What follows belongs to an exercise in optimizing a design on an open flow for small area; a production flow would make more cautious choices. The RTL was checked by simulation tests, not by an equivalence proof against the original design. The series may have gaps, and a smaller design here may also do less where the tests do not look.

## config.mk

```make
export PLATFORM = sky130hd
export DESIGN_NAME = main
export DESIGN_NICKNAME = main
export VERILOG_FILES = /design/flow/design.v
export SDC_FILE = /design/flow/constraint.sdc
export NUM_CORES = 4
export LEC_CHECK = 0
export CAP_MARGIN = 20
export CORE_MARGIN = 2
export CORE_UTILIZATION = 40
export SLEW_MARGIN = 20
```

## constraint.sdc

```tcl
create_clock -name core_clock -period 10.0 [get_ports {clk}]
set_input_delay 2.0000 -clock core_clock [delete_from_list [all_inputs] [get_ports {clk}]]
set_output_delay 2.0000 -clock core_clock [all_outputs]
set_load 0.01 [all_outputs]
```

## design.v

```verilog
module  clkgen   
    #(parameter DIVWIDTH = 16) 
     (
    clk, rst, en, div, clkdiv, rise
);
input clk, rst, en;
input wire [DIVWIDTH-1:0] div;
output reg clkdiv;
output wire rise;
reg [DIVWIDTH-1:0] divct;
assign rise = en && (divct == div) && !clkdiv;
always @(posedge clk or negedge rst)
begin
    if(!rst)
    begin
       divct <= 1'b0;
       clkdiv <= 1'b0;
    end 
    else if(en) begin
       divct <= divct + 1'b1;
       if(divct == div) begin
           divct <= 1'b0;
           clkdiv <= !clkdiv;
       end 
    end    
end
endmodule
module siggen (
    clk, en, rst, npl, zero, runup, start, startRise
);
input clk, en, rst;
output wire startRise;
input wire [9:0] npl;
output reg runup;
output reg zero;
output reg start;
reg [9:0] nplDiv;
reg [2:0] status;
reg [4:0] tmpct;
parameter            IDLE   = 3'd0 ;
parameter            RUNUP   = 3'd1 ;
parameter            RUNDOWN  = 3'd2 ;
parameter            ZEROS  = 3'd3 ;
assign startRise = en && (status == IDLE) && !start;
always @(posedge clk or negedge rst)
begin
    if(!rst)
    begin
       zero <= 1'b0;
       runup <= 1'b0;
       status <= IDLE;
       tmpct <= 5'd0;
       start <= 1'b0;
    end 
    else if(en) begin
        case(status)
        IDLE:
            begin
                status <= RUNUP;
                tmpct <= 5'd0;
                nplDiv <= 10'b0;
                start <= 1'b1;
            end
        RUNUP:
            begin
                start <= 1'b0;
                tmpct <= tmpct + 5'd1;
                if(tmpct == 5'd19) 
                begin
                    tmpct <= 5'd0;
                    nplDiv <= nplDiv + 10'd1;
                end
                if(nplDiv == npl) begin
                    nplDiv <= 10'b0;
                    runup <= 1'd0;
                    status <= RUNDOWN;
                end
                else
                    runup <= 1'd1;
            end
        RUNDOWN:
            begin
                status <= ZEROS;
                zero <= 1'b1;
                tmpct <= 5'd0;
            end
        ZEROS:
            begin
                tmpct <= tmpct + 5'd1;
                if(tmpct == 5'd4) 
                begin
                    tmpct <= 5'd0;
                    status <= IDLE;
                    zero <= 1'b0;
                end
            end
        endcase
    end    
end
endmodule
module pwmgen 
#(parameter PERIOD = 10'd259) 
(
    clk, rst, start, reload, enable, mode, pwm, modeA, modeB
);
input clk,reload, enable, mode, rst, start;
output reg pwm;
output reg [31:0] modeA;
output reg [31:0] modeB;
reg [9:0] count;
reg [9:0] startct;
reg [9:0] finishct;
reg modest;
always @(posedge clk or negedge rst)
begin
	if(!rst) begin
		count <= 10'b0;
	end
	else begin
		if(enable) begin
			if(count == PERIOD) begin
				count <= 10'b0;
			end
			else begin
				count <= count + 10'd1;
			end
		end
		else begin
			count <= 10'b0;
		end
	 end
end
always @(posedge clk or negedge rst)
begin
	if(!rst) begin
		startct <= 10'b0;
		finishct <= 10'b0;
		modest <= 1'b0;
	end
	else begin
		if(count == 10'b0) begin
			modest <= mode;
			if(mode) begin
				startct <=  10'd2;
				finishct <= PERIOD-10'd2;
			end
			else begin
				startct <=  (PERIOD>>1) - 10'd2;
				finishct <= (PERIOD>>1) + 10'd2;
			end	
		end
		else begin
			startct <= startct;
			finishct <= finishct;
			modest <= modest;
		end
	 end
end
always @(posedge clk or negedge rst)
begin
	if(!rst) begin
		pwm <= 1'b0; 
	end
	else begin
		if(enable) begin
			if(count == startct) begin
				pwm <= 1'b1;
			end
			else if(count == finishct) begin
				pwm <= 1'b0;
			end	
		end
		else begin
			pwm <= pwm;
		end
	 end
end
always @(posedge clk or negedge rst)
begin
	 if(!rst) begin
		modeA <= 32'b0;
		modeB <= 32'b0;
	 end
	 else  begin
		if(start) begin
			modeA <= 32'b0;
			modeB <= 32'b0;
		 end
		 else if(count == 10'b1) begin
			if(modest) begin
				modeB <= modeB+32'b1;
			end
			else begin
				modeA <= modeA+32'b1;
			end
		 end
		 else begin
			 modeB <= modeB;
			 modeA <= modeA;
		 end
	 end
end
endmodule
module spi (
    stpwmNA,stpwmNB,stpwmPA,stpwmPB,strundown,stN64,stP8,stN1,sck,cs,miso,mosi,error,msclk,nplc,rst
);
    input wire [31:0] stpwmNA;
    input wire [31:0] stpwmNB;
    input wire [31:0] stpwmPA;
    input wire [31:0] stpwmPB;
    input wire [11:0] strundown;
    input wire [7:0]  stN64;
    input wire [7:0]  stP8;
    input wire [7:0]  stN1;
    input wire [2:0]  error;
    input wire sck;
    input wire cs;
    input wire msclk;
    input wire rst;
    output reg miso;
    output reg [9:0] nplc;
    input wire mosi;
    reg sck1,sck2, cs1, cs2;
    wire sckPosedge;
    wire csLow;
    wire csEdge;
    reg [2:0] status;
    reg [4:0] counter;
    reg [31:0] tmp;
    parameter            IDLE   = 3'd0 ;
    parameter            NA   = 3'd1 ;
    parameter            NB  = 3'd2 ;
    parameter            PA  = 3'd3 ;
    parameter            PB  = 3'd4 ;
    parameter            RD  = 3'd5 ;
    parameter            OTHER  = 3'd6 ;
    assign sckPosedge = ((sck1 == 1'b1)  && (sck2 == 1'b0));
    assign csEdge = ((cs1 == 1'b0) && (cs2 == 1'b1));
    always @(posedge msclk) begin
        sck1 <= sck;
        sck2 <= sck1;
        cs1 <= cs;
        cs2 <= cs1;
        if(!rst) begin
            nplc <= 10'd2;
            counter <= 5'b0;
            status <= IDLE;
            tmp <= stpwmNA;
            miso <= 1'b0;
        end
        else begin 
            if(cs) begin
                counter <= 5'b0;
                status <= IDLE;
                tmp <= stpwmNA;
                miso <= 1'b0;
            end
            else begin
                if(csEdge) begin
                    status <= NA;
                    tmp <= stpwmNA;
                    miso <= 1'b0;
                end
                else if (sckPosedge) begin
                    counter <= counter + 5'b1;
                    miso <= tmp[31];
                    case(status)
                        NA:
                        begin
                            if(counter == 5'd31) begin
                                status <= NB;
                                tmp <= stpwmNB;
                            end
                            else begin
                                tmp <= {tmp[30:0],mosi};
                                if((counter == 5'd16) && (tmp[15:10] == 6'b101010)) begin
                                    nplc <= tmp[9:0];
                                end
                            end
                        end
                        NB:
                        begin
                            if(counter == 5'd31) begin
                                status <= PA;
                                tmp <= stpwmPA;
                            end
                            else begin
                                tmp <= {tmp[30:0],1'b0};
                            end
                        end
                        PA:
                        begin
                            if(counter == 5'd31) begin
                                status <= PB;
                                tmp <= stpwmPB;
                            end
                            else begin
                                tmp <= {tmp[30:0],1'b0};
                            end
                        end
                        PB:
                        begin
                            if(counter == 5'd31) begin
                                status <= RD;
                                tmp <= {1'b0,error,strundown,stN64,stP8};
                            end
                            else begin
                                tmp <= {tmp[30:0],1'b0};
                            end
                        end
                        RD:
                        begin
                            if(counter == 5'd31) begin
                                status <= OTHER;
                                tmp <= {stN1,24'b0};
                            end
                            else begin
                                tmp <= {tmp[30:0],1'b0};
                            end
                        end
                        OTHER:
                        begin
                            if(counter == 5'd31) begin
                                status <= NA;
                                tmp <= stpwmNA;
                            end
                            else begin
                                tmp <= {tmp[30:0],1'b0};
                            end
                        end
                        default:
                        begin
                            counter <= 5'b0;
                            status <= NA;
                            tmp <= stpwmNA;
                            miso <= 1'b0;
                        end
                    endcase
                end
            end
        end
    end
endmodule
module main (clk, rst, zeroLevel, mediaLevel, highLevel ,sp512, sn512, sn64, sp8, sn1, sinput, szero,sck,cs,miso,mosi);
    input clk, rst, zeroLevel, mediaLevel, highLevel;
    output wire sp512, sn512, sinput, szero;
    output reg sn64,sp8, sn1;
    input wire sck;
    input wire cs;
    output wire miso;
    input wire mosi;
    parameter            IDLE   = 3'd0 ;
    parameter            RUNUP   = 3'd1 ;
    parameter            RUNDOWN  = 3'd2 ;
    parameter            N64  = 3'd3 ;
    parameter            P8  = 3'd4 ;
    parameter            N1  = 3'd5 ;
    parameter            ERROR  = 3'd6 ;
    wire ms;
    wire clk100k;
    reg [2:0] status;
    reg rundownreg;
    wire start;
    wire isrunup;
    wire modeN;
    wire modeP;
    wire runupw;
    reg preSinput;
    wire [31:0] wpwmNA;
    wire [31:0] wpwmNB;
    wire [31:0] wpwmPA;
    wire [31:0] wpwmPB;
    reg [31:0] stpwmNA;
    reg [31:0] stpwmNB;
    reg [31:0] stpwmPA;
    reg [31:0] stpwmPB;
    reg [11:0] strundown;
    reg [7:0]  stN64;
    reg [7:0]  stP8;
    reg [7:0]  stN1;
    reg [11:0] trundown;
    reg [7:0]  tN64;
    reg [7:0]  tP8;
    reg [7:0]  tN1;
    reg [2:0]  error;
    wire [9:0]  nplc;
    wire sgrundown;
    wire sgstart;
    wire rise100k;
    wire risems;
    wire startRise;
    assign modeN = mediaLevel ? 1'b0: 1'b1;
    assign modeP = highLevel ? 1'b1: 1'b0;
    assign isrunup = (status == RUNUP);
    assign sp512 = isrunup? runupw: rundownreg;
    assign sgrundown = (preSinput == 1'b1 && sinput == 1'b0);
    clkgen #(.DIVWIDTH(9)) c100k(clk,rst,1'b1,9'd124, clk100k, rise100k);
    clkgen #(.DIVWIDTH(9)) cms(clk,rst,rise100k,9'd49,ms,risems);
    siggen gen(.clk(clk),.en(risems),.rst(rst),.npl(nplc),.zero(szero),.runup(sinput),.start(start),.startRise(startRise));
    pwmgen #(.PERIOD(249)) pwmN(.clk(clk), .rst(rst),.start(start), .reload(clk100k), .enable(sinput), .mode(modeN), .pwm(sn512), .modeA(wpwmNA), .modeB(wpwmNB));
    pwmgen #(.PERIOD(249)) pwmP(.clk(clk), .rst(rst),.start(start), .reload(clk100k), .enable(sinput), .mode(modeP), .pwm(runupw), .modeA(wpwmPA), .modeB(wpwmPB)); 
    spi aaa(.stpwmNA(32'd1), .stpwmNB(stpwmNB), .stpwmPA(stpwmPA), .stpwmPB(stpwmPB), .strundown(strundown), 
            .stN64(stN64), .stP8(stP8), .stN1(stN1), .sck(sck), .cs(cs),.mosi(mosi), .miso(miso), .error(error), .nplc(nplc), .msclk(clk), .rst(rst));
    always @(posedge clk or negedge rst)
    begin
        if(!rst) begin
            strundown <= 12'b0;
            stN64 <= 8'b0;
            stP8 <= 8'b0;
            stN1 <= 8'b0;
            stpwmNA <= 32'b0;
            stpwmNB <= 32'b0;
            stpwmPA <= 32'b0;
            stpwmPB <= 32'b0;
        end
        else if(startRise) begin
            stpwmNA <= wpwmNA;
            stpwmNB <= wpwmNB;
            stpwmPA <= wpwmPA;
            stpwmPB <= wpwmPB;
            strundown <= trundown;
            stN64 <= tN64;
            stP8 <= tP8;
            stN1 <= tN1;
        end
	 end
    always @(posedge clk or negedge rst)
    begin
        if(!rst) begin
            status <= IDLE;
            sn64 <= 1'b0;
            rundownreg <= 1'b0;
            sp8 <= 1'b0;
            sn1 <= 1'b0;
            preSinput <= 1'b0;
            rundownreg  <= 1'b1;
            trundown <= 12'b0;
            tN64 <= 8'b0;
            tP8 <= 8'b0;
            tN1 <= 8'b0;
            error <= 3'b0;
        end
        else begin
            preSinput <= sinput;
            if(szero) begin
                sn1 <= 1'b0;
                sp8 <= 1'b0;
                sn64 <= 1'b0;
                rundownreg <= 1'b0;
                status <= IDLE;
            end
            else begin  
                case(status)
                    IDLE:
                    begin
                        if(start) begin
                            status <= RUNUP; 
                        end
                    end
                    RUNUP:
                    begin
                        if(sgrundown) begin
                            rundownreg  <= 1'b1;
                            trundown <= 12'b1;
                            tN64 <= 8'b0;
                            tP8 <= 8'b0;
                            tN1 <= 8'b0;
                            if(zeroLevel) begin
                                error <= 3'd0;
                                status <= RUNDOWN;
                            end
                            else begin
                                error <= 3'd1;
                                status <= IDLE;
                            end
                        end
                    end
                    RUNDOWN:
                        begin
                            if(zeroLevel) begin
                                if(trundown == 12'd4095) begin
                                    error <= 3'd2;
                                    status <= IDLE;
                                end
                                else begin
                                    trundown <= trundown + 12'b1;
                                end
                            end
                            else begin
                                rundownreg  <= 1'b0;
                                status <= N64;
                                sn64 <= 1'b1;
                                tN64 <= 8'b1;
                            end
                        end
                    N64:
                        begin
                            if(!zeroLevel) begin
                                if(trundown == 8'd255) begin
                                    error <= 3'd3;
                                    status <= IDLE;
                                end
                                else begin
                                    tN64 <= tN64 + 8'b1;
                                end
                            end
                            else begin
                                sn64  <= 1'b0;
                                status <= P8;
                                sp8 <= 1'b1;
                                tP8 <= 8'b1;
                            end
                        end
                    P8:
                        begin
                            if(zeroLevel) begin
                                if(trundown == 8'd255) begin
                                    error <= 3'd4;
                                    status <= IDLE;
                                end
                                else begin
                                    tP8 <= tP8 + 8'b1;
                                end
                            end
                            else begin
                                sp8  <= 1'b0;
                                status <= N1;
                                sn1 <= 1'b1;
                                tN1 <= 8'b1;
                            end 
                        end
                    N1:
                        begin
                            if(!zeroLevel) begin
                                if(trundown == 8'd255) begin
                                    error <= 3'd5;
                                    status <= IDLE;
                                end
                                else begin
                                    tN1 <= tN1 + 8'b1;
                                end
                            end
                            else begin
                                sn1  <= 1'b0;
                                status <= IDLE;
                            end 
                        end
                endcase
            end
        end
    end
endmodule
```

## run.sh

```bash
#!/bin/bash
# synth_recipe.tcl (not shown) runs the flow's synth.tcl, then flattens the netlist and writes it again
# the make line also repeats each setting of config.mk as NAME=value (left out here)
make -C /OpenROAD-flow-scripts/flow DESIGN_CONFIG=/design/flow/config.mk WORK_HOME=/design/flow/orfs CLKGATE_MAP_FILE= SYNTH_SCRIPT=/design/flow/synth_recipe.tcl finish
```

==> results_dict.tcl, run 1 <==
set metrics [dict create \
    status "complete, no violations" \
    synth.distinct_cells 76 \
    dp_hpwl_um 32600 \
    buffers 41 \
    cts-root-buf "clkbuf_16" \
    diodes 0 \
    final_cell_mix "331 x dfrtp_1, 179 x nor2_1, 136 x nand2_1" \
    hold_viol_final 0 \
    max_stage_delay_ps 750 \
    drc 0 \
    async_reset_ff_share_pct 83.7 \
    vias 14600 \
    grtUsageMet1_pct 28.1 \
    yosysSeqAreaShare_pct 50.0 \
    clk_share_pct 7.17 \
    postCtsSetupRepairBufs 0 \
    seq_area_um2 9740 \
    inverters 42 \
    whs_ps 355 \
    cts_buffers 45 \
    timing.critical_path.slowest_stage_cell "dfrtp_1" \
    layout_setup_ws_ps 5510 \
    tns_ps 0 \
    ys_warn_count 5 \
    post_drt_wl_per_cell_um 18.9 \
    grt_max_degree 151 \
    port_buffers 15 \
    post_dp_cell_area_um2 20100 \
    cts_tree "built" \
    top_layer_used "met4" \
    hp-class "reg2reg" \
    path_clk_slew_ps 60 \
    fin_skew_ps 17.0 \
    grt_use_met2_pct 29.7 \
    via_per_inst 5.77 \
    start_kind "flop" \
    syn_to_final_growth_pct 11.5 \
    rows 80 \
    fillCellCount 4445 \
    worstSkewPairLatency_ps 570 \
    r2r_slack_ps 6050 \
    grt_pass1_vias 14000 \
    globalplace.congestion 0.824 \
    multi_input_gates 1359 \
    grt.met3_usage_pct 2.51 \
    clock_sinks 398 \
]
## run 1: sequential cells by signal, indices dropped and copies added, names as in the netlist, 5 cells and up
name	flops
pwmP.modeA	32
pwmP.modeB	32
strundown	12
tP8	8
c100k.divct	9
aaa.counter	5
stP8	8
aaa.tmp	32
stN1	8
gen.nplDiv	10
trundown	12
pwmN.count	10
aaa.nplc	10
pwmP.count	10
tN1	8
stpwmPA	32
stpwmPB	32
pwmN.modeB	32
gen.tmpct	5
stN64	8
cms.divct	9
tN64	8
stpwmNB	32
## run 1: cell families (layout without fill, tap and decap cells)
logic type      count (synthesis)  after routing  share of synthesized area [%]
xor+xnor                      119            119                           5.36
mux                           146            146                           8.34
fa+ha+maj                      28             28                           1.80
buf+inv                       160            163                           3.30
compound gates                369            369                           12.6
simple gates                  697            697                           18.6
flops                         398            398                           50.0
## run 1: cell usage after synthesis (10+ instances only)
library cell | instances | area, um^2
nor4_1 | 39 | 244
a31oi_1 | 13 | 81.3
nand2b_1 | 19 | 119
a22oi_1 | 10 | 75.1
mux2_2 | 105 | 1180
or3_1 | 29 | 181
nand3_1 | 73 | 365
ha_1 | 28 | 350
o31ai_1 | 21 | 158
mux2i_1 | 17 | 170
nor2b_1 | 24 | 150
or4_1 | 19 | 143
a21oi_1 | 64 | 320
and3_1 | 33 | 206
a221oi_1 | 26 | 228
inv_1 | 41 | 154
nor3_1 | 33 | 165
nand2_1 | 136 | 510
dfrtp_1 | 332 | 8310
and4_1 | 12 | 105
a22o_1 | 23 | 201
xnor2_1 | 82 | 718
clkbuf_1 | 97 | 364
nand4_1 | 43 | 269
a222oi_1 | 28 | 280
edfxtp_1 | 10 | 300
nor2_1 | 180 | 676
xor2_1 | 37 | 324
o21ai_0 | 127 | 636
dfxtp_1 | 55 | 1100
mux2_1 | 24 | 270
## run 1: final timing paths
path                            depth (start not counted)                startpoint                    endpoint
worst max-delay path                                    4     status[0]$_DFFE_PN0P_                       sp512
worst min-delay path                                    0           aaa.cs1$_DFF_P_             aaa.cs2$_DFF_P_
worst max register to register                          7  cms.divct[3]$_DFFE_PN0N_     stpwmPB[23]$_DFFE_PN0P_
worst min register to register                          0           aaa.cs1$_DFF_P_             aaa.cs2$_DFF_P_
max in group asynchronous                               3                       rst  pwmP.modeB[20]$_DFFE_PN0P_
min in group asynchronous                               1                       rst      stpwmNB[8]$_DFFE_PN0P_
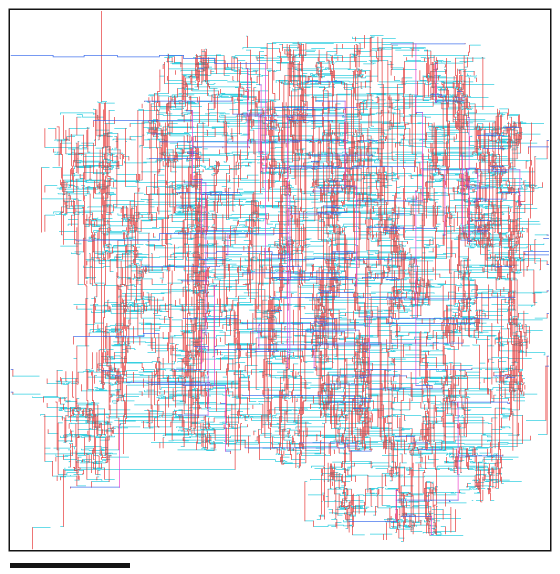
*Signal wires by layer, run 1*
Bar = 50 um.
legend:
  blue:
    layer: met3
    wire_length: 2640 um
  magenta:
    layer: met4
    wire_length: 1080 um
  red:
    layer: met2
    wire_length: 21.6 mm
  cyan:
    layer: met1
    wire_length: 22.5 mm

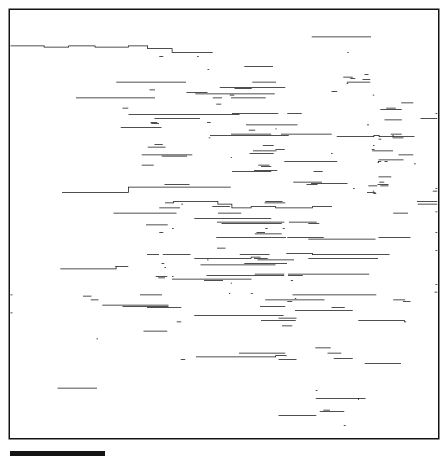
*M3 wires, run 1*
Bar = 50 um.
main direction: horizontal
longest straight run: 58.0 um
wire length on this layer: 2640 um
share of all routed wire: 5.5%
nets with wire on the layer: 121

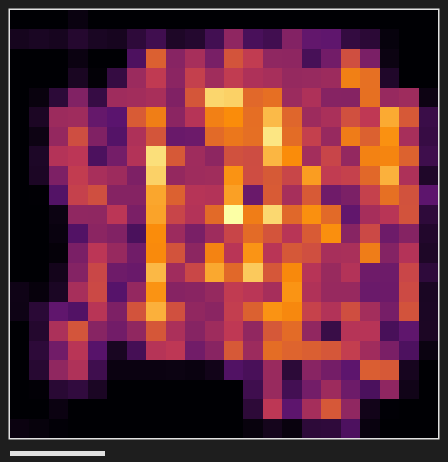
*Wiring heat map, run 1*
Bar = 50 um. 22 x 22 tiles, from black (low) to pale yellow (high), scaled to the fullest tile. Values are wire area over tile area, all layers added.
nearly empty tiles: 20%
tiles over half the peak: 27%
mean over tiles: 0.15
GRT Util Overall: 19.2%
DRT Wirelength: 47800 um

### A small window of the routed layout, run 1

Bar = 20 um. Region (87, 132) to (137, 182) um. Cells in grey, sequential cells in the stronger grey; small squares are vias.
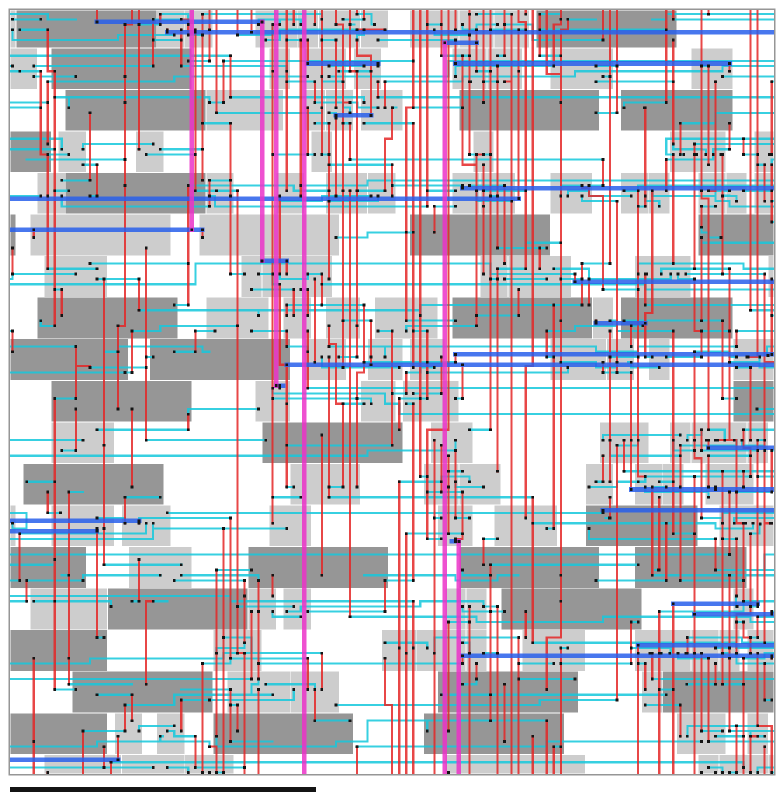

## Run 2: files that changed since run 1, shown whole
==> design.v <==
module clkgen (clk, rst, ph, tick);
    input clk, rst;
    output reg [7:0] ph;
    output wire tick;
    reg [6:0] ms;
    wire r100k = (ph == 8'd249);
    assign tick = r100k && (ms == 7'd49);
    always @(posedge clk or negedge rst)
    begin
        if(!rst) begin
            ph <= 8'd125;
            ms <= 7'd0;
        end
        else begin
            ph <= r100k ? 8'd0 : ph + 8'd1;
            if(r100k)
                ms <= (ms == 7'd99) ? 7'd0 : ms + 7'd1;
        end
    end
endmodule
module siggen (clk, en, rst, npl, zero, runup, start, startRise);
    input clk, en, rst;
    input wire [2:0] npl;
    output reg zero;
    output reg runup;
    output reg start;
    output wire startRise;
    reg rd;
    reg [4:0] tmpct;
    reg [2:0] nplDiv;
    wire idle = !start && !runup && !rd && !zero;
    wire last = (nplDiv == npl);
    assign startRise = en && idle;
    always @(posedge clk or negedge rst)
    begin
        if(!rst) begin
            zero <= 1'b0;
            runup <= 1'b0;
            start <= 1'b0;
            rd <= 1'b0;
        end
        else if(en) begin
            start <= idle;
            runup <= (start || runup) && !last;
            rd <= (start || runup) && last;
            zero <= rd || (zero && tmpct != 5'd4);
        end
    end
    always @(posedge clk)
    begin
        if(en) begin
            if(idle || rd) begin
                tmpct <= 5'd0;
                nplDiv <= 3'd0;
            end
            else if(tmpct == 5'd19) begin
                tmpct <= 5'd0;
                nplDiv <= nplDiv + 3'd1;
            end
            else
                tmpct <= tmpct + 5'd1;
        end
    end
endmodule
module pwmgen (clk, rst, enable, mode, ph, pwm, modest);
    input clk, rst, enable, mode;
    input wire [7:0] ph;
    output reg pwm;
    output reg modest;
    always @(posedge clk or negedge rst)
    begin
        if(!rst) begin
            pwm <= 1'b0;
            modest <= 1'b0;
        end
        else begin
            if(!enable || ph == 8'd0)
                modest <= mode;
            if(enable) begin
                if(modest ? (ph == 8'd2) : (ph == 8'd122))
                    pwm <= 1'b1;
                else if(modest ? (ph == 8'd247) : (ph == 8'd126))
                    pwm <= 1'b0;
            end
        end
    end
endmodule
module spi (
    stpwmNB,stpwmPA,stpwmPB,strundown,stN64,stP8,stN1,sck,cs,miso,mosi,error,msclk,nplc,rst
);
    parameter W = 14;
    input wire [W-1:0] stpwmNB;
    input wire [W-1:0] stpwmPA;
    input wire [W-1:0] stpwmPB;
    input wire [11:0] strundown;
    input wire [7:0]  stN64;
    input wire [7:0]  stP8;
    input wire [7:0]  stN1;
    input wire [2:0]  error;
    input wire sck;
    input wire cs;
    input wire msclk;
    input wire rst;
    output reg miso;
    output reg [2:0] nplc;
    input wire mosi;
    reg sck1,sck2, cs1, cs2;
    wire sckPosedge;
    wire csEdge;
    reg [2:0] status;
    reg [4:0] counter;
    reg [31:0] tmp;
    parameter            IDLE   = 3'd0 ;
    parameter            NA   = 3'd1 ;
    parameter            NB  = 3'd2 ;
    parameter            PA  = 3'd3 ;
    parameter            PB  = 3'd4 ;
    parameter            RD  = 3'd5 ;
    parameter            OTHER  = 3'd6 ;
    assign sckPosedge = sck1 && !sck2;
    assign csEdge = !cs1 && cs2;
    always @(posedge msclk) begin
        sck1 <= sck;
        sck2 <= sck1;
        cs1 <= cs;
        cs2 <= cs1;
        if(!rst) begin
            nplc <= 3'd2;
            counter <= 5'b0;
            status <= IDLE;
            tmp <= 32'd1;
            miso <= 1'b0;
        end
        else begin
            if(cs) begin
                counter <= 5'b0;
                status <= IDLE;
                tmp <= 32'd1;
                miso <= 1'b0;
            end
            else begin
                if(csEdge) begin
                    status <= NA;
                    tmp <= 32'd1;
                    miso <= 1'b0;
                end
                else if (sckPosedge) begin
                    counter <= counter + 5'b1;
                    miso <= tmp[31];
                    tmp <= {tmp[30:0],mosi};
                    if((status == NA) && (counter == 5'd16) && tmp[15] && !tmp[10])
                        nplc <= tmp[2:0];
                    if(counter == 5'd31) begin
                        case(status)
                            NA: begin status <= NB; tmp <= stpwmNB; end
                            NB: begin status <= PA; tmp <= stpwmPA; end
                            PA: begin status <= PB; tmp <= stpwmPB; end
                            PB: begin status <= RD; tmp <= {1'b0,error,strundown,stN64,stP8}; end
                            RD: begin status <= OTHER; tmp <= {stN1,24'b0}; end
                            default: begin status <= NA; tmp <= 32'd1; end
                        endcase
                    end
                    if(status == IDLE) begin
                        counter <= 5'b0;
                        status <= NA;
                        tmp <= 32'd1;
                        miso <= 1'b0;
                    end
                end
            end
        end
    end
endmodule
module main (clk, rst, zeroLevel, mediaLevel, highLevel ,sp512, sn512, sn64, sp8, sn1, sinput, szero,sck,cs,miso,mosi);
    input clk, rst, zeroLevel, mediaLevel, highLevel;
    output wire sp512, sn512, sinput, szero;
    output reg sn64,sp8, sn1;
    input wire sck;
    input wire cs;
    output wire miso;
    input wire mosi;
    localparam W = 14;
    parameter            IDLE   = 3'd0 ;
    parameter            RUNUP   = 3'd1 ;
    parameter            RUNDOWN  = 3'd2 ;
    parameter            N64  = 3'd3 ;
    parameter            P8  = 3'd4 ;
    parameter            N1  = 3'd5 ;
    wire [7:0] ph;
    wire tick;
    reg [2:0] status;
    reg rundownreg;
    wire start;
    wire isrunup;
    wire runupw;
    wire modestN, modestP;
    reg preSinput;
    reg [W-1:0] pwmNB, pwmPA, pwmPB;
    reg [W-1:0] stpwmNB, stpwmPA, stpwmPB;
    reg [11:0] strundown;
    reg [7:0]  stN64;
    reg [7:0]  stP8;
    reg [7:0]  stN1;
    reg [11:0] trundown;
    reg [7:0]  tN64;
    reg [7:0]  tP8;
    reg [7:0]  tN1;
    reg [2:0]  error;
    wire [2:0] nplc;
    wire sgrundown;
    wire startRise;
    assign isrunup = (status == RUNUP);
    assign sp512 = isrunup? runupw: rundownreg;
    assign sgrundown = preSinput && !sinput;
    clkgen tb0(.clk(clk), .rst(rst), .ph(ph), .tick(tick));
    siggen gen(.clk(clk),.en(tick),.rst(rst),.npl(nplc),.zero(szero),.runup(sinput),.start(start),.startRise(startRise));
    pwmgen pwmN(.clk(clk), .rst(rst), .enable(sinput), .mode(!mediaLevel), .ph(ph), .pwm(sn512), .modest(modestN));
    pwmgen pwmP(.clk(clk), .rst(rst), .enable(sinput), .mode(highLevel), .ph(ph), .pwm(runupw), .modest(modestP));
    spi aaa(.stpwmNB(stpwmNB), .stpwmPA(stpwmPA), .stpwmPB(stpwmPB), .strundown(strundown),
            .stN64(stN64), .stP8(stP8), .stN1(stN1), .sck(sck), .cs(cs),.mosi(mosi), .miso(miso), .error(error), .nplc(nplc), .msclk(clk), .rst(rst));
    always @(posedge clk or negedge rst)
    begin
        if(!rst) begin
            pwmNB <= {W{1'b0}};
            pwmPA <= {W{1'b0}};
            pwmPB <= {W{1'b0}};
        end
        else if(start) begin
            pwmNB <= {W{1'b0}};
            pwmPA <= {W{1'b0}};
            pwmPB <= {W{1'b0}};
        end
        else if(sinput && ph == 8'd1) begin
            if(modestN)
                pwmNB <= pwmNB + 1'b1;
            if(modestP)
                pwmPB <= pwmPB + 1'b1;
            else
                pwmPA <= pwmPA + 1'b1;
        end
    end
    always @(posedge clk or negedge rst)
    begin
        if(!rst) begin
            strundown <= 12'b0;
            stN64 <= 8'b0;
            stP8 <= 8'b0;
            stN1 <= 8'b0;
            stpwmNB <= {W{1'b0}};
            stpwmPA <= {W{1'b0}};
            stpwmPB <= {W{1'b0}};
        end
        else if(startRise) begin
            stpwmNB <= pwmNB;
            stpwmPA <= pwmPA;
            stpwmPB <= pwmPB;
            strundown <= trundown;
            stN64 <= tN64;
            stP8 <= tP8;
            stN1 <= tN1;
        end
    end
    always @(posedge clk or negedge rst)
    begin
        if(!rst) begin
            status <= IDLE;
            sn64 <= 1'b0;
            sp8 <= 1'b0;
            sn1 <= 1'b0;
            preSinput <= 1'b0;
            rundownreg  <= 1'b1;
            trundown <= 12'b0;
            tN64 <= 8'b0;
            tP8 <= 8'b0;
            tN1 <= 8'b0;
            error <= 3'b0;
        end
        else begin
            preSinput <= sinput;
            if(szero) begin
                sn1 <= 1'b0;
                sp8 <= 1'b0;
                sn64 <= 1'b0;
                rundownreg <= 1'b0;
                status <= IDLE;
            end
            else begin
                case(status)
                    IDLE:
                        if(start)
                            status <= RUNUP;
                    RUNUP:
                        if(sgrundown) begin
                            rundownreg  <= 1'b1;
                            trundown <= 12'b1;
                            tN64 <= 8'b0;
                            tP8 <= 8'b0;
                            tN1 <= 8'b0;
                            if(zeroLevel) begin
                                error <= 3'd0;
                                status <= RUNDOWN;
                            end
                            else begin
                                error <= 3'd1;
                                status <= IDLE;
                            end
                        end
                    RUNDOWN:
                        if(zeroLevel) begin
                            if(trundown == 12'd4095) begin
                                error <= 3'd2;
                                status <= IDLE;
                            end
                            else
                                trundown <= trundown + 12'b1;
                        end
                        else begin
                            rundownreg  <= 1'b0;
                            status <= N64;
                            sn64 <= 1'b1;
                            tN64 <= 8'b1;
                        end
                    N64:
                        if(!zeroLevel) begin
                            if(trundown == 12'd255) begin
                                error <= 3'd3;
                                status <= IDLE;
                            end
                            else
                                tN64 <= tN64 + 8'b1;
                        end
                        else begin
                            sn64  <= 1'b0;
                            status <= P8;
                            sp8 <= 1'b1;
                            tP8 <= 8'b1;
                        end
                    P8:
                        if(zeroLevel) begin
                            if(trundown == 12'd255) begin
                                error <= 3'd4;
                                status <= IDLE;
                            end
                            else
                                tP8 <= tP8 + 8'b1;
                        end
                        else begin
                            sp8  <= 1'b0;
                            status <= N1;
                            sn1 <= 1'b1;
                            tN1 <= 8'b1;
                        end
                    N1:
                        if(!zeroLevel) begin
                            if(trundown == 12'd255) begin
                                error <= 3'd5;
                                status <= IDLE;
                            end
                            else
                                tN1 <= tN1 + 8'b1;
                        end
                        else begin
                            sn1  <= 1'b0;
                            status <= IDLE;
                        end
                    default: ;
                endcase
            end
        end
    end
endmodule
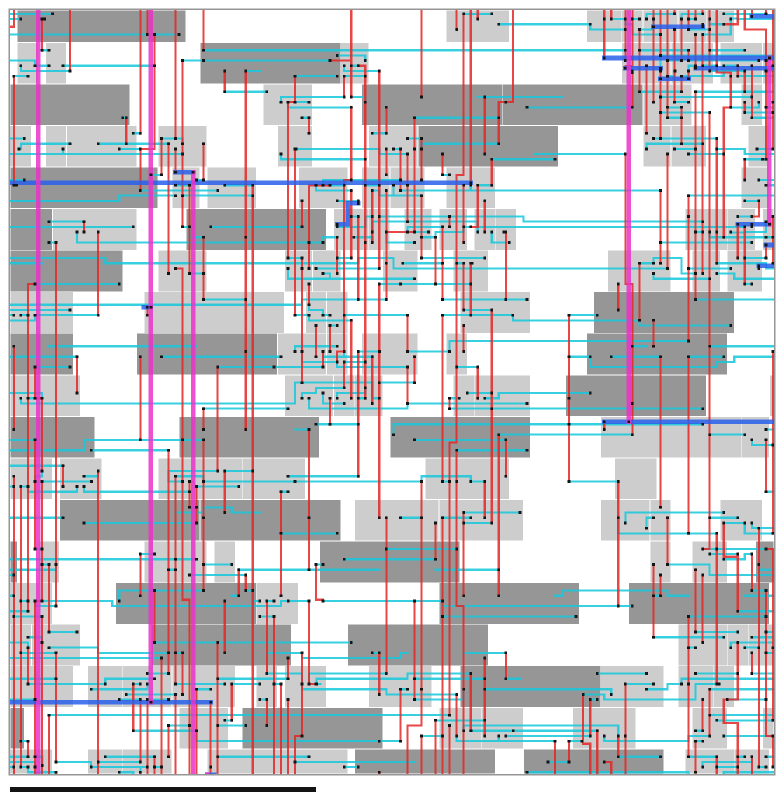
*A small window of the routed layout, run 2*
Bar = 20 um. Region (63, 99) to (113, 149) um. Cells in grey, sequential cells in the stronger grey; small squares are vias.
legend:
  magenta:
    layer: met4
  blue:
    layer: met3
  cyan:
    layer: met1
  red:
    layer: met2
netlist names of flops here include: `tP8` (8), `stP8` (6), `stpwmPA` (4)
sequential cells in the window: 28
cells with their middle in the window: 136
most frequent: dfrtp_1 (25), nor2_1 (11)

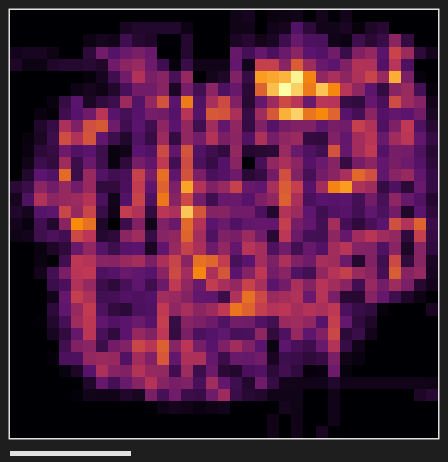
*Wiring heat map, run 2*
Bar = 50 um. 35 x 35 tiles, from black (low) to pale yellow (high), scaled to the fullest tile. Values are wire area over tile area, all layers added.
nearly empty tiles: 22%
emptiest ninth of the die: south-east
tiles over half the peak: 8.8%
mean over tiles: 0.13
densest ninth of the die: centre
via count: 8610
GRT Util Overall: 17.2%

==> results_dict.tcl, run 2 <==
set metrics [dict create \
    grt_use_met2_pct 28.0 \
    post_dp_cell_area_um2 12400 \
    synthXorXnorAreaFrac_pct 4.47 \
    synth_edf_count 8 \
    worstSkewPairLatency_ps 540 \
    synth_top_cell_area_share_pct 38.3 \
    grt_pass1_vias 8238 \
    fillCellCount 2783 \
    via_per_inst 5.54 \
    async_reset_ff_share_pct 77.2 \
    grtUsageMet1_pct 24.3 \
    min_to "aaa.cs2$_DFF_P_" \
    globalplace.congestion 0.812 \
    hp-class "reg2reg" \
    holdPathStages 0 \
    diodes 0 \
    status "complete, no violations" \
    grt.met3_usage_pct 2.21 \
    netlist_top_cells_count "183 x dfrtp_1, 133 x nor2_1, 78 x mux2_2" \
    dp_hpwl_um 17400 \
    cts_tree "built" \
    start_kind "flop" \
    largest-register "aaa.tmp" \
    synthMuxAreaShare_pct 10.8 \
    synth_top_family_by_area "simple AND/OR/NAND/NOR gates" \
    rows 63 \
    timing.critical_path.slowest_stage_cell "dfrtp_1" \
    drc 0 \
    synth_top_area_cell "dfrtp_1" \
    r2r_slack_ps 6900 \
    postCtsSetupRepairBufs 0 \
    path_clk_slew_ps 60 \
    synth.distinct_cells 72 \
    yosysSeqAreaShare_pct 49.9 \
    whs_ps 347 \
    final_cell_mix "183 x dfrtp_1, 132 x nor2_1, 78 x mux2_2" \
    synth_adder_area_share_pct 1.99 \
    syn_to_final_growth_pct 12.4 \
    synth-compound-area-share_pct 12.6 \
    synth.area.top_cells "dfrtp_1 38%, dfxtp_1 8.0%, mux2_2 7.3%, nor2_1 4.2%, xnor2_1 2.5%" \
    grt_max_degree 80 \
    clock_sinks 246 \
    die-width_um 177 \
    yosys.area_share.simple_pct 16.9 \
    ys_warn_count 5 \
    tns_ps 0 \
    yosysMostFrequentCell "dfrtp_1" \
    max_stage_delay_ps 850 \
    hold_viol_final 0 \
    r2r-start "tb0.ph[0]$_DFF_PN1_" \
    cts_buffers 28 \
    crit-reg2reg-capture "strundown[10]$_DFFE_PN0P_" \
]
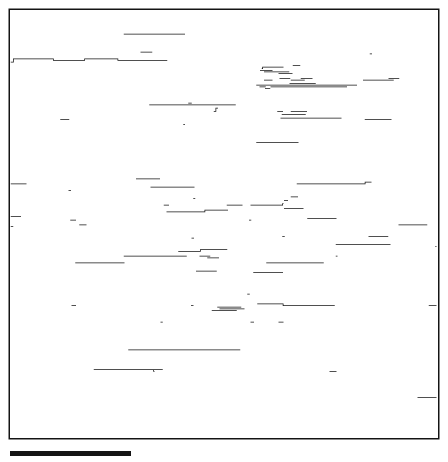
*M3 wires, run 2*
Bar = 50 um.
nets with wire on the layer: 43
longest straight run: 46.0 um
main direction: horizontal
wire length on this layer: 833 um
share of all routed wire: 3.2%

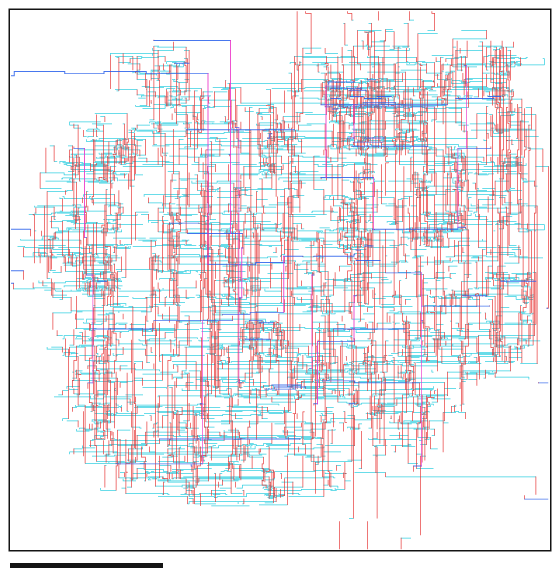
*Signal wires by layer, run 2*
Bar = 50 um.
legend:
  red:
    layer: met2
    wire_length: 12400 um
  blue:
    layer: met3
    wire_length: 833 um
  cyan:
    layer: met1
    wire_length: 12500 um
  magenta:
    layer: met4
    wire_length: 596 um
Avg WL per Cell: 17.0 um
DRT Wirelength: 26400 um

run 2: cell types whose count changed in the layout (fill, tap and decap cells not counted), moves of 17 or more:
cell	delta
mux2_1	-24
o21ai_0	-92
mux2_2	-27
xnor2_1	-48
and3_1	-20
a221oi_1	-24
or3_1	-17
nor4_1	-26
nor2_1	-47
a22oi_1	+23
nand3_1	-38
nand2_1	-72
a21oi_1	-23
dfrtp_1	-148
run 2: logic make-up (layout without fill, tap and decap cells):
kind of cell    Yosys count  count (layout)
simple gates            395             395
flops                   246             246
compound gates          216             216
mux                     115             115
buf+inv                  98             111
xor+xnor                 61              61
fa+ha+maj                19              19
run 2: worst max-delay path by stage:
stage                          start                   to  slack, ps
4_1_cts        status[0]$_DFFE_PN0P_                sp512       5390
3_3_place_gp               zeroLevel   tN1[7]$_DFFE_PN0P_       5550
5_1_grt        status[0]$_DFFE_PN0P_                sp512       5240
2_1_floorplan              zeroLevel  tN64[7]$_DFFE_PN0P_       6570
3_5_place_dp               zeroLevel   tN1[5]$_DFFE_PN0P_       5480
6_report       status[0]$_DFFE_PN0P_                sp512       5390
run 2: routing by layer:
metal  vias up  share of wire (%)
met2       132                 47
met1      4264                 47
met4         0                2.3
met3        39                3.2
met5         -                  0
li1       4175                  -
run 2: final cells by class:
cell class	instances	area [um^2]	area share, %
inverters	34	129	0.959
well taps	390	488	3.63
clock inverters	14	228	1.69
multi-input cells	806	5600	41.7
repair buffers	25	229	1.70
flip-flops and latches	246	5960	44.4
clock buffers	38	800	5.95
run 2: worst max-delay path: cells and delay by family, from the launching register on:
kind / cells / cell delay [ps]
DFF: 1 / 850
buffers and inverters: 1 / 480
and+or+nand+nor: 2 / 390
muxes: 1 / 350
run 2: metrics by stage:
| step | setup slack, ps | utilization, % |
|---|---|---|
| after CTS | 5390 | 45.4 |
| after floorplan | 6570 | - |
| after global placement | 5550 | 42.0 |
| final | 5390 | 45.5 |
| after detailed placement | 5480 | 42.0 |
| after global routing | 5240 | 45.5 |
## Run 3: files that changed since run 2, shown whole
==> design.v <==
module clkgen (clk, rst, ph, tick);
    input clk, rst;
    output reg [7:0] ph;
    output wire tick;
    reg [6:0] ms;
    wire r100k = (ph == 8'd249);
    assign tick = r100k && (ms == 7'd49);
    always @(posedge clk or negedge rst)
    begin
        if(!rst) begin
            ph <= 8'd125;
            ms <= 7'd0;
        end
        else begin
            ph <= r100k ? 8'd0 : ph + 8'd1;
            if(r100k)
                ms <= (ms == 7'd99) ? 7'd0 : ms + 7'd1;
        end
    end
endmodule
module siggen (clk, en, rst, npl, zero, runup, start, startRise, nrun);
    input clk, en, rst;
    input wire [2:0] npl;
    output reg zero;
    output reg runup;
    output reg start;
    output wire startRise;
    output wire [2:0] nrun;
    reg rd;
    reg [4:0] tmpct;
    reg [2:0] nplDiv;
    wire idle = !start && !runup && !rd && !zero;
    wire last = (nplDiv == npl);
    assign startRise = en && idle;
    assign nrun = nplDiv;
    always @(posedge clk or negedge rst)
    begin
        if(!rst) begin
            zero <= 1'b0;
            runup <= 1'b0;
            start <= 1'b0;
            rd <= 1'b0;
        end
        else if(en) begin
            start <= idle;
            runup <= (start || runup) && !last;
            rd <= (start || runup) && last;
            zero <= rd || (zero && tmpct != 5'd4);
        end
    end
    always @(posedge clk)
    begin
        if(en) begin
            if(idle) begin
                tmpct <= 5'd0;
                nplDiv <= 3'd0;
            end
            else if(rd)
                tmpct <= 5'd0;
            else if(tmpct == 5'd19) begin
                tmpct <= 5'd0;
                nplDiv <= nplDiv + 3'd1;
            end
            else
                tmpct <= tmpct + 5'd1;
        end
    end
endmodule
module pwmgen (clk, rst, enable, mode, ph, pwm, modest);
    input clk, rst, enable, mode;
    input wire [7:0] ph;
    output reg pwm;
    output reg modest;
    always @(posedge clk or negedge rst)
    begin
        if(!rst)
            pwm <= 1'b0;
        else if(enable) begin
            if(modest ? (ph == 8'd2) : (ph == 8'd122))
                pwm <= 1'b1;
            else if(modest ? (ph == 8'd247) : (ph == 8'd126))
                pwm <= 1'b0;
        end
    end
    always @(posedge clk)
    begin
        if(!enable || ph == 8'd0)
            modest <= mode;
    end
endmodule
module spi (
    stpwmNB,stpwmPA,stpwmPB,strundown,stN64,stP8,stN1,valid,sck,cs,miso,mosi,error,msclk,nplc,rst
);
    parameter W = 14;
    input wire [W-1:0] stpwmNB;
    input wire [W-1:0] stpwmPA;
    input wire [W-1:0] stpwmPB;
    input wire [11:0] strundown;
    input wire [7:0]  stN64;
    input wire [7:0]  stP8;
    input wire [7:0]  stN1;
    input wire valid;        
    input wire [2:0]  error;
    input wire sck;
    input wire cs;
    input wire msclk;
    input wire rst;
    output reg miso;
    output reg [2:0] nplc;
    input wire mosi;
    reg sck1,sck2, cs1, cs2;
    wire sckPosedge;
    wire csEdge;
    reg [2:0] status;
    reg [4:0] counter;
    reg [31:0] tmp;
    parameter            IDLE   = 3'd0 ;
    parameter            NA   = 3'd1 ;
    parameter            NB  = 3'd2 ;
    parameter            PA  = 3'd3 ;
    parameter            PB  = 3'd4 ;
    parameter            RD  = 3'd5 ;
    parameter            OTHER  = 3'd6 ;
    assign sckPosedge = sck1 && !sck2;
    assign csEdge = !cs1 && cs2;
    wire selNB = (status == NA) && valid;
    wire selPA = (status == NB) && valid;
    wire selPB = (status == PA) && valid;
    wire selE  = (status == PB);
    wire selRD = selE && valid;
    wire selOT = (status == RD) && valid;
    wire selNA = (status == OTHER) || (status == 3'd7);
    wire [31:0] nextw = ({32{selNB}} & {{(32-W){1'b0}}, stpwmNB})
                      | ({32{selPA}} & {{(32-W){1'b0}}, stpwmPA})
                      | ({32{selPB}} & {{(32-W){1'b0}}, stpwmPB})
                      | ({32{selE}}  & {1'b0, error, 28'b0})
                      | ({32{selRD}} & {4'b0, strundown, stN64, stP8})
                      | ({32{selOT}} & {stN1, 24'b0})
                      | {31'b0, selNA};
    always @(posedge msclk) begin
        sck1 <= sck;
        sck2 <= sck1;
        cs1 <= cs;
        cs2 <= cs1;
        if(!rst) begin
            nplc <= 3'd2;
            counter <= 5'b0;
            status <= IDLE;
            tmp <= 32'd1;
            miso <= 1'b0;
        end
        else begin
            if(cs) begin
                counter <= 5'b0;
                status <= IDLE;
                tmp <= 32'd1;
                miso <= 1'b0;
            end
            else begin
                if(csEdge) begin
                    status <= NA;
                    tmp <= 32'd1;
                    miso <= 1'b0;
                end
                else if (sckPosedge) begin
                    counter <= counter + 5'b1;
                    miso <= tmp[31];
                    tmp <= {tmp[30:0],mosi};
                    if((status == NA) && (counter == 5'd16) && tmp[15] && !tmp[10])
                        nplc <= tmp[2:0];
                    if(counter == 5'd31) begin
                        status <= (status == OTHER) ? NA : status + 3'd1;
                        tmp <= nextw;
                    end
                    if(status == IDLE) begin
                        counter <= 5'b0;
                        status <= NA;
                        tmp <= 32'd1;
                        miso <= 1'b0;
                    end
                end
            end
        end
    end
endmodule
module main (clk, rst, zeroLevel, mediaLevel, highLevel ,sp512, sn512, sn64, sp8, sn1, sinput, szero,sck,cs,miso,mosi);
    input clk, rst, zeroLevel, mediaLevel, highLevel;
    output wire sp512, sn512, sinput, szero;
    output reg sn64,sp8, sn1;
    input wire sck;
    input wire cs;
    output wire miso;
    input wire mosi;
    localparam W = 14;
    parameter            IDLE   = 3'd0 ;
    parameter            RUNUP   = 3'd1 ;
    parameter            RUNDOWN  = 3'd2 ;
    parameter            N64  = 3'd3 ;
    parameter            P8  = 3'd4 ;
    parameter            N1  = 3'd5 ;
    wire [7:0] ph;
    wire tick;
    reg [2:0] status;
    reg rundownreg;
    wire start;
    wire isrunup;
    wire runupw;
    wire modestN, modestP;
    reg preSinput;
    reg [W-1:0] pwmNB, pwmPB;
    wire [2:0] nrun;
    reg [2:0] stNrun;
    reg [W-1:0] stpwmNB, stpwmPB;
    reg [11:0] strundown;
    reg [7:0]  stN64;
    reg [7:0]  stP8;
    reg [7:0]  stN1;
    reg [11:0] trundown;
    reg [7:0]  tN64;
    reg [7:0]  tP8;
    reg [7:0]  tN1;
    reg [2:0]  error;
    wire [2:0] nplc;
    wire sgrundown;
    wire startRise;
    reg [1:0] vcnt;
    wire valid = vcnt[1];
    wire [W-1:0] stpwmPA = stNrun * 14'd2000 - stpwmPB;
    assign isrunup = (status == RUNUP);
    assign sp512 = isrunup? runupw: rundownreg;
    assign sgrundown = preSinput && !sinput;
    clkgen tb0(.clk(clk), .rst(rst), .ph(ph), .tick(tick));
    siggen gen(.clk(clk),.en(tick),.rst(rst),.npl(nplc),.zero(szero),.runup(sinput),.start(start),.startRise(startRise),.nrun(nrun));
    pwmgen pwmN(.clk(clk), .rst(rst), .enable(sinput), .mode(!mediaLevel), .ph(ph), .pwm(sn512), .modest(modestN));
    pwmgen pwmP(.clk(clk), .rst(rst), .enable(sinput), .mode(highLevel), .ph(ph), .pwm(runupw), .modest(modestP));
    spi aaa(.stpwmNB(stpwmNB), .stpwmPA(stpwmPA), .stpwmPB(stpwmPB), .strundown(strundown),
            .stN64(stN64), .stP8(stP8), .stN1(stN1), .valid(valid), .sck(sck), .cs(cs),.mosi(mosi), .miso(miso), .error(error), .nplc(nplc), .msclk(clk), .rst(rst));
    always @(posedge clk or negedge rst)
    begin
        if(!rst)
            vcnt <= 2'b0;
        else if(startRise)
            vcnt <= {vcnt[1] | vcnt[0], 1'b1};
    end
    always @(posedge clk)
    begin
        if(start) begin
            pwmNB <= {W{1'b0}};
            pwmPB <= {W{1'b0}};
        end
        else if(sinput && ph == 8'd1) begin
            if(modestN)
                pwmNB <= pwmNB + 1'b1;
            if(modestP)
                pwmPB <= pwmPB + 1'b1;
        end
    end
    always @(posedge clk)
    begin
        if(startRise) begin
            stpwmNB <= pwmNB;
            stpwmPB <= pwmPB;
            stNrun <= nrun;
            strundown <= trundown;
            stN64 <= tN64;
            stP8 <= tP8;
            stN1 <= tN1;
        end
    end
    wire live = !szero;
    wire goRD     = live && (status == RUNUP) && sgrundown;
    wire rdCount  = live && (status == RUNDOWN) && zeroLevel && (trundown != 12'd4095);
    wire n64Enter = live && (status == RUNDOWN) && !zeroLevel;
    wire n64Count = live && (status == N64) && !zeroLevel && (trundown != 12'd255);
    wire p8Enter  = live && (status == N64) && zeroLevel;
    wire p8Count  = live && (status == P8) && zeroLevel && (trundown != 12'd255);
    wire n1Enter  = live && (status == P8) && !zeroLevel;
    wire n1Count  = live && (status == N1) && !zeroLevel && (trundown != 12'd255);
    always @(posedge clk)
    begin
        preSinput <= sinput;
        if(goRD) begin
            trundown <= 12'b1;
            tN64 <= 8'b0;
            tP8 <= 8'b0;
            tN1 <= 8'b0;
        end
        else begin
            if(rdCount)
                trundown <= trundown + 12'b1;
            if(n64Enter)
                tN64 <= 8'b1;
            else if(n64Count)
                tN64 <= tN64 + 8'b1;
            if(p8Enter)
                tP8 <= 8'b1;
            else if(p8Count)
                tP8 <= tP8 + 8'b1;
            if(n1Enter)
                tN1 <= 8'b1;
            else if(n1Count)
                tN1 <= tN1 + 8'b1;
        end
    end
    always @(posedge clk or negedge rst)
    begin
        if(!rst) begin
            status <= IDLE;
            sn64 <= 1'b0;
            sp8 <= 1'b0;
            sn1 <= 1'b0;
            rundownreg  <= 1'b1;
            error <= 3'b0;
        end
        else begin
            if(szero) begin
                sn1 <= 1'b0;
                sp8 <= 1'b0;
                sn64 <= 1'b0;
                rundownreg <= 1'b0;
                status <= IDLE;
            end
            else begin
                case(status)
                    IDLE:
                        if(start)
                            status <= RUNUP;
                    RUNUP:
                        if(sgrundown) begin
                            rundownreg  <= 1'b1;
                            if(zeroLevel) begin
                                error <= 3'd0;
                                status <= RUNDOWN;
                            end
                            else begin
                                error <= 3'd1;
                                status <= IDLE;
                            end
                        end
                    RUNDOWN:
                        if(zeroLevel) begin
                            if(trundown == 12'd4095) begin
                                error <= 3'd2;
                                status <= IDLE;
                            end
                        end
                        else begin
                            rundownreg  <= 1'b0;
                            status <= N64;
                            sn64 <= 1'b1;
                        end
                    N64:
                        if(!zeroLevel) begin
                            if(trundown == 12'd255) begin
                                error <= 3'd3;
                                status <= IDLE;
                            end
                        end
                        else begin
                            sn64  <= 1'b0;
                            status <= P8;
                            sp8 <= 1'b1;
                        end
                    P8:
                        if(zeroLevel) begin
                            if(trundown == 12'd255) begin
                                error <= 3'd4;
                                status <= IDLE;
                            end
                        end
                        else begin
                            sp8  <= 1'b0;
                            status <= N1;
                            sn1 <= 1'b1;
                        end
                    N1:
                        if(!zeroLevel) begin
                            if(trundown == 12'd255) begin
                                error <= 3'd5;
                                status <= IDLE;
                            end
                        end
                        else begin
                            sn1  <= 1'b0;
                            status <= IDLE;
                        end
                    default: ;
                endcase
            end
        end
    end
endmodule
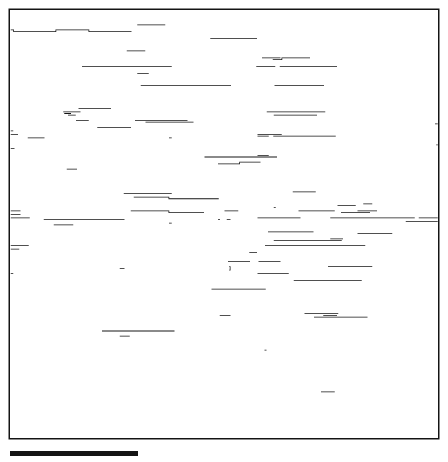
*M3 wires, run 3*
Bar = 50 um.
wire length on this layer: 1000 um
share of all routed wire: 4.4%
longest straight run: 38.9 um

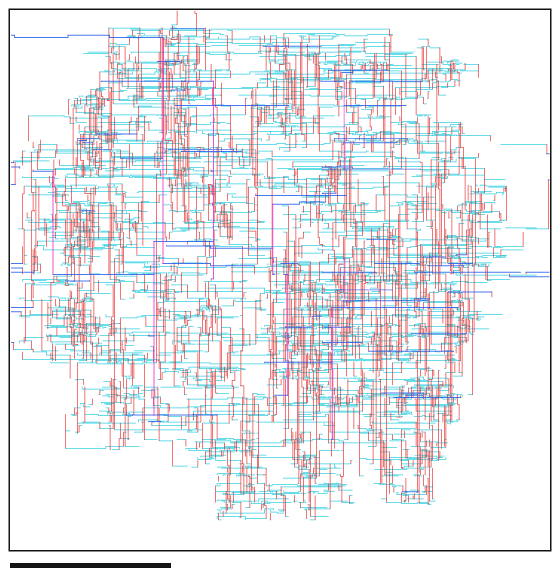
*Signal wires by layer, run 3*
Bar = 50 um.
legend:
  cyan:
    layer: met1
    wire_length: 11500 um
  red:
    layer: met2
    wire_length: 9870 um
  blue:
    layer: met3
    wire_length: 1000 um
  magenta:
    layer: met4
    wire_length: 359 um

==> results_dict.tcl, run 3 <==
set metrics [dict create \
    cts_tree "built" \
    post_drt_wl_per_cell_um 15.6 \
    synth.area.top_cells "edfxtp_1 22%, dfxtp_1 21%, dfrtp_1 6.1%, nor2_1 4.8%, xor2_1 4.6%" \
    layout_setup_ws_ps 5790 \
    die-width_um 167 \
    dp_slack_ps 5690 \
    netlist_top_cells_count "137 x nor2_1, 113 x dfxtp_1, 101 x nand2_1" \
    async_reset_ff_share_pct 14.8 \
    crit-reg2reg-capture "aaa.tmp[13]$_SDFFE_PP0P_" \
    synth_edf_count 77 \
    totalWireLength_um 22700 \
    final_cell_mix "135 x nor2_1, 113 x dfxtp_1, 101 x nand2_1" \
    synth_top_cell_area_share_pct 21.7 \
    drc 0 \
    tns_ps 0 \
    status "complete, no violations" \
    hold_viol_final 0 \
    globalplace.congestion 0.820 \
    whs_ps 364 \
    critPathCapture "sp512" \
    r2r_slack_ps 6250 \
    cts_buffers 24 \
    largest-register "aaa.tmp" \
    diodes 0 \
    critPathLaunch "status[1]$_DFFE_PN0P_" \
    final_util_pct 45.7 \
    vias 7690 \
    synth.distinct_cells 66 \
    yosysMostFrequentCell "nor2_1" \
    start_kind "flop" \
    ys_warn_count 5 \
    hp-class "reg2reg" \
    path_clk_slew_ps 60 \
    postCtsSetupRepairBufs 0 \
    grt_usage_pct 16.5 \
    grt_max_degree 71 \
    worstSkewPairLatency_ps 510 \
    cts-root-buf "clkbuf_16" \
    rows 59 \
    dp_hpwl_um 15500 \
    synth_top_area_cell "edfxtp_1" \
    post_dp_cell_area_um2 11200 \
    yosysSeqAreaShare_pct 50.7 \
    r2r-start "stNrun[0]$_DFFE_PP_" \
    holdPathStages 0 \
]
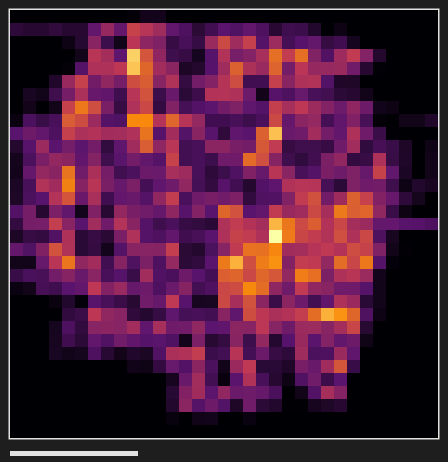
*Wiring heat map, run 3*
Bar = 50 um. 33 x 33 tiles, from black (low) to pale yellow (high), scaled to the fullest tile. Values are wire area over tile area, all layers added.
emptiest ninth of the die: south-west
fullest tile: 0.56
nearly empty tiles: 27%
densest ninth of the die: centre
tiles over half the peak: 11%

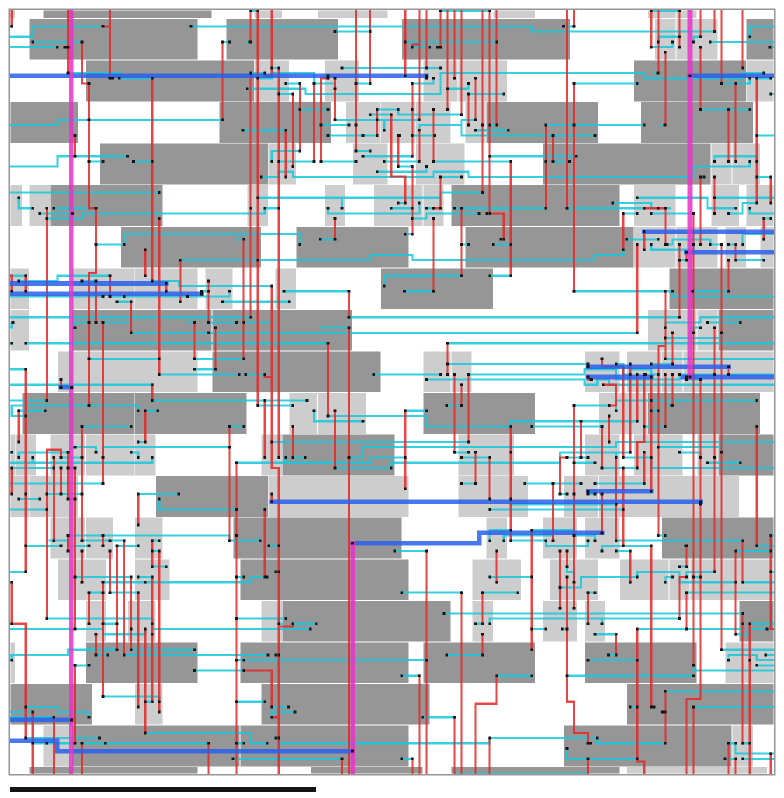
*A small window of the routed layout, run 3*
Bar = 20 um. Region (59, 92) to (109, 142) um. Cells in grey, sequential cells in the stronger grey; small squares are vias.
legend:
  cyan:
    layer: met1
  blue:
    layer: met3
  red:
    layer: met2
  magenta:
    layer: met4
sequential cells in the window: 41
netlist names of flops here include: `stP8` (7), `tN64` (6), `tN1` (5)
most frequent: dfxtp_1 (21), edfxtp_1 (17), nor2_1 (16)
cells with their middle in the window: 124

-- run 3: worst min-delay path by stage --
stage / start / end / slack (ps)
after floorplan: aaa.cs1$_DFF_P_ / aaa.cs2$_DFF_P_ / 340
after global placement: aaa.cs1$_DFF_P_ / aaa.cs2$_DFF_P_ / 350
after detailed placement: aaa.cs1$_DFF_P_ / aaa.cs2$_DFF_P_ / 360
after CTS: aaa.cs1$_DFF_P_ / aaa.cs2$_DFF_P_ / 360
after global routing: aaa.cs1$_DFF_P_ / aaa.cs2$_DFF_P_ / 370
final: aaa.cs1$_DFF_P_ / aaa.cs2$_DFF_P_ / 360
-- run 3: cell families (layout without fill, tap and decap cells) --
| kind of cell | after synthesis | after routing | share of synthesized area [%] |
|---|---|---|---|
| flops | 223 | 223 | 50.7 |
| fa+ha+maj | 42 | 42 | 5.21 |
| simple gates | 435 | 435 | 20.3 |
| mux | 16 | 16 | 1.57 |
| buf+inv | 101 | 124 | 3.58 |
| xor+xnor | 80 | 80 | 6.57 |
| compound gates | 199 | 199 | 12.0 |
-- run 3: metal layers --
| layer | vias up | GRT usage, % | wire length, um |
|---|---|---|---|
| li1 | 3898 | - | - |
| met2 | 145 | 25.3 | 9870 |
| met5 | - | 0 | 0 |
| met4 | 0 | 3.78 | 359 |
| met1 | 3622 | 24.8 | 11500 |
| met3 | 25 | 2.25 | 999 |
-- run 3: area by class of cell --
cell class                 count  area (um^2)
sequential                   223         5410
clock inverter                10         82.6
timing repair buffer          24          213
inverter                      56          210
clock buffer                  34          709
fill                        2511        14200
tap                          335          419
multi-input combinational    772         4900
-- run 3: critical path, cell delays in order, from the launching register on --
cell and delay, ps:
dfrtp_1 500, nor2_1 280, nand2_1 120, mux2_2 250
clkdlybuf4s50_1 550
==> run 3 -> run 4 <==
--- a/design.v
+++ b/design.v
@@ -1,8 +1,25 @@
-module clkgen (clk, rst, ph, tick);
+module clkgen (clk, rst, tick, p0, p1, p2, p122, p126, p247);
     input clk, rst;
-    output reg [7:0] ph;
     output wire tick;
+    output wire p0, p1, p2, p122, p126, p247;
+    reg [7:0] ph;
     reg [6:0] ms;
-    wire r100k = (ph == 8'd249);
-    assign tick = r100k && (ms == 7'd49);
+    function [7:0] phnext;
+        input [7:0] s;
+        phnext = {s[6:0], s[7] ^ s[5] ^ s[4] ^ s[3]};
+    endfunction
+    function [6:0] msnext;
+        input [6:0] s;
+        msnext = {s[5:0], s[6] ^ s[5]};
+    endfunction
+    localparam [7:0] PH0 = 8'h01;
+    localparam [6:0] MS0 = 7'h01;
+    wire r100k = (ph == PH(249));
+    assign tick = r100k && (ms == MS(49));
+    assign p0 = (ph == PH(0));
+    assign p1 = (ph == PH(1));
+    assign p2 = (ph == PH(2));
+    assign p122 = (ph == PH(122));
+    assign p126 = (ph == PH(126));
+    assign p247 = (ph == PH(247));
     always @(posedge clk or negedge rst)
@@ -10,11 +27,29 @@
         if(!rst) begin
-            ph <= 8'd125;
-            ms <= 7'd0;
+            ph <= PH(125);
+            ms <= MS0;
         end
         else begin
-            ph <= r100k ? 8'd0 : ph + 8'd1;
+            ph <= r100k ? PH0 : phnext(ph);
             if(r100k)
-                ms <= (ms == 7'd99) ? 7'd0 : ms + 7'd1;
+                ms <= (ms == MS(99)) ? MS0 : msnext(ms);
         end
     end
+    function [7:0] PH;
+        input integer k;
+        integer i;
+        begin
+            PH = PH0;
+            for(i = 0; i < k; i = i + 1)
+                PH = phnext(PH);
+        end
+    endfunction
+    function [6:0] MS;
+        input integer k;
+        integer i;
+        begin
+            MS = MS0;
+            for(i = 0; i < k; i = i + 1)
+                MS = msnext(MS);
+        end
+    endfunction
 endmodule
@@ -29,3 +64,3 @@
     reg rd;
-    reg [4:0] tmpct;
+    reg [4:0] tmpct;      
     reg [2:0] nplDiv;
@@ -33,2 +68,16 @@
     wire last = (nplDiv == npl);
+    function [4:0] tnext;
+        input [4:0] s;
+        tnext = {s[3:0], s[4] ^ s[2]};
+    endfunction
+    localparam [4:0] T0 = 5'h01;
+    function [4:0] T;
+        input integer k;
+        integer i;
+        begin
+            T = T0;
+            for(i = 0; i < k; i = i + 1)
+                T = tnext(T);
+        end
+    endfunction
     assign startRise = en && idle;
@@ -47,3 +96,3 @@
             rd <= (start || runup) && last;
-            zero <= rd || (zero && tmpct != 5'd4);
+            zero <= rd || (zero && tmpct != T(4));
         end
@@ -54,3 +103,3 @@
             if(idle) begin
-                tmpct <= 5'd0;
+                tmpct <= T0;
                 nplDiv <= 3'd0;
@@ -58,5 +107,5 @@
             else if(rd)
-                tmpct <= 5'd0;
-            else if(tmpct == 5'd19) begin
-                tmpct <= 5'd0;
+                tmpct <= T0;
+            else if(tmpct == T(19)) begin
+                tmpct <= T0;
                 nplDiv <= nplDiv + 3'd1;
@@ -64,3 +113,3 @@
             else
-                tmpct <= tmpct + 5'd1;
+                tmpct <= tnext(tmpct);
         end
@@ -68,5 +117,5 @@
 endmodule
-module pwmgen (clk, rst, enable, mode, ph, pwm, modest);
+module pwmgen (clk, rst, enable, mode, p0, p2, p122, p126, p247, pwm, modest);
     input clk, rst, enable, mode;
-    input wire [7:0] ph;
+    input wire p0, p2, p122, p126, p247;   
     output reg pwm;
@@ -78,5 +127,5 @@
         else if(enable) begin
-            if(modest ? (ph == 8'd2) : (ph == 8'd122))
+            if(modest ? p2 : p122)
                 pwm <= 1'b1;
-            else if(modest ? (ph == 8'd247) : (ph == 8'd126))
+            else if(modest ? p247 : p126)
                 pwm <= 1'b0;
@@ -86,3 +135,3 @@
     begin
-        if(!enable || ph == 8'd0)
+        if(!enable || p0)
             modest <= mode;
@@ -115,3 +164,3 @@
     reg [4:0] counter;
-    reg [31:0] tmp;
+    reg [31:0] tmp;      
     parameter            IDLE   = 3'd0 ;
@@ -125,9 +174,10 @@
     assign csEdge = !cs1 && cs2;
-    wire selNB = (status == NA) && valid;
-    wire selPA = (status == NB) && valid;
-    wire selPB = (status == PA) && valid;
-    wire selE  = (status == PB);
+    wire isNA = (status == NA);
+    wire wend = (counter == 5'd31);
+    wire selNB = wend && isNA && valid;
+    wire selPA = wend && (status == NB) && valid;
+    wire selPB = wend && (status == PA) && valid;
+    wire selE  = wend && (status == PB);
     wire selRD = selE && valid;
-    wire selOT = (status == RD) && valid;
-    wire selNA = (status == OTHER) || (status == 3'd7);
+    wire selOT = wend && (status == RD) && valid;
     wire [31:0] nextw = ({32{selNB}} & {{(32-W){1'b0}}, stpwmNB})
@@ -137,4 +187,8 @@
                       | ({32{selRD}} & {4'b0, strundown, stN64, stP8})
-                      | ({32{selOT}} & {stN1, 24'b0})
-                      | {31'b0, selNA};
+                      | ({32{selOT}} & {stN1, 24'b0});
+    wire [31:0] shifted = {tmp[30:0], mosi && isNA} & {32{!(isNA && wend)}};
+    always @(posedge msclk) begin
+        if(sckPosedge)
+            tmp <= shifted | nextw;
+    end
     always @(posedge msclk) begin
@@ -148,3 +202,2 @@
             status <= IDLE;
-            tmp <= 32'd1;
             miso <= 1'b0;
@@ -155,3 +208,2 @@
                 status <= IDLE;
-                tmp <= 32'd1;
                 miso <= 1'b0;
@@ -161,3 +213,2 @@
                     status <= NA;
-                    tmp <= 32'd1;
                     miso <= 1'b0;
@@ -166,10 +217,7 @@
                     counter <= counter + 5'b1;
-                    miso <= tmp[31];
-                    tmp <= {tmp[30:0],mosi};
-                    if((status == NA) && (counter == 5'd16) && tmp[15] && !tmp[10])
+                    miso <= isNA ? wend : tmp[31];
+                    if(isNA && (counter == 5'd16) && tmp[15] && !tmp[10])
                         nplc <= tmp[2:0];
-                    if(counter == 5'd31) begin
+                    if(wend)
                         status <= (status == OTHER) ? NA : status + 3'd1;
-                        tmp <= nextw;
-                    end
                     if(status == IDLE) begin
@@ -177,3 +225,2 @@
                         status <= NA;
-                        tmp <= 32'd1;
                         miso <= 1'b0;
@@ -200,3 +247,3 @@
     parameter            N1  = 3'd5 ;
-    wire [7:0] ph;
+    wire p0, p1, p2, p122, p126, p247;
     wire tick;
@@ -231,6 +278,6 @@
     assign sgrundown = preSinput && !sinput;
-    clkgen tb0(.clk(clk), .rst(rst), .ph(ph), .tick(tick));
+    clkgen tb0(.clk(clk), .rst(rst), .tick(tick), .p0(p0), .p1(p1), .p2(p2), .p122(p122), .p126(p126), .p247(p247));
     siggen gen(.clk(clk),.en(tick),.rst(rst),.npl(nplc),.zero(szero),.runup(sinput),.start(start),.startRise(startRise),.nrun(nrun));
-    pwmgen pwmN(.clk(clk), .rst(rst), .enable(sinput), .mode(!mediaLevel), .ph(ph), .pwm(sn512), .modest(modestN));
-    pwmgen pwmP(.clk(clk), .rst(rst), .enable(sinput), .mode(highLevel), .ph(ph), .pwm(runupw), .modest(modestP));
+    pwmgen pwmN(.clk(clk), .rst(rst), .enable(sinput), .mode(!mediaLevel), .p0(p0), .p2(p2), .p122(p122), .p126(p126), .p247(p247), .pwm(sn512), .modest(modestN));
+    pwmgen pwmP(.clk(clk), .rst(rst), .enable(sinput), .mode(highLevel), .p0(p0), .p2(p2), .p122(p122), .p126(p126), .p247(p247), .pwm(runupw), .modest(modestP));
     spi aaa(.stpwmNB(stpwmNB), .stpwmPA(stpwmPA), .stpwmPB(stpwmPB), .strundown(strundown),
@@ -250,3 +297,3 @@
         end
-        else if(sinput && ph == 8'd1) begin
+        else if(sinput && p1) begin
             if(modestN)
--- a/config.mk
+++ b/config.mk
@@ -9,3 +9,6 @@
 export CORE_MARGIN = 2
-export CORE_UTILIZATION = 40
+export CORE_UTILIZATION = 60
+export CTS_BUF_LIST = sky130_fd_sc_hd__clkbuf_16
+export CTS_CLUSTER_DIAMETER = 100
+export CTS_CLUSTER_SIZE = 30
 export SLEW_MARGIN = 20
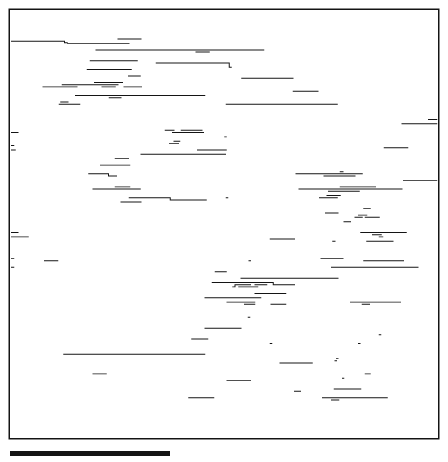
*M3 wires, run 4*
Bar = 50 um.
longest straight run: 52.4 um
nets with wire on the layer: 77
main direction: horizontal
wire length on this layer: 953 um
share of all routed wire: 4.7%

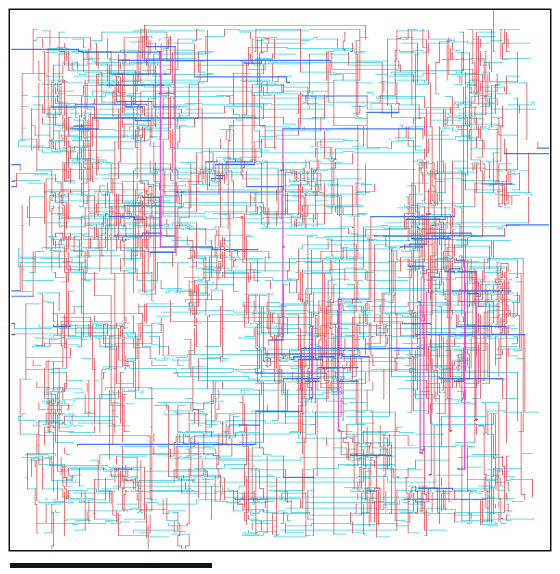
*Signal wires by layer, run 4*
Bar = 50 um.
legend:
  magenta:
    layer: met4
    wire_length: 474 um
  cyan:
    layer: met1
    wire_length: 9790 um
  blue:
    layer: met3
    wire_length: 953 um
  red:
    layer: met2
    wire_length: 9180 um
DRT Wirelength: 20400 um
GRT Util Overall: 23.1%
via count: 6815
Avg WL per Cell: 18.0 um

==> results_dict.tcl, run 4 <==
set metrics [dict create \
    status "complete, no violations" \
    drc 0 \
    cts_tree "built" \
    hold_viol_final 0 \
    synth.area.top_cells "edfxtp_1 32%, dfxtp_1 16%, dfrtp_1 6.9%, xor2_1 3.6%, ha_1 3.6%" \
    r2r-start "stNrun[0]$_DFFE_PP_" \
    holdPathStages 0 \
    synth.distinct_cells 66 \
    grt_max_degree 68 \
    path_clk_slew_ps 110 \
    netlist_top_cells_count "109 x edfxtp_1, 93 x nor2_1, 81 x dfxtp_1" \
    timing.critical_path.slowest_stage_cell "dfrtp_1" \
    rows 47 \
    min_from "aaa.cs1$_DFF_P_" \
    synth_top_area_cell "edfxtp_1" \
    synth_top_cell_area_share_pct 32.3 \
    yosysSeqAreaShare_pct 56.6 \
    largest-register "aaa.tmp" \
    diodes 0 \
    postCtsSetupRepairBufs 0 \
    fillCellCount 1292 \
    cts_buffers 11 \
    multi_input_area_um2 4050 \
    seq_area_um2 5730 \
    worstSkewPairLatency_ps 470 \
    synth_edf_count 109 \
    die-width_um 134 \
    async_reset_ff_share_pct 14.8 \
    yosysMostFrequentCell "edfxtp_1" \
    start_kind "flop" \
    final_cell_mix "109 x edfxtp_1, 93 x nor2_1, 81 x dfxtp_1" \
    tns_ps 0 \
    max_stage_delay_ps 640 \
    hp-class "reg2reg" \
    ys_warn_count 5 \
    cp_num_cells 4 \
    cts-root-buf "clkbuf_16" \
]
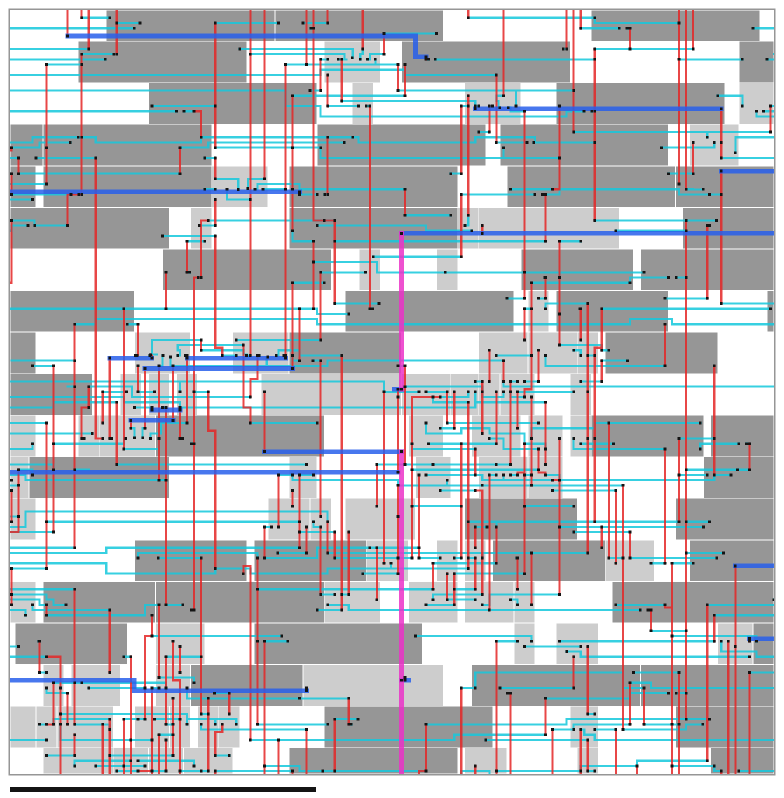
*A small window of the routed layout, run 4*
Bar = 20 um. Region (42, 69) to (92, 119) um. Cells in grey, sequential cells in the stronger grey; small squares are vias.
legend:
  red:
    layer: met2
  magenta:
    layer: met4
  blue:
    layer: met3
  cyan:
    layer: met1
netlist names of flops here include: `aaa.tmp` (9), `tN64` (8), `strundown` (7)
most frequent: edfxtp_1 (31), nor2_1 (12), dfxtp_1 (12)
sequential cells in the window: 45
cells with their middle in the window: 114

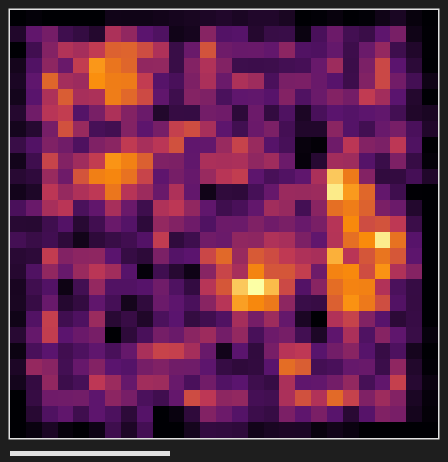
*Wiring heat map, run 4*
Bar = 50 um. 27 x 27 tiles, from black (low) to pale yellow (high), scaled to the fullest tile. Values are wire area over tile area, all layers added.
tiles over half the peak: 14%
fullest tile: 0.62
nearly empty tiles: 6.9%
mean over tiles: 0.18

run 4: cell count changes in the layout (fill, tap and decap cells not counted), moves of 11 or more:
cell and delta:
nand2_1 -37, a22o_1 +11, o21ai_0 -29, a22oi_1 -26, nand3_1 -16, dfxtp_1 -32, nor2_1 -42, a222oi_1 +20
edfxtp_1 +32, clkbuf_16 -14, xor2_1 -14
run 4: cell type report:
type                    count  share of cell area, %
clock buffers              11                   2.56
clock inverters             6                  0.536
inverters                  45                   1.57
multi-input cells         606                   37.7
flip-flops and latches    223                   53.3
well taps                 220                   2.56
repair buffers             21                   1.77
run 4: worst paths after layout:
kind                                         end  slack (ps)
max reg2reg                aaa.tmp[13]$_DFFE_PP_        5790
min reg2reg                      aaa.cs2$_DFF_P_         350
max in group asynchronous  gen.start$_DFFE_PN0P_        8050
min in group asynchronous   pwmN.pwm$_DFFE_PN0P_        1560
min                              aaa.cs2$_DFF_P_         350
max                                        sp512        5770
run 4: metrics by stage:
step / cells / setup WS (ps) / utilization [%] / instance area [um^2] / hold WS (ps)
after floorplan: 916 / 6080 / - / 10100 / 323
after detailed placement: 1115 / 5670 / 63.0 / 10400 / 336
after global placement: 1115 / 5820 / 63.0 / 10400 / 333
final: 1132 / 5770 / 65.0 / 10700 / 353
after CTS: 1132 / 5770 / 65.0 / 10700 / 357
after global routing: 1132 / 5620 / 65.0 / 10700 / 368
run 4: cells by family (layout without fill, tap and decap cells):
family	count (synthesis)	count (layout)	synth area share (%)
AND/OR/NAND/NOR	331	331	17.0
flip-flops	223	223	56.6
AO/OA/AOI/OAI	151	151	10.3
buffers and inverters	87	83	3.59
XOR/XNOR	74	74	6.41
adder cells (fa/ha/maj)	34	34	4.48
multiplexers	16	16	1.66
run 4: per-layer routing:
layer | GRT usage (%) | up-vias | wire (um)
met1 | 34.5 | 3304 | 9790
met5 | 0 | - | 0
li1 | - | 3304 | -
met2 | 35.6 | 177 | 9180
met3 | 3.17 | 30 | 952
met4 | 6.74 | 0 | 473
==> run 4 -> run 5 <==
--- a/design.v
+++ b/design.v
@@ -55,3 +55,3 @@
 endmodule
-module siggen (clk, en, rst, npl, zero, runup, start, startRise, nrun);
+module siggen (clk, en, rst, npl, zero, runup, start, startRise, nrun, rdown);
     input clk, en, rst;
@@ -63,2 +63,3 @@
     output wire [2:0] nrun;
+    output wire rdown;       
     reg rd;
@@ -84,2 +85,3 @@
     assign nrun = nplDiv;
+    assign rdown = rd;
     always @(posedge clk or negedge rst)
@@ -255,3 +257,3 @@
     wire modestN, modestP;
-    reg preSinput;
+    wire rdown;
     reg [W-1:0] pwmNB, pwmPB;
@@ -274,8 +276,18 @@
     wire valid = vcnt[1];
-    wire [W-1:0] stpwmPA = stNrun * 14'd2000 - stpwmPB;
+    wire [W-1:0] stpwmPA;
+    wire [W-1:0] nruns = stNrun * 14'd2000;
+    genvar gi;
+    wire [W:0] brw;
+    assign brw[0] = 1'b0;
+    generate
+        for(gi = 0; gi < W; gi = gi + 1) begin : sub
+            assign stpwmPA[gi] = nruns[gi] ^ stpwmPB[gi] ^ brw[gi];
+            assign brw[gi+1] = (!nruns[gi] && (stpwmPB[gi] || brw[gi])) || (stpwmPB[gi] && brw[gi]);
+        end
+    endgenerate
     assign isrunup = (status == RUNUP);
     assign sp512 = isrunup? runupw: rundownreg;
-    assign sgrundown = preSinput && !sinput;
+    assign sgrundown = rdown && (nrun != 3'd0);
     clkgen tb0(.clk(clk), .rst(rst), .tick(tick), .p0(p0), .p1(p1), .p2(p2), .p122(p122), .p126(p126), .p247(p247));
-    siggen gen(.clk(clk),.en(tick),.rst(rst),.npl(nplc),.zero(szero),.runup(sinput),.start(start),.startRise(startRise),.nrun(nrun));
+    siggen gen(.clk(clk),.en(tick),.rst(rst),.npl(nplc),.zero(szero),.runup(sinput),.start(start),.startRise(startRise),.nrun(nrun),.rdown(rdown));
     pwmgen pwmN(.clk(clk), .rst(rst), .enable(sinput), .mode(!mediaLevel), .p0(p0), .p2(p2), .p122(p122), .p126(p126), .p247(p247), .pwm(sn512), .modest(modestN));
@@ -327,3 +339,2 @@
     begin
-        preSinput <= sinput;
         if(goRD) begin
==> flow/run.sh (new file) <==
#!/bin/bash
# Layout: the standard flow (standard.sh, standard synthesis unchanged)
# with two settings of its own, passed to ORFS through the environment:
#  - clock tree synthesis: no dummy loads, clkbuf_16 leaf buffers, small
#    root and tree buffers (the design has large timing slack)
#  - port buffering: every input and output port still gets a buffer, a buf_1
# The make output goes to standard.log here; ORFS keeps its per-step logs
# under orfs/logs.
set -euo pipefail
export CTS_ARGS="-sink_clustering_enable -repair_clock_nets -dont_use_dummy_load -sink_clustering_size 30 -sink_clustering_max_diameter 100 -buf_list sky130_fd_sc_hd__clkbuf_16 -root_buf sky130_fd_sc_hd__clkbuf_2 -tree_buf sky130_fd_sc_hd__clkbuf_2"
export BUFFER_PORTS_ARGS="-buffer_cell sky130_fd_sc_hd__buf_1"
bash standard.sh > standard.log 2>&1
==> standard.sh (new file) <==
#!/bin/bash
# synth_recipe.tcl (not shown) runs the flow's synth.tcl, then flattens the netlist and writes it again
# the make line also repeats each setting of config.mk as NAME=value (left out here)
make -C /OpenROAD-flow-scripts/flow DESIGN_CONFIG=/design/flow/config.mk WORK_HOME=/design/flow/orfs CLKGATE_MAP_FILE= SYNTH_SCRIPT=/design/flow/synth_recipe.tcl "${@:-finish}"
--- a/config.mk
+++ b/config.mk
@@ -10,5 +10,2 @@
 export CORE_UTILIZATION = 60
-export CTS_BUF_LIST = sky130_fd_sc_hd__clkbuf_16
-export CTS_CLUSTER_DIAMETER = 100
-export CTS_CLUSTER_SIZE = 30
 export SLEW_MARGIN = 20
removed: run.sh
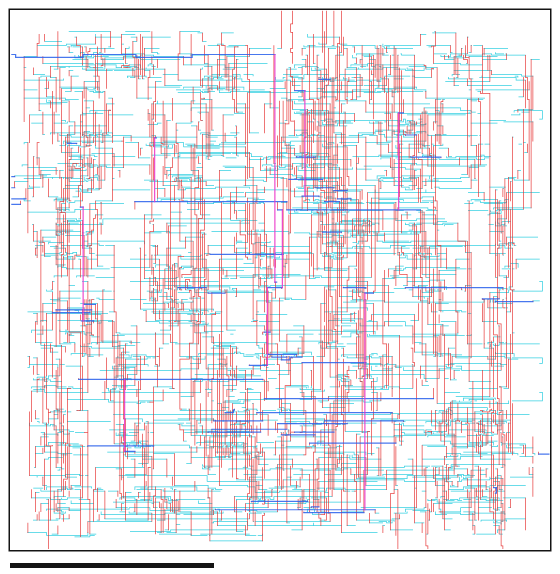
*Signal wires by layer, run 5*
Bar = 50 um.
legend:
  magenta:
    layer: met4
    wire_length: 258 um
  red:
    layer: met2
    wire_length: 9140 um
  cyan:
    layer: met1
    wire_length: 8490 um
  blue:
    layer: met3
    wire_length: 674 um

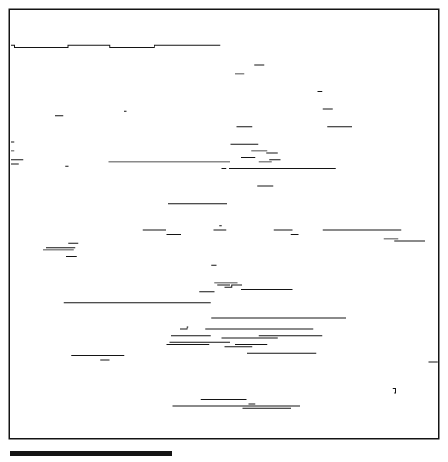
*M3 wires, run 5*
Bar = 50 um.
share of all routed wire: 3.6%
wire length on this layer: 674 um
main direction: horizontal
longest straight run: 45.1 um
nets with wire on the layer: 46
DRT Wirelength: 18600 um
via count: 6355
M3 GR Usage: 2.08%

==> results_dict.tcl, run 5 <==
set metrics [dict create \
    tns_ps 0 \
    synth_top_area_cell "edfxtp_1" \
    max_stage_delay_ps 410 \
    async_reset_ff_share_pct 14.9 \
    worstSkewPairLatency_ps 660 \
    holdPathStages 0 \
    synth_top_cell_area_share_pct 33.2 \
    synth_adder_area_share_pct 5.55 \
    yosysMostFrequentCell "edfxtp_1" \
    hp-class "reg2reg" \
    status "complete, no violations" \
    hold_viol_final 0 \
    grt_max_degree 60 \
    drc 0 \
    cts_buffers 11 \
    final_cell_mix "109 x edfxtp_1, 91 x nor2_1, 80 x dfxtp_1" \
    yosysSeqAreaShare_pct 57.8 \
    dp.cells 1074 \
    whs_ps 362 \
    synth_edf_count 109 \
    netlist_top_cells_count "109 x edfxtp_1, 91 x nor2_1, 80 x dfxtp_1" \
    synth_top_family_by_area "simple AND/OR/NAND/NOR gates" \
    r2r_slack_ps 5080 \
    post_dp_cell_area_um2 10100 \
    ys_warn_count 5 \
    design_area_um2 10300 \
    synthMuxAreaShare_pct 1.57 \
    synthXorXnorAreaFrac_pct 5.41 \
    rows 46 \
    largest-register "aaa.tmp" \
]
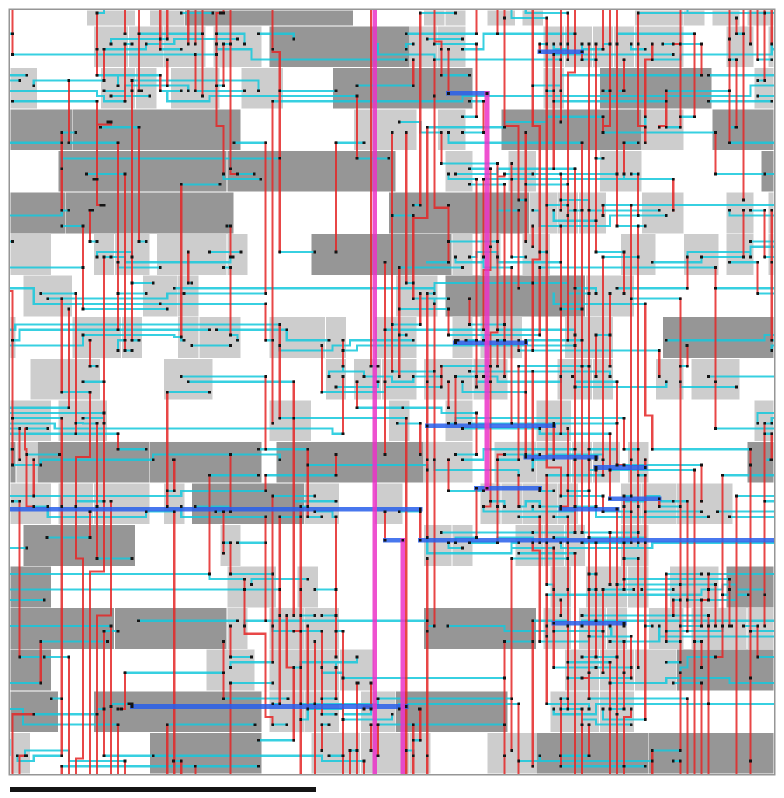
*A small window of the routed layout, run 5*
Bar = 20 um. Region (41, 68) to (91, 118) um. Cells in grey, sequential cells in the stronger grey; small squares are vias.
legend:
  red:
    layer: met2
  magenta:
    layer: met4
  blue:
    layer: met3
  cyan:
    layer: met1
cells with their middle in the window: 156
most frequent: nand2_1 (16), nor2_1 (14), dfxtp_1 (12)
sequential cells in the window: 27
netlist names of flops here include: `tP8` (6), `gen.nplDiv` (3), `status` (3)

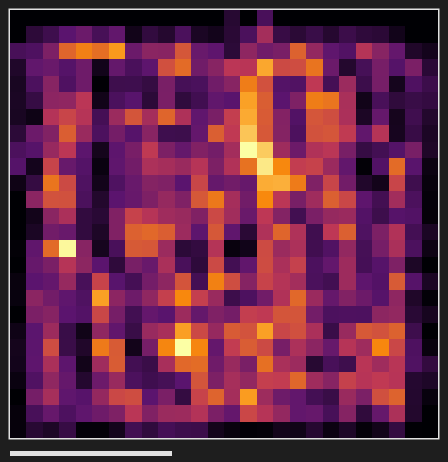
*Wiring heat map, run 5*
Bar = 50 um. 26 x 26 tiles, from black (low) to pale yellow (high), scaled to the fullest tile. Values are wire area over tile area, all layers added.
mean over tiles: 0.17
nearly empty tiles: 7.5%
tiles over half the peak: 20%
fullest tile: 0.53
GRT Util Overall: 21.7%
Avg WL per Cell: 17.1 um

## run 5: cell types whose count changed after synthesis, moves of 7 or more
cell	delta
o211ai_1	-10
xnor2_1	-11
fa_1	+9
nand4_1	-11
clkbuf_1	-7
nor3_1	-7
a22oi_1	+19
a21oi_1	-8
## run 5: layout make-up
type / count / area [um^2] / area share (%)
antenna: 1 / 2.50 / 0.0242
sequential: 222 / 5710 / 55.3
multi-input combinational: 565 / 3840 / 37.2
tap: 216 / 270 / 2.62
inverter: 50 / 188 / 1.82
clock buffer: 11 / 215 / 2.08
timing repair buffer: 21 / 103 / 0.993
## run 5: kinds of logic (layout without fill, tap and decap cells)
| family | after synthesis | after routing |
|---|---|---|
| compound gates | 139 | 139 |
| buf+inv | 85 | 82 |
| xor+xnor | 61 | 61 |
| flops | 222 | 222 |
| simple gates | 314 | 314 |
| fa+ha+maj | 36 | 36 |
| other cells | 0 | 1 |
| mux | 15 | 15 |
## run 5: path summary, 6_finish.rpt
check / startpoint / end
setup reg to reg: stpwmPB[0]$_DFFE_PP_ / aaa.tmp[12]$_DFFE_PP_
setup / recovery: stpwmPB[0]$_DFFE_PP_ / aaa.tmp[12]$_DFFE_PP_
min in group asynchronous: rst / error[0]$_DFFE_PN0P_
max in group asynchronous: rst / gen.start$_DFFE_PN0P_
hold reg to reg: aaa.cs1$_DFF_P_ / aaa.cs2$_DFF_P_
hold / removal: aaa.cs1$_DFF_P_ / aaa.cs2$_DFF_P_
## run 5: metal layers
layer | up-vias | routed length (um) | GRT usage [%]
met2 | 112 | 9140 | 36.4
met1 | 3113 | 8490 | 31.1
met3 | 18 | 674 | 2.08
met5 | - | 0 | 0
met4 | 0 | 257 | 4.84
li1 | 3112 | - | -
## run 5: stage by stage
stage / worst slack, ps
floorplan: 5320
global placement: 5130
detailed placement: 5070
CTS: 5070
global route: 4840
finish: 5080
==> run 5 -> run 6 <==
--- a/design.v
+++ b/design.v
@@ -303,2 +303,3 @@
     end
+    wire pev = sinput && p1;
     always @(posedge clk)
@@ -309,7 +310,5 @@
         end
-        else if(sinput && p1) begin
-            if(modestN)
-                pwmNB <= pwmNB + 1'b1;
-            if(modestP)
-                pwmPB <= pwmPB + 1'b1;
+        else begin
+            pwmNB <= pwmNB + (pev && modestN);
+            pwmPB <= pwmPB + (pev && modestP);
         end
@@ -346,16 +345,6 @@
         else begin
-            if(rdCount)
-                trundown <= trundown + 12'b1;
-            if(n64Enter)
-                tN64 <= 8'b1;
-            else if(n64Count)
-                tN64 <= tN64 + 8'b1;
-            if(p8Enter)
-                tP8 <= 8'b1;
-            else if(p8Count)
-                tP8 <= tP8 + 8'b1;
-            if(n1Enter)
-                tN1 <= 8'b1;
-            else if(n1Count)
-                tN1 <= tN1 + 8'b1;
+            trundown <= trundown + rdCount;
+            tN64 <= tN64 + (n64Enter || n64Count);
+            tP8 <= tP8 + (p8Enter || p8Count);
+            tN1 <= tN1 + (n1Enter || n1Count);
         end
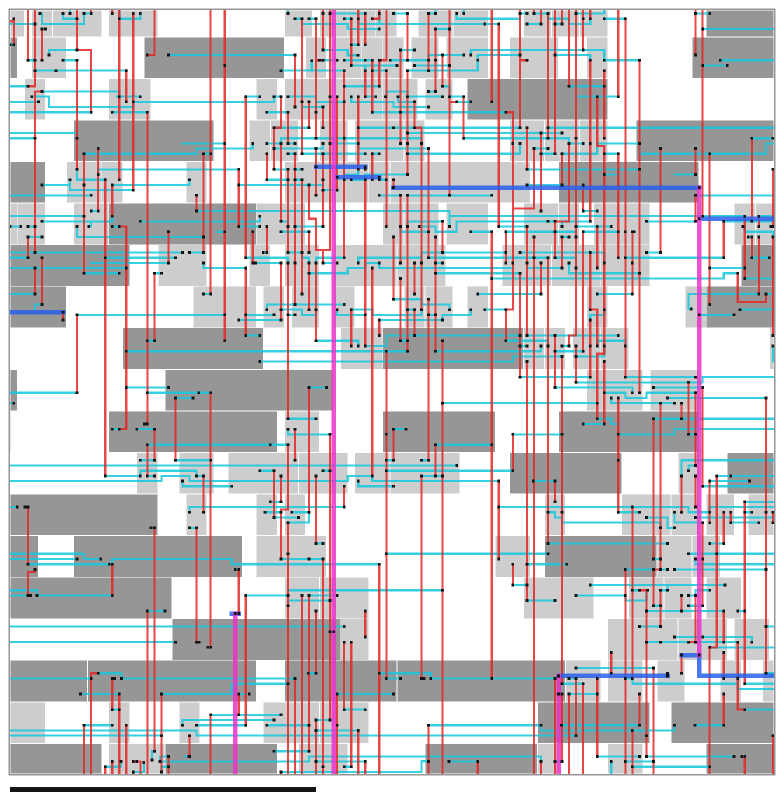
*A small window of the routed layout, run 6*
Bar = 20 um. Region (40, 66) to (90, 116) um. Cells in grey, sequential cells in the stronger grey; small squares are vias.
legend:
  red:
    layer: met2
  blue:
    layer: met3
  cyan:
    layer: met1
  magenta:
    layer: met4
netlist names of flops here include: `stP8` (4), `trundown` (4), `aaa.nplc` (3)
cells with their middle in the window: 147
sequential cells in the window: 28
most frequent: nand2_1 (14), nor2_1 (11)

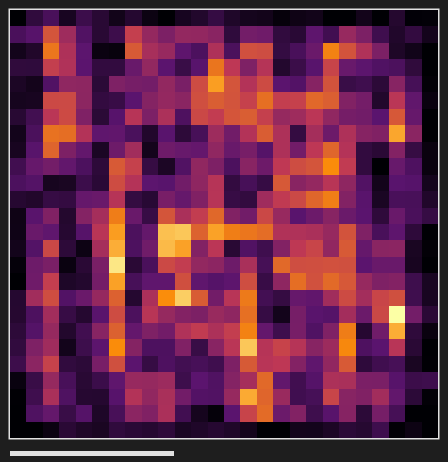
*Wiring heat map, run 6*
Bar = 50 um. 26 x 26 tiles, from black (low) to pale yellow (high), scaled to the fullest tile. Values are wire area over tile area, all layers added.
fullest tile: 0.53
densest ninth of the die: centre
tiles over half the peak: 18%
mean over tiles: 0.16
nearly empty tiles: 4.9%

==> results_dict.tcl, run 6 <==
set metrics [dict create \
    syn_area_um2 9590 \
    hp-class "reg2reg" \
    holdPathStages 0 \
    final_cell_mix "109 x edfxtp_1, 80 x dfxtp_1, 77 x nor2_1" \
    gr-total-overflow 0 \
    die-area_um2 17000 \
    critPathCapture "aaa.tmp[12]$_DFFE_PP_" \
    synth_top_area_cell "edfxtp_1" \
    min_to "aaa.cs2$_DFF_P_" \
    avgSynthCellArea_um2 11.7 \
    ys_warn_count 5 \
    rows 46 \
    via_per_inst 5.81 \
    tns_ps 0 \
    synth_ff_type "edfxtp_1" \
    worstSkewPairLatency_ps 710 \
    cts_buffer_depth 3 \
    synth-seq-cells 222 \
    netlist_top_cells_count "109 x edfxtp_1, 80 x dfxtp_1, 78 x nor2_1" \
    r2r_slack_ps 4980 \
    die-width_um 130 \
    grt_usage_pct 21.7 \
    synth_top_cell_area_share_pct 34.1 \
    vias 6008 \
    synth_edf_count 109 \
    critPathLaunch "stpwmPB[0]$_DFFE_PP_" \
    grt_max_degree 61 \
    hold_viol_final 0 \
    totalWireLength_um 17600 \
    async_reset_ff_share_pct 14.9 \
    cts_buffers 11 \
    status "complete, no violations" \
    post_drt_wl_per_cell_um 17.0 \
    crit-reg2reg-capture "aaa.tmp[12]$_DFFE_PP_" \
    post_dp_cell_area_um2 9840 \
    design_area_um2 10100 \
    largest-register "aaa.tmp" \
    min_from "aaa.cs1$_DFF_P_" \
]
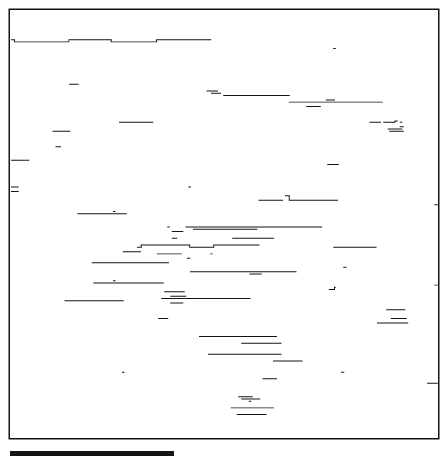
*M3 wires, run 6*
Bar = 50 um.
nets with wire on the layer: 45
share of all routed wire: 3.6%
wire length on this layer: 628 um
main direction: horizontal
longest straight run: 41.4 um

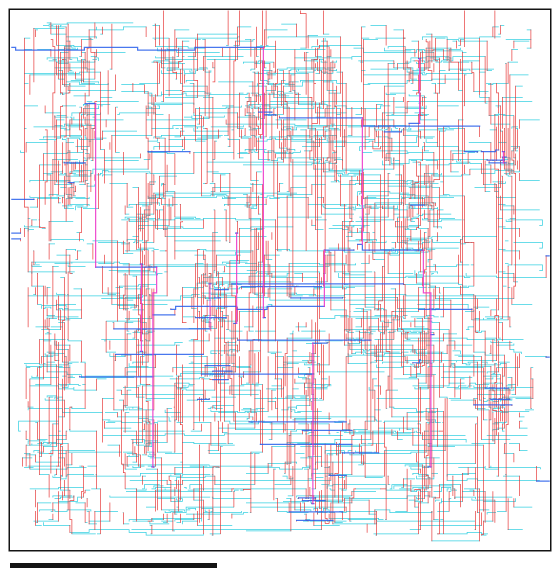
*Signal wires by layer, run 6*
Bar = 50 um.
legend:
  blue:
    layer: met3
    wire_length: 628 um
  magenta:
    layer: met4
    wire_length: 363 um
  cyan:
    layer: met1
    wire_length: 8170 um
  red:
    layer: met2
    wire_length: 8450 um

==> run 6: cell count changes after synthesis, moves of 6 or more <==
cell	previous run	this run
nor2_1	91	78
ha_1	23	29
nor2b_1	9	19
mux2i_1	11	5
inv_1	50	40
a221o_1	0	7
nand2_1	70	48
a222oi_1	15	8
==> run 6: metrics by stage <==
| step | setup WS [ps] | std cells | util [%] | hold WS (ps) |
|---|---|---|---|---|
| floorplan | 5230 | 820 | - | 323 |
| global placement | 5070 | 1022 | 62.4 | 327 |
| detailed placement | 4980 | 1022 | 62.4 | 333 |
| CTS | 4970 | 1033 | 63.8 | 355 |
| global route | 4740 | 1034 | 63.8 | 363 |
| finish | 4980 | 1034 | 63.8 | 352 |
==> run 6: logic make-up after synthesis <==
| kind of cell | after synthesis | synth area share [%] |
|---|---|---|
| compound gates | 137 | 9.94 |
| xor+xnor | 62 | 5.66 |
| fa+ha+maj | 42 | 6.50 |
| buf+inv | 75 | 3.03 |
| flops | 222 | 59.5 |
| mux | 7 | 0.757 |
| simple gates | 275 | 14.6 |
==> run 6: routing by layer <==
| layer | up-vias | wire [um] | part of all wire [%] | GRT usage (%) |
|---|---|---|---|---|
| met2 | 112 | 8450 | 48 | 36.4 |
| met1 | 2940 | 8170 | 46 | 30.4 |
| li1 | 2927 | - | - | - |
| met5 | - | 0 | 0 | 0 |
| met3 | 29 | 628 | 3.6 | 2.85 |
| met4 | 0 | 363 | 2.1 | 5.32 |
==> run 6: critical path: stages, from the launching register on <==
cell,delay [ps]
edfxtp_1,410
inv_1,70
ha_1,140
ha_1,140
ha_1,130
inv_1,50
fa_1,360
inv_1,80
fa_1,160
inv_1,50
fa_1,380
fa_1,430
fa_1,400
fa_1,390
fa_1,390
fa_1,360
inv_1,70
fa_1,410
a222oi_1,300
nand2_1,80
==> run 6: final cells by class <==
| type | instances | area (um^2) |
|---|---|---|
| Antenna cell | 1 | 2.50 |
| Clock buffer | 11 | 215 |
| Fill cell | 1279 | 5710 |
| Inverter | 40 | 150 |
| Multi-Input combinational cell | 523 | 3610 |
| Sequential cell | 222 | 5710 |
| Tap cell | 216 | 270 |
| Timing Repair Buffer | 21 | 103 |
==> run 6 -> run 7 <==
--- a/flow/run.sh
+++ b/flow/run.sh
@@ -6,2 +6,4 @@
 #  - port buffering: every input and output port still gets a buffer, a buf_1
+#  - power recovery after global routing (ORFS's RECOVER_POWER): gates off
+#    the critical paths are downsized
 # The make output goes to standard.log here; ORFS keeps its per-step logs
@@ -11,2 +13,3 @@
 export BUFFER_PORTS_ARGS="-buffer_cell sky130_fd_sc_hd__buf_1"
+export RECOVER_POWER=100
 bash standard.sh > standard.log 2>&1
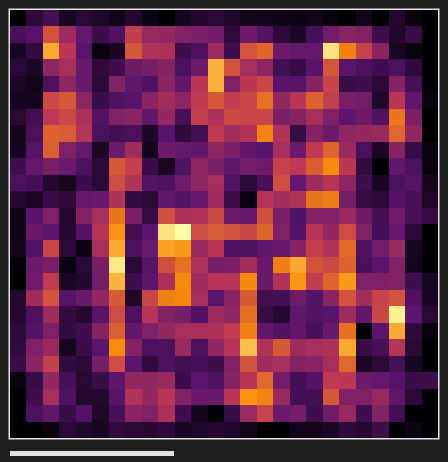
*Wiring heat map, run 7*
Bar = 50 um. 26 x 26 tiles, from black (low) to pale yellow (high), scaled to the fullest tile. Values are wire area over tile area, all layers added.
mean over tiles: 0.16
tiles over half the peak: 17%
nearly empty tiles: 4.9%
DRT Wirelength: 17600 um
GRT Util Overall: 21.7%
Avg WL per Cell: 17.0 um
via count: 6010

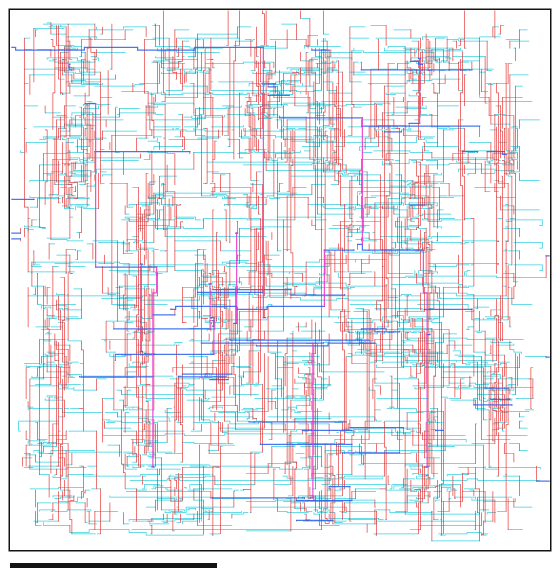
*Signal wires by layer, run 7*
Bar = 50 um.
legend:
  red:
    layer: met2
    wire_length: 8390 um
  magenta:
    layer: met4
    wire_length: 367 um
  blue:
    layer: met3
    wire_length: 717 um
  cyan:
    layer: met1
    wire_length: 8110 um

==> results_dict.tcl, run 7 <==
set metrics [dict create \
    drv_slew 152 \
    worstSkewPairLatency_ps 700 \
    synth_top_cell_area_share_pct 34.1 \
    synth_ff_type "edfxtp_1" \
    design_area_um2 10000 \
    hold_viol_final 0 \
    die-area_um2 17000 \
    async_reset_ff_share_pct 14.9 \
    ys_warn_count 5 \
    gr-total-overflow 0 \
    dp.cells 1022 \
    avgSynthCellArea_um2 11.7 \
    dp_slack_ps 4980 \
    critPathLaunch "tb0.ph[7]$_DFF_PN0_" \
    largest-register "aaa.tmp" \
    layout_setup_ws_ps 3430 \
    maxCapViolations 4 \
    via_per_inst 5.81 \
    synth_top_area_cell "edfxtp_1" \
    post_dp_cell_area_um2 9840 \
    fillCellCount 1287 \
    grt_max_degree 61 \
    so.violations "max-capacitance violations, max-slew violations" \
    cts_buffer_depth 3 \
    cts_buffers 11 \
    status "failed layout checks" \
    multi_input_area_um2 3590 \
    synth_edf_count 109 \
    tns_ps 0 \
    hp-class "reg2reg" \
    final_util_pct 63.6 \
    final_cell_mix "109 x edfxtp_1, 80 x dfxtp_1, 77 x nor2_1" \
    syn_area_um2 9590 \
    die-width_um 130 \
    netlist_top_cells_count "109 x edfxtp_1, 80 x dfxtp_1, 78 x nor2_1" \
    seq_area_um2 5710 \
]
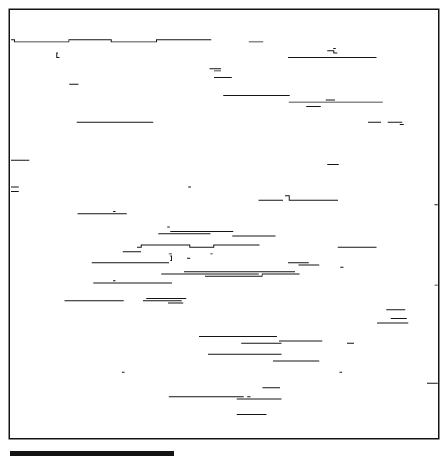
*M3 wires, run 7*
Bar = 50 um.
main direction: horizontal
nets with wire on the layer: 47
M3 GR Usage: 2.85%

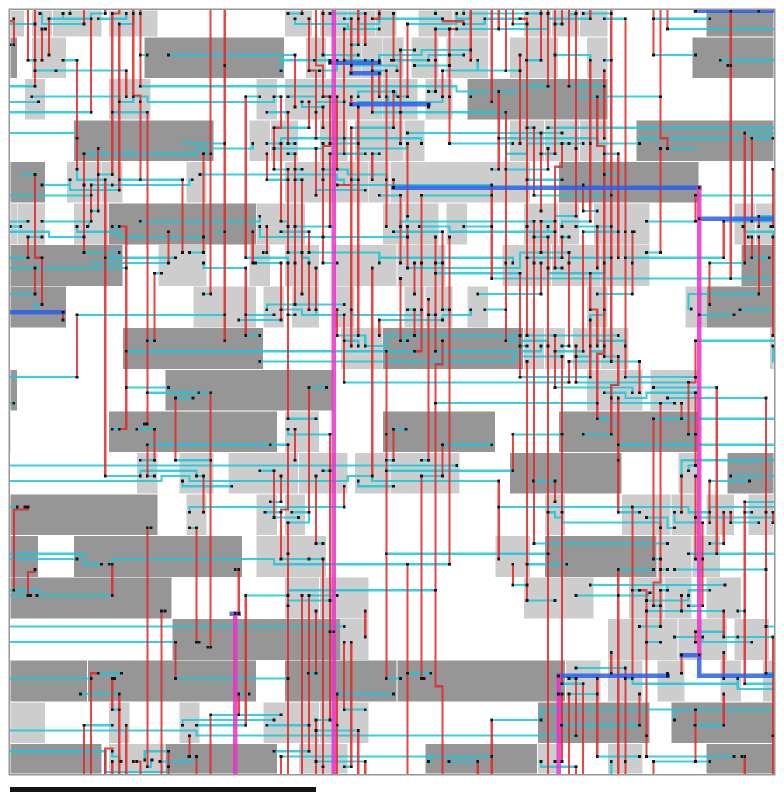
*A small window of the routed layout, run 7*
Bar = 20 um. Region (40, 66) to (90, 116) um. Cells in grey, sequential cells in the stronger grey; small squares are vias.
legend:
  red:
    layer: met2
  blue:
    layer: met3
  magenta:
    layer: met4
  cyan:
    layer: met1
netlist names of flops here include: `stP8` (4), `trundown` (4), `aaa.nplc` (3)
cells with their middle in the window: 147
most frequent: nand2_1 (14), nor2_1 (11), inv_1 (10)
sequential cells in the window: 28

-- run 7: cell count changes in the layout (fill, tap and decap cells not counted), moves of 2 or more --
| cell | change |
|---|---|
| dfstp_1 | +2 |
| and2_0 | +5 |
| dfstp_2 | -2 |
| buf_4 | -3 |
| clkbuf_1 | +5 |
| and2_1 | -5 |
-- run 7: cell type report --
cell class | count | share of cell area (%)
Antenna cell | 1 | 0.0250
Clock buffer | 11 | 2.15
Inverter | 40 | 1.50
Multi-Input combinational cell | 523 | 35.8
Sequential cell | 222 | 56.9
Tap cell | 216 | 2.70
Timing Repair Buffer | 21 | 0.899
-- run 7: layer usage --
layer  vias to the layer above  global-route usage, %  share of wire (%)
met5                         -                      0                  0
met4                         0                   5.32                2.1
met3                        28                   2.85                4.1
met2                       116                   36.4                 48
met1                      2939                   30.4                 46
li1                       2927                      -                  -
-- run 7: path summary, 6_finish.rpt --
path	to	slack, ps
hold reg to reg	aaa.cs2$_DFF_P_	350
setup / recovery	stpwmNB[5]$_DFFE_PP_	3430
max in group asynchronous	tb0.ms[4]$_DFFE_PN0P_	6880
setup reg to reg	stpwmNB[5]$_DFFE_PP_	3430
min in group asynchronous	status[2]$_DFFE_PN0P_	1880
hold / removal	aaa.cs2$_DFF_P_	350
-- run 7: logic make-up (layout without fill, tap and decap cells) --
family	Yosys count	in the layout	synth area share, %
simple gates	275	275	14.6
flops	222	222	59.5
compound gates	137	137	9.94
buf+inv	75	72	3.03
xor+xnor	62	62	5.66
fa+ha+maj	42	42	6.50
mux	7	7	0.757
other cells	0	1	0
-- run 7: worst max-delay path, stage by stage, from the launching register on --
cell	delay (ps)
dfrtp_1	440
or4b_1	520
or4b_1	720
nor3b_1	1330
nand2_1	240
inv_1	390
clkbuf_1	2400
==> run 7 -> run 8 <==
--- a/design.v
+++ b/design.v
@@ -277,3 +277,18 @@
     wire [W-1:0] stpwmPA;
-    wire [W-1:0] nruns = stNrun * 14'd2000;
+    function [W-1:0] tfun;
+        input [2:0] n;
+        integer i, j;
+        reg [W-1:0] t;
+        begin
+            for(i = 0; i < W; i = i + 1) begin
+                tfun[i] = 1'b0;
+                for(j = 0; j < 8; j = j + 1) begin
+                    t = j * 2000;
+                    if(t[i] && n == j)
+                        tfun[i] = 1'b1;
+                end
+            end
+        end
+    endfunction
+    wire [W-1:0] nruns = tfun(stNrun);
     genvar gi;
--- a/flow/run.sh
+++ b/flow/run.sh
@@ -2,3 +2,3 @@
 # Layout: the standard flow (standard.sh, standard synthesis unchanged)
-# with two settings of its own, passed to ORFS through the environment:
+# with settings of its own, passed to ORFS through the environment:
 #  - clock tree synthesis: no dummy loads, clkbuf_16 leaf buffers, small
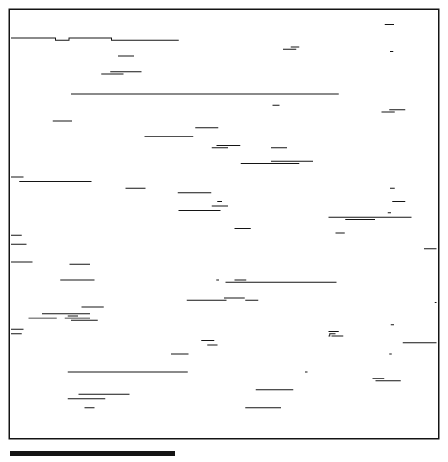
*M3 wires, run 8*
Bar = 50 um.
share of all routed wire: 3.6%
longest straight run: 81.0 um
wire length on this layer: 624 um
main direction: horizontal
DRT Wirelength: 17400 um
M3 GR Usage: 2.21%
via count: 5991

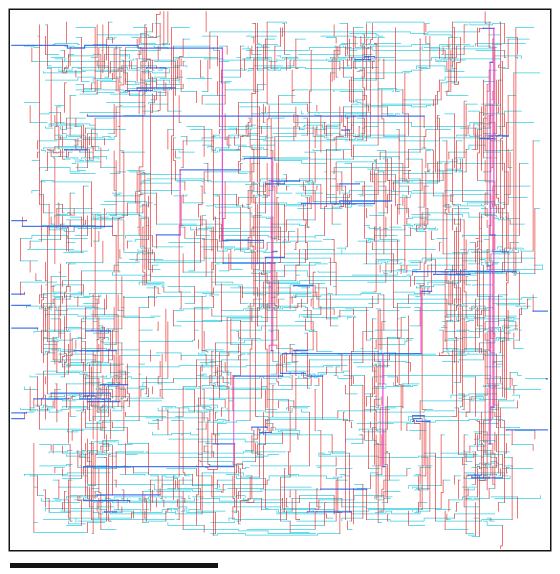
*Signal wires by layer, run 8*
Bar = 50 um.
legend:
  blue:
    layer: met3
    wire_length: 624 um
  magenta:
    layer: met4
    wire_length: 348 um
  cyan:
    layer: met1
    wire_length: 8470 um
  red:
    layer: met2
    wire_length: 7990 um

==> results_dict.tcl, run 8 <==
set metrics [dict create \
    status "failed layout checks" \
    so.violations "max-capacitance violations, max-slew violations" \
    rows 46 \
    cts_tree "built" \
    synth_top_family_by_area "simple AND/OR/NAND/NOR gates" \
    layout_setup_ws_ps 4120 \
    gr-total-overflow 0 \
    drv_slew 88 \
    via_per_inst 5.81 \
    synth_ff_type "edfxtp_1" \
    cts_buffers 11 \
    yosys.area_share.simple_pct 16.2 \
    synth_top_cell_area_share_pct 34.4 \
    post_drt_wl_per_cell_um 16.9 \
    hp-class "reg2reg" \
    port_buffers 15 \
    synthXorXnorAreaFrac_pct 5.89 \
    hold_viol_final 0 \
    post_dp_cell_area_um2 9730 \
    maxCapViolations 2 \
    ctsHoldBuffers 0 \
    async_reset_ff_share_pct 14.9 \
    die-area_um2 16900 \
    worstSkewPairLatency_ps 700 \
    netlist_top_cells_count "109 x edfxtp_1, 86 x nor2_1, 80 x dfxtp_1" \
    worstPathMaxFanout 67 \
    die-width_um 130 \
    avgSynthCellArea_um2 11.6 \
    grt_max_degree 68 \
    grt_usage_pct 21.0 \
    ys_warn_count 5 \
    dp.cells 1018 \
    synthMuxAreaShare_pct 1.13 \
    synth_top_area_cell "edfxtp_1" \
    dp_slack_ps 5220 \
    synth_adder_area_share_pct 4.76 \
    design_area_um2 9900 \
    syn_area_um2 9510 \
    cts_buffer_depth 3 \
    drive_above_1_share_pct 3.80 \
    diodes 0 \
    largest-register "aaa.tmp" \
    final_util_pct 63.0 \
    start_kind "flop" \
    synth_edf_count 109 \
    final_common_cell "edfxtp_1" \
    die_y_um 130 \
    synth-compound-area-share_pct 8.66 \
    final_cell_mix "109 x edfxtp_1, 86 x nor2_1, 80 x dfxtp_1" \
    tns_ps 0 \
]
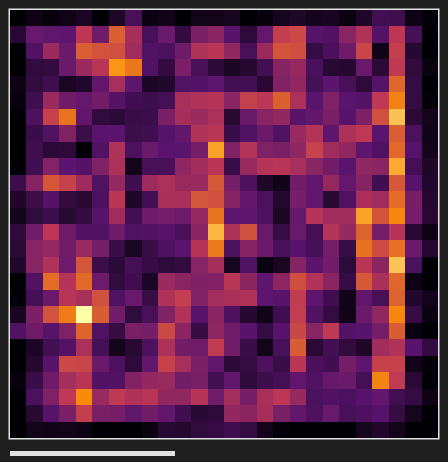
*Wiring heat map, run 8*
Bar = 50 um. 26 x 26 tiles, from black (low) to pale yellow (high), scaled to the fullest tile. Values are wire area over tile area, all layers added.
fullest tile: 0.58
mean over tiles: 0.16
nearly empty tiles: 5.8%
tiles over half the peak: 12%

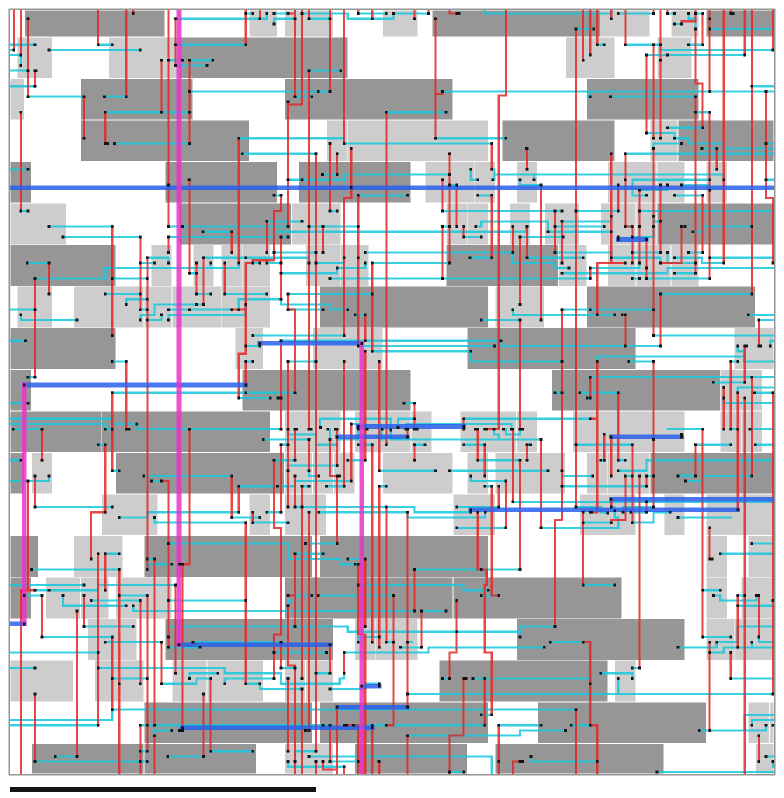
*A small window of the routed layout, run 8*
Bar = 20 um. Region (40, 66) to (90, 116) um. Cells in grey, sequential cells in the stronger grey; small squares are vias.
legend:
  blue:
    layer: met3
  cyan:
    layer: met1
  magenta:
    layer: met4
  red:
    layer: met2
netlist names of flops here include: `pwmPB` (9), `stpwmPB` (7), `aaa.tmp` (6)
cells with their middle in the window: 130
sequential cells in the window: 39
most frequent: edfxtp_1 (24), dfxtp_1 (14)

## run 8: changes by cell type after synthesis, sizes merged, moves of 6 or more
| cell | before | now |
|---|---|---|
| a21oi | 29 | 20 |
| a221o | 7 | 0 |
| a222oi | 8 | 20 |
| a22oi | 20 | 11 |
| ha | 29 | 21 |
| nand2 | 48 | 64 |
| nand3 | 34 | 40 |
| nor2 | 78 | 86 |
| o21ai | 31 | 22 |
| xnor2 | 24 | 30 |
## run 8: critical path, stage by stage (launching register included)
cell and delay (ps):
dfrtp_1 440, or4b_1 580, nor4_1 890, nand3_4 180, clkinvlp_2 360, nand2_1 170, clkinv_1 80, clkbuf_1 2650
## run 8: cells by family (layout without fill, tap and decap cells)
logic type	count (synthesis)	in the layout
buffers and inverters	77	75
adder cells (fa/ha/maj)	31	31
XOR/XNOR	64	64
flip-flops	222	222
multiplexers	10	10
AND/OR/NAND/NOR	300	300
AO/OA/AOI/OAI	114	114
## run 8: worst paths after layout
path	startpoint	end	slack (ps)	cells past startpoint
setup reg to reg	tb0.ph[1]$_DFF_PN0_	strundown[11]$_DFFE_PP_	4120	7
hold reg to reg	aaa.cs1$_DFF_P_	aaa.cs2$_DFF_P_	350	0
min in group asynchronous	rst	vcnt[0]$_DFFE_PN0P_	1480	1
setup / recovery	tb0.ph[1]$_DFF_PN0_	strundown[11]$_DFFE_PP_	4120	7
max in group asynchronous	rst	gen.rd$_DFFE_PN0P_	6820	2
hold / removal	aaa.cs1$_DFF_P_	aaa.cs2$_DFF_P_	350	0
## run 8: final cells by class
| type | instances | area (um^2) |
|---|---|---|
| fillers | 1278 | 5810 |
| multi-input cells | 519 | 3460 |
| repair buffers | 22 | 90.1 |
| clock buffers | 11 | 215 |
| inverters | 42 | 159 |
| flip-flops and latches | 222 | 5710 |
| well taps | 216 | 270 |
## run 8: routing by layer
layer | up-vias | track usage [%] | wire (um)
met2 | 130 | 32.8 | 7990
met5 | - | 0 | 0
met1 | 2926 | 31.7 | 8470
met4 | 0 | 5.31 | 347
met3 | 19 | 2.21 | 624
li1 | 2916 | - | -
==> run 8 -> run 9 <==
--- a/flow/run.sh
+++ b/flow/run.sh
@@ -6,4 +6,2 @@
 #  - port buffering: every input and output port still gets a buffer, a buf_1
-#  - power recovery after global routing (ORFS's RECOVER_POWER): gates off
-#    the critical paths are downsized
 # The make output goes to standard.log here; ORFS keeps its per-step logs
@@ -13,3 +11,2 @@
 export BUFFER_PORTS_ARGS="-buffer_cell sky130_fd_sc_hd__buf_1"
-export RECOVER_POWER=100
 bash standard.sh > standard.log 2>&1
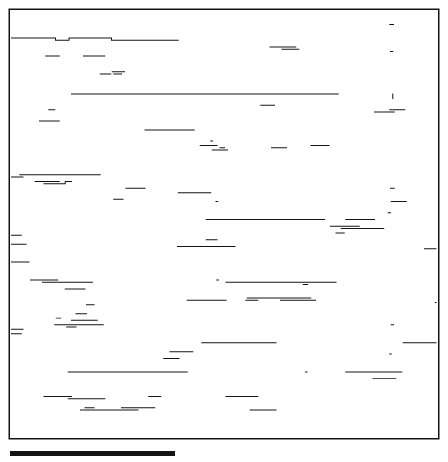
*M3 wires, run 9*
Bar = 50 um.
nets with wire on the layer: 63
wire length on this layer: 728 um

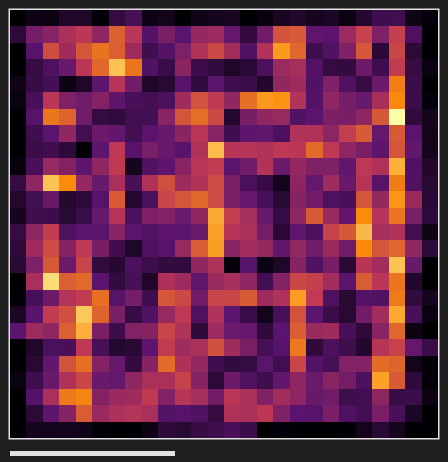
*Wiring heat map, run 9*
Bar = 50 um. 26 x 26 tiles, from black (low) to pale yellow (high), scaled to the fullest tile. Values are wire area over tile area, all layers added.
nearly empty tiles: 5.9%
mean over tiles: 0.16
fullest tile: 0.51
tiles over half the peak: 19%

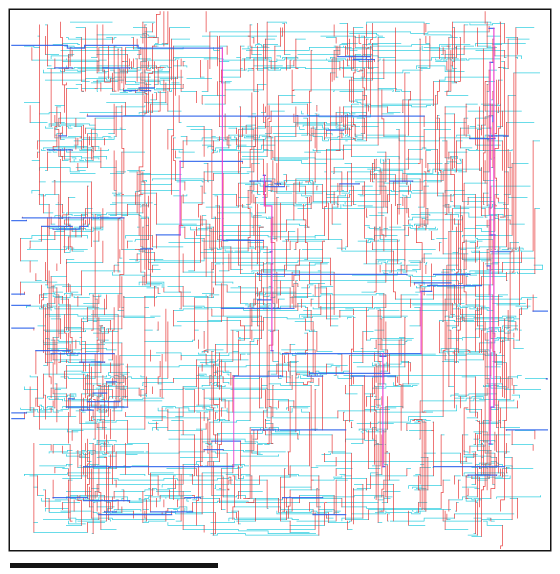
*Signal wires by layer, run 9*
Bar = 50 um.
legend:
  magenta:
    layer: met4
    wire_length: 347 um
  cyan:
    layer: met1
    wire_length: 8330 um
  red:
    layer: met2
    wire_length: 7970 um
  blue:
    layer: met3
    wire_length: 728 um
via count: 6004
Avg WL per Cell: 16.8 um
GRT Util Overall: 21.0%
DRT Wirelength: 17400 um

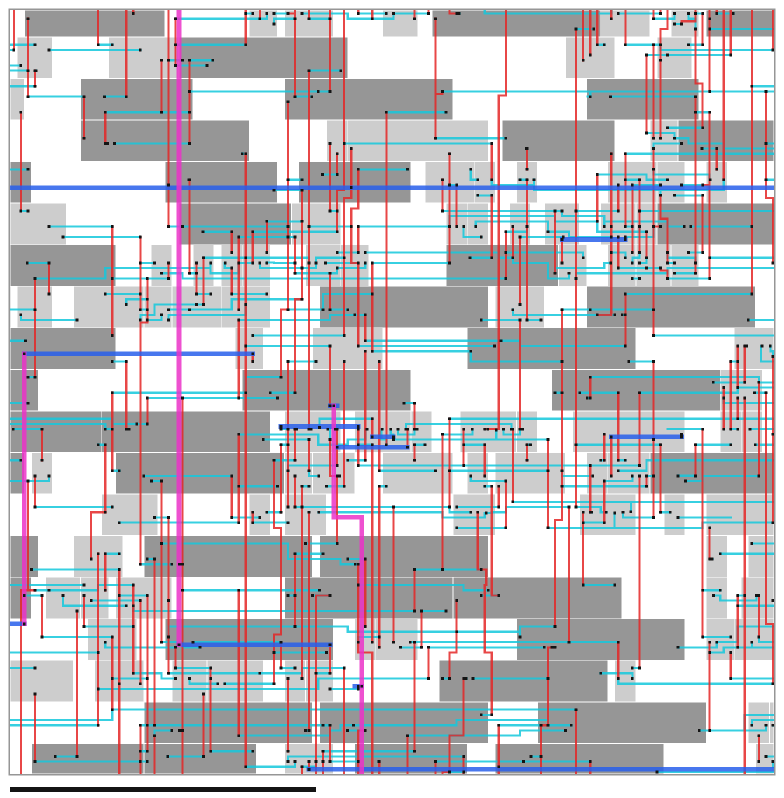
*A small window of the routed layout, run 9*
Bar = 20 um. Region (40, 66) to (90, 116) um. Cells in grey, sequential cells in the stronger grey; small squares are vias.
legend:
  blue:
    layer: met3
  red:
    layer: met2
  cyan:
    layer: met1
  magenta:
    layer: met4
netlist names of flops here include: `pwmPB` (9), `stpwmPB` (7), `aaa.tmp` (6)
cells with their middle in the window: 130
most frequent: edfxtp_1 (24), dfxtp_1 (14)
sequential cells in the window: 39

==> results_dict.tcl, run 9 <==
set metrics [dict create \
    status "complete, no violations" \
    r2r-start "stpwmPB[1]$_DFFE_PP_" \
    ys_warn_count 5 \
    diodes 0 \
    synth_top_area_cell "edfxtp_1" \
    port_buffers 15 \
    tns_ps 0 \
    worstPathMaxFanout 2 \
    cts_buffers 11 \
    gr-total-overflow 0 \
    yosys.area_share.simple_pct 16.2 \
    netlist_top_cells_count "109 x edfxtp_1, 86 x nor2_1, 80 x dfxtp_1" \
    final_common_cell "edfxtp_1" \
    die-area_um2 16900 \
    critPathCapture "aaa.tmp[12]$_DFFE_PP_" \
    crit-reg2reg-capture "aaa.tmp[12]$_DFFE_PP_" \
    final_cell_mix "109 x edfxtp_1, 86 x nor2_1, 80 x dfxtp_1" \
    synth-compound-area-share_pct 8.66 \
    layout_setup_ws_ps 5270 \
    cts_buffer_depth 3 \
    synth_ff_type "edfxtp_1" \
    r2r_cells 23 \
    start_kind "flop" \
    hp-class "reg2reg" \
    largest-register "aaa.tmp" \
    grtUsageMet1_pct 31.7 \
    rows 46 \
    r2r_slack_ps 5270 \
    synth_top_family_by_area "simple AND/OR/NAND/NOR gates" \
    syn_area_um2 9510 \
    busiest_layer "met2" \
    grt_max_degree 68 \
    fillCellCount 1263 \
    drive_above_1_share_pct 5.88 \
    ctsHoldBuffers 0 \
    cts_tree "built" \
    min_from "aaa.cs1$_DFF_P_" \
    synth_top_cell_area_share_pct 34.4 \
]
==> run 9: cell families after synthesis <==
group           after synthesis
xor+xnor                     64
simple gates                300
buf+inv                      77
mux                          10
compound gates              114
flops                       222
fa+ha+maj                    31
==> run 9: routing by layer <==
metal	vias to the layer above	routed length [um]
met5	-	0
met4	0	347
met3	19	727
met2	156	7970
met1	2913	8330
li1	2916	-
==> run 9: final cells by class <==
| class | count | area [um^2] | area share, % |
|---|---|---|---|
| Sequential cell | 222 | 5710 | 57.0 |
| Multi-Input combinational cell | 519 | 3500 | 35.0 |
| Tap cell | 216 | 270 | 2.70 |
| Clock buffer | 11 | 215 | 2.15 |
| Inverter | 42 | 163 | 1.63 |
| Timing Repair Buffer | 22 | 150 | 1.50 |
==> run 9: stage by stage <==
step                      instance area, um^2  instances  hold slack, ps
after detailed placement                 9730       1018             335
after global placement                   9730       1018             333
after global routing                    10000       1032             366
after floorplan                          9510        818             323
after CTS                                9950       1029             359
final                                   10000       1032             355
==> run 9: worst max-delay path: stages, from the launching register on <==
cell and delay (ps):
edfxtp_1 400, inv_1 70, ha_1 150, ha_1 150
ha_1 140, inv_1 50, fa_1 390, inv_1 80
fa_1 160, inv_1 50, fa_1 390, inv_1 80
fa_1 170, inv_1 50, fa_1 380, inv_1 80
fa_1 160, inv_1 50, fa_1 410, fa_1 390
inv_1 80, fa_1 410, a22oi_1 160, nand2_1 70
==> run 9: worst min path at each step <==
stage / end / slack [ps] / cells past startpoint
after detailed placement: aaa.cs2$_DFF_P_ / 340 / 0
after floorplan: aaa.cs2$_DFF_P_ / 320 / 0
after global placement: aaa.cs2$_DFF_P_ / 330 / 0
after CTS: aaa.cs2$_DFF_P_ / 360 / 0
after global routing: aaa.cs2$_DFF_P_ / 370 / 0
final: aaa.cs2$_DFF_P_ / 350 / 0

afterwards: timing with drivers on the ports:
No port has a modelled driver above. Below, the same layouts with a new extraction and two added sets of constraints.
Step 1 sets driving cells, clkbuf_16 on the clock port and buf_2 on the other inputs (assumed; they add their load-dependent delay and slew).
Step 2 times the ports against the registers' clock, not the clock port: input delays grow and output delays shrink by t, the midpoint of the rising clock arrivals with the driver on.
Three values: ideal, step 1, step 2; two values: the first two.
run	t (ns)	setup WS [ns]	worst setup path after step 2	worst slew at a driven data input, ns	cell pins on the clock port's net
run 1	0.611	5.509 / 5.456 / 5.564	input to register	0.05	1
run 2	0.581	5.390 / 5.341 / 5.442	input to register	0.04	1
run 3	0.556	5.788 / 5.740 / 5.674	input to register	0.03	1
run 4	0.504	5.774 / 5.732 / 5.574	input to register	0.03	1
run 5	0.672	5.083 / 5.083 / 5.083	register to register	0.03	1
run 6	0.713	4.985 / 4.985 / 4.985	register to register	0.04	1
run 7	0.709	3.428 / 3.428 / 3.428	register to register	0.04	1
run 8	0.714	4.120 / 4.120 / 4.120	register to register	0.03	1
run 9	0.703	5.269 / 5.269 / 5.269	register to register	0.03	1
The setup slack of run 4, which loses most, moves by -0.042 ns with the drivers and by -0.200 ns with both steps.
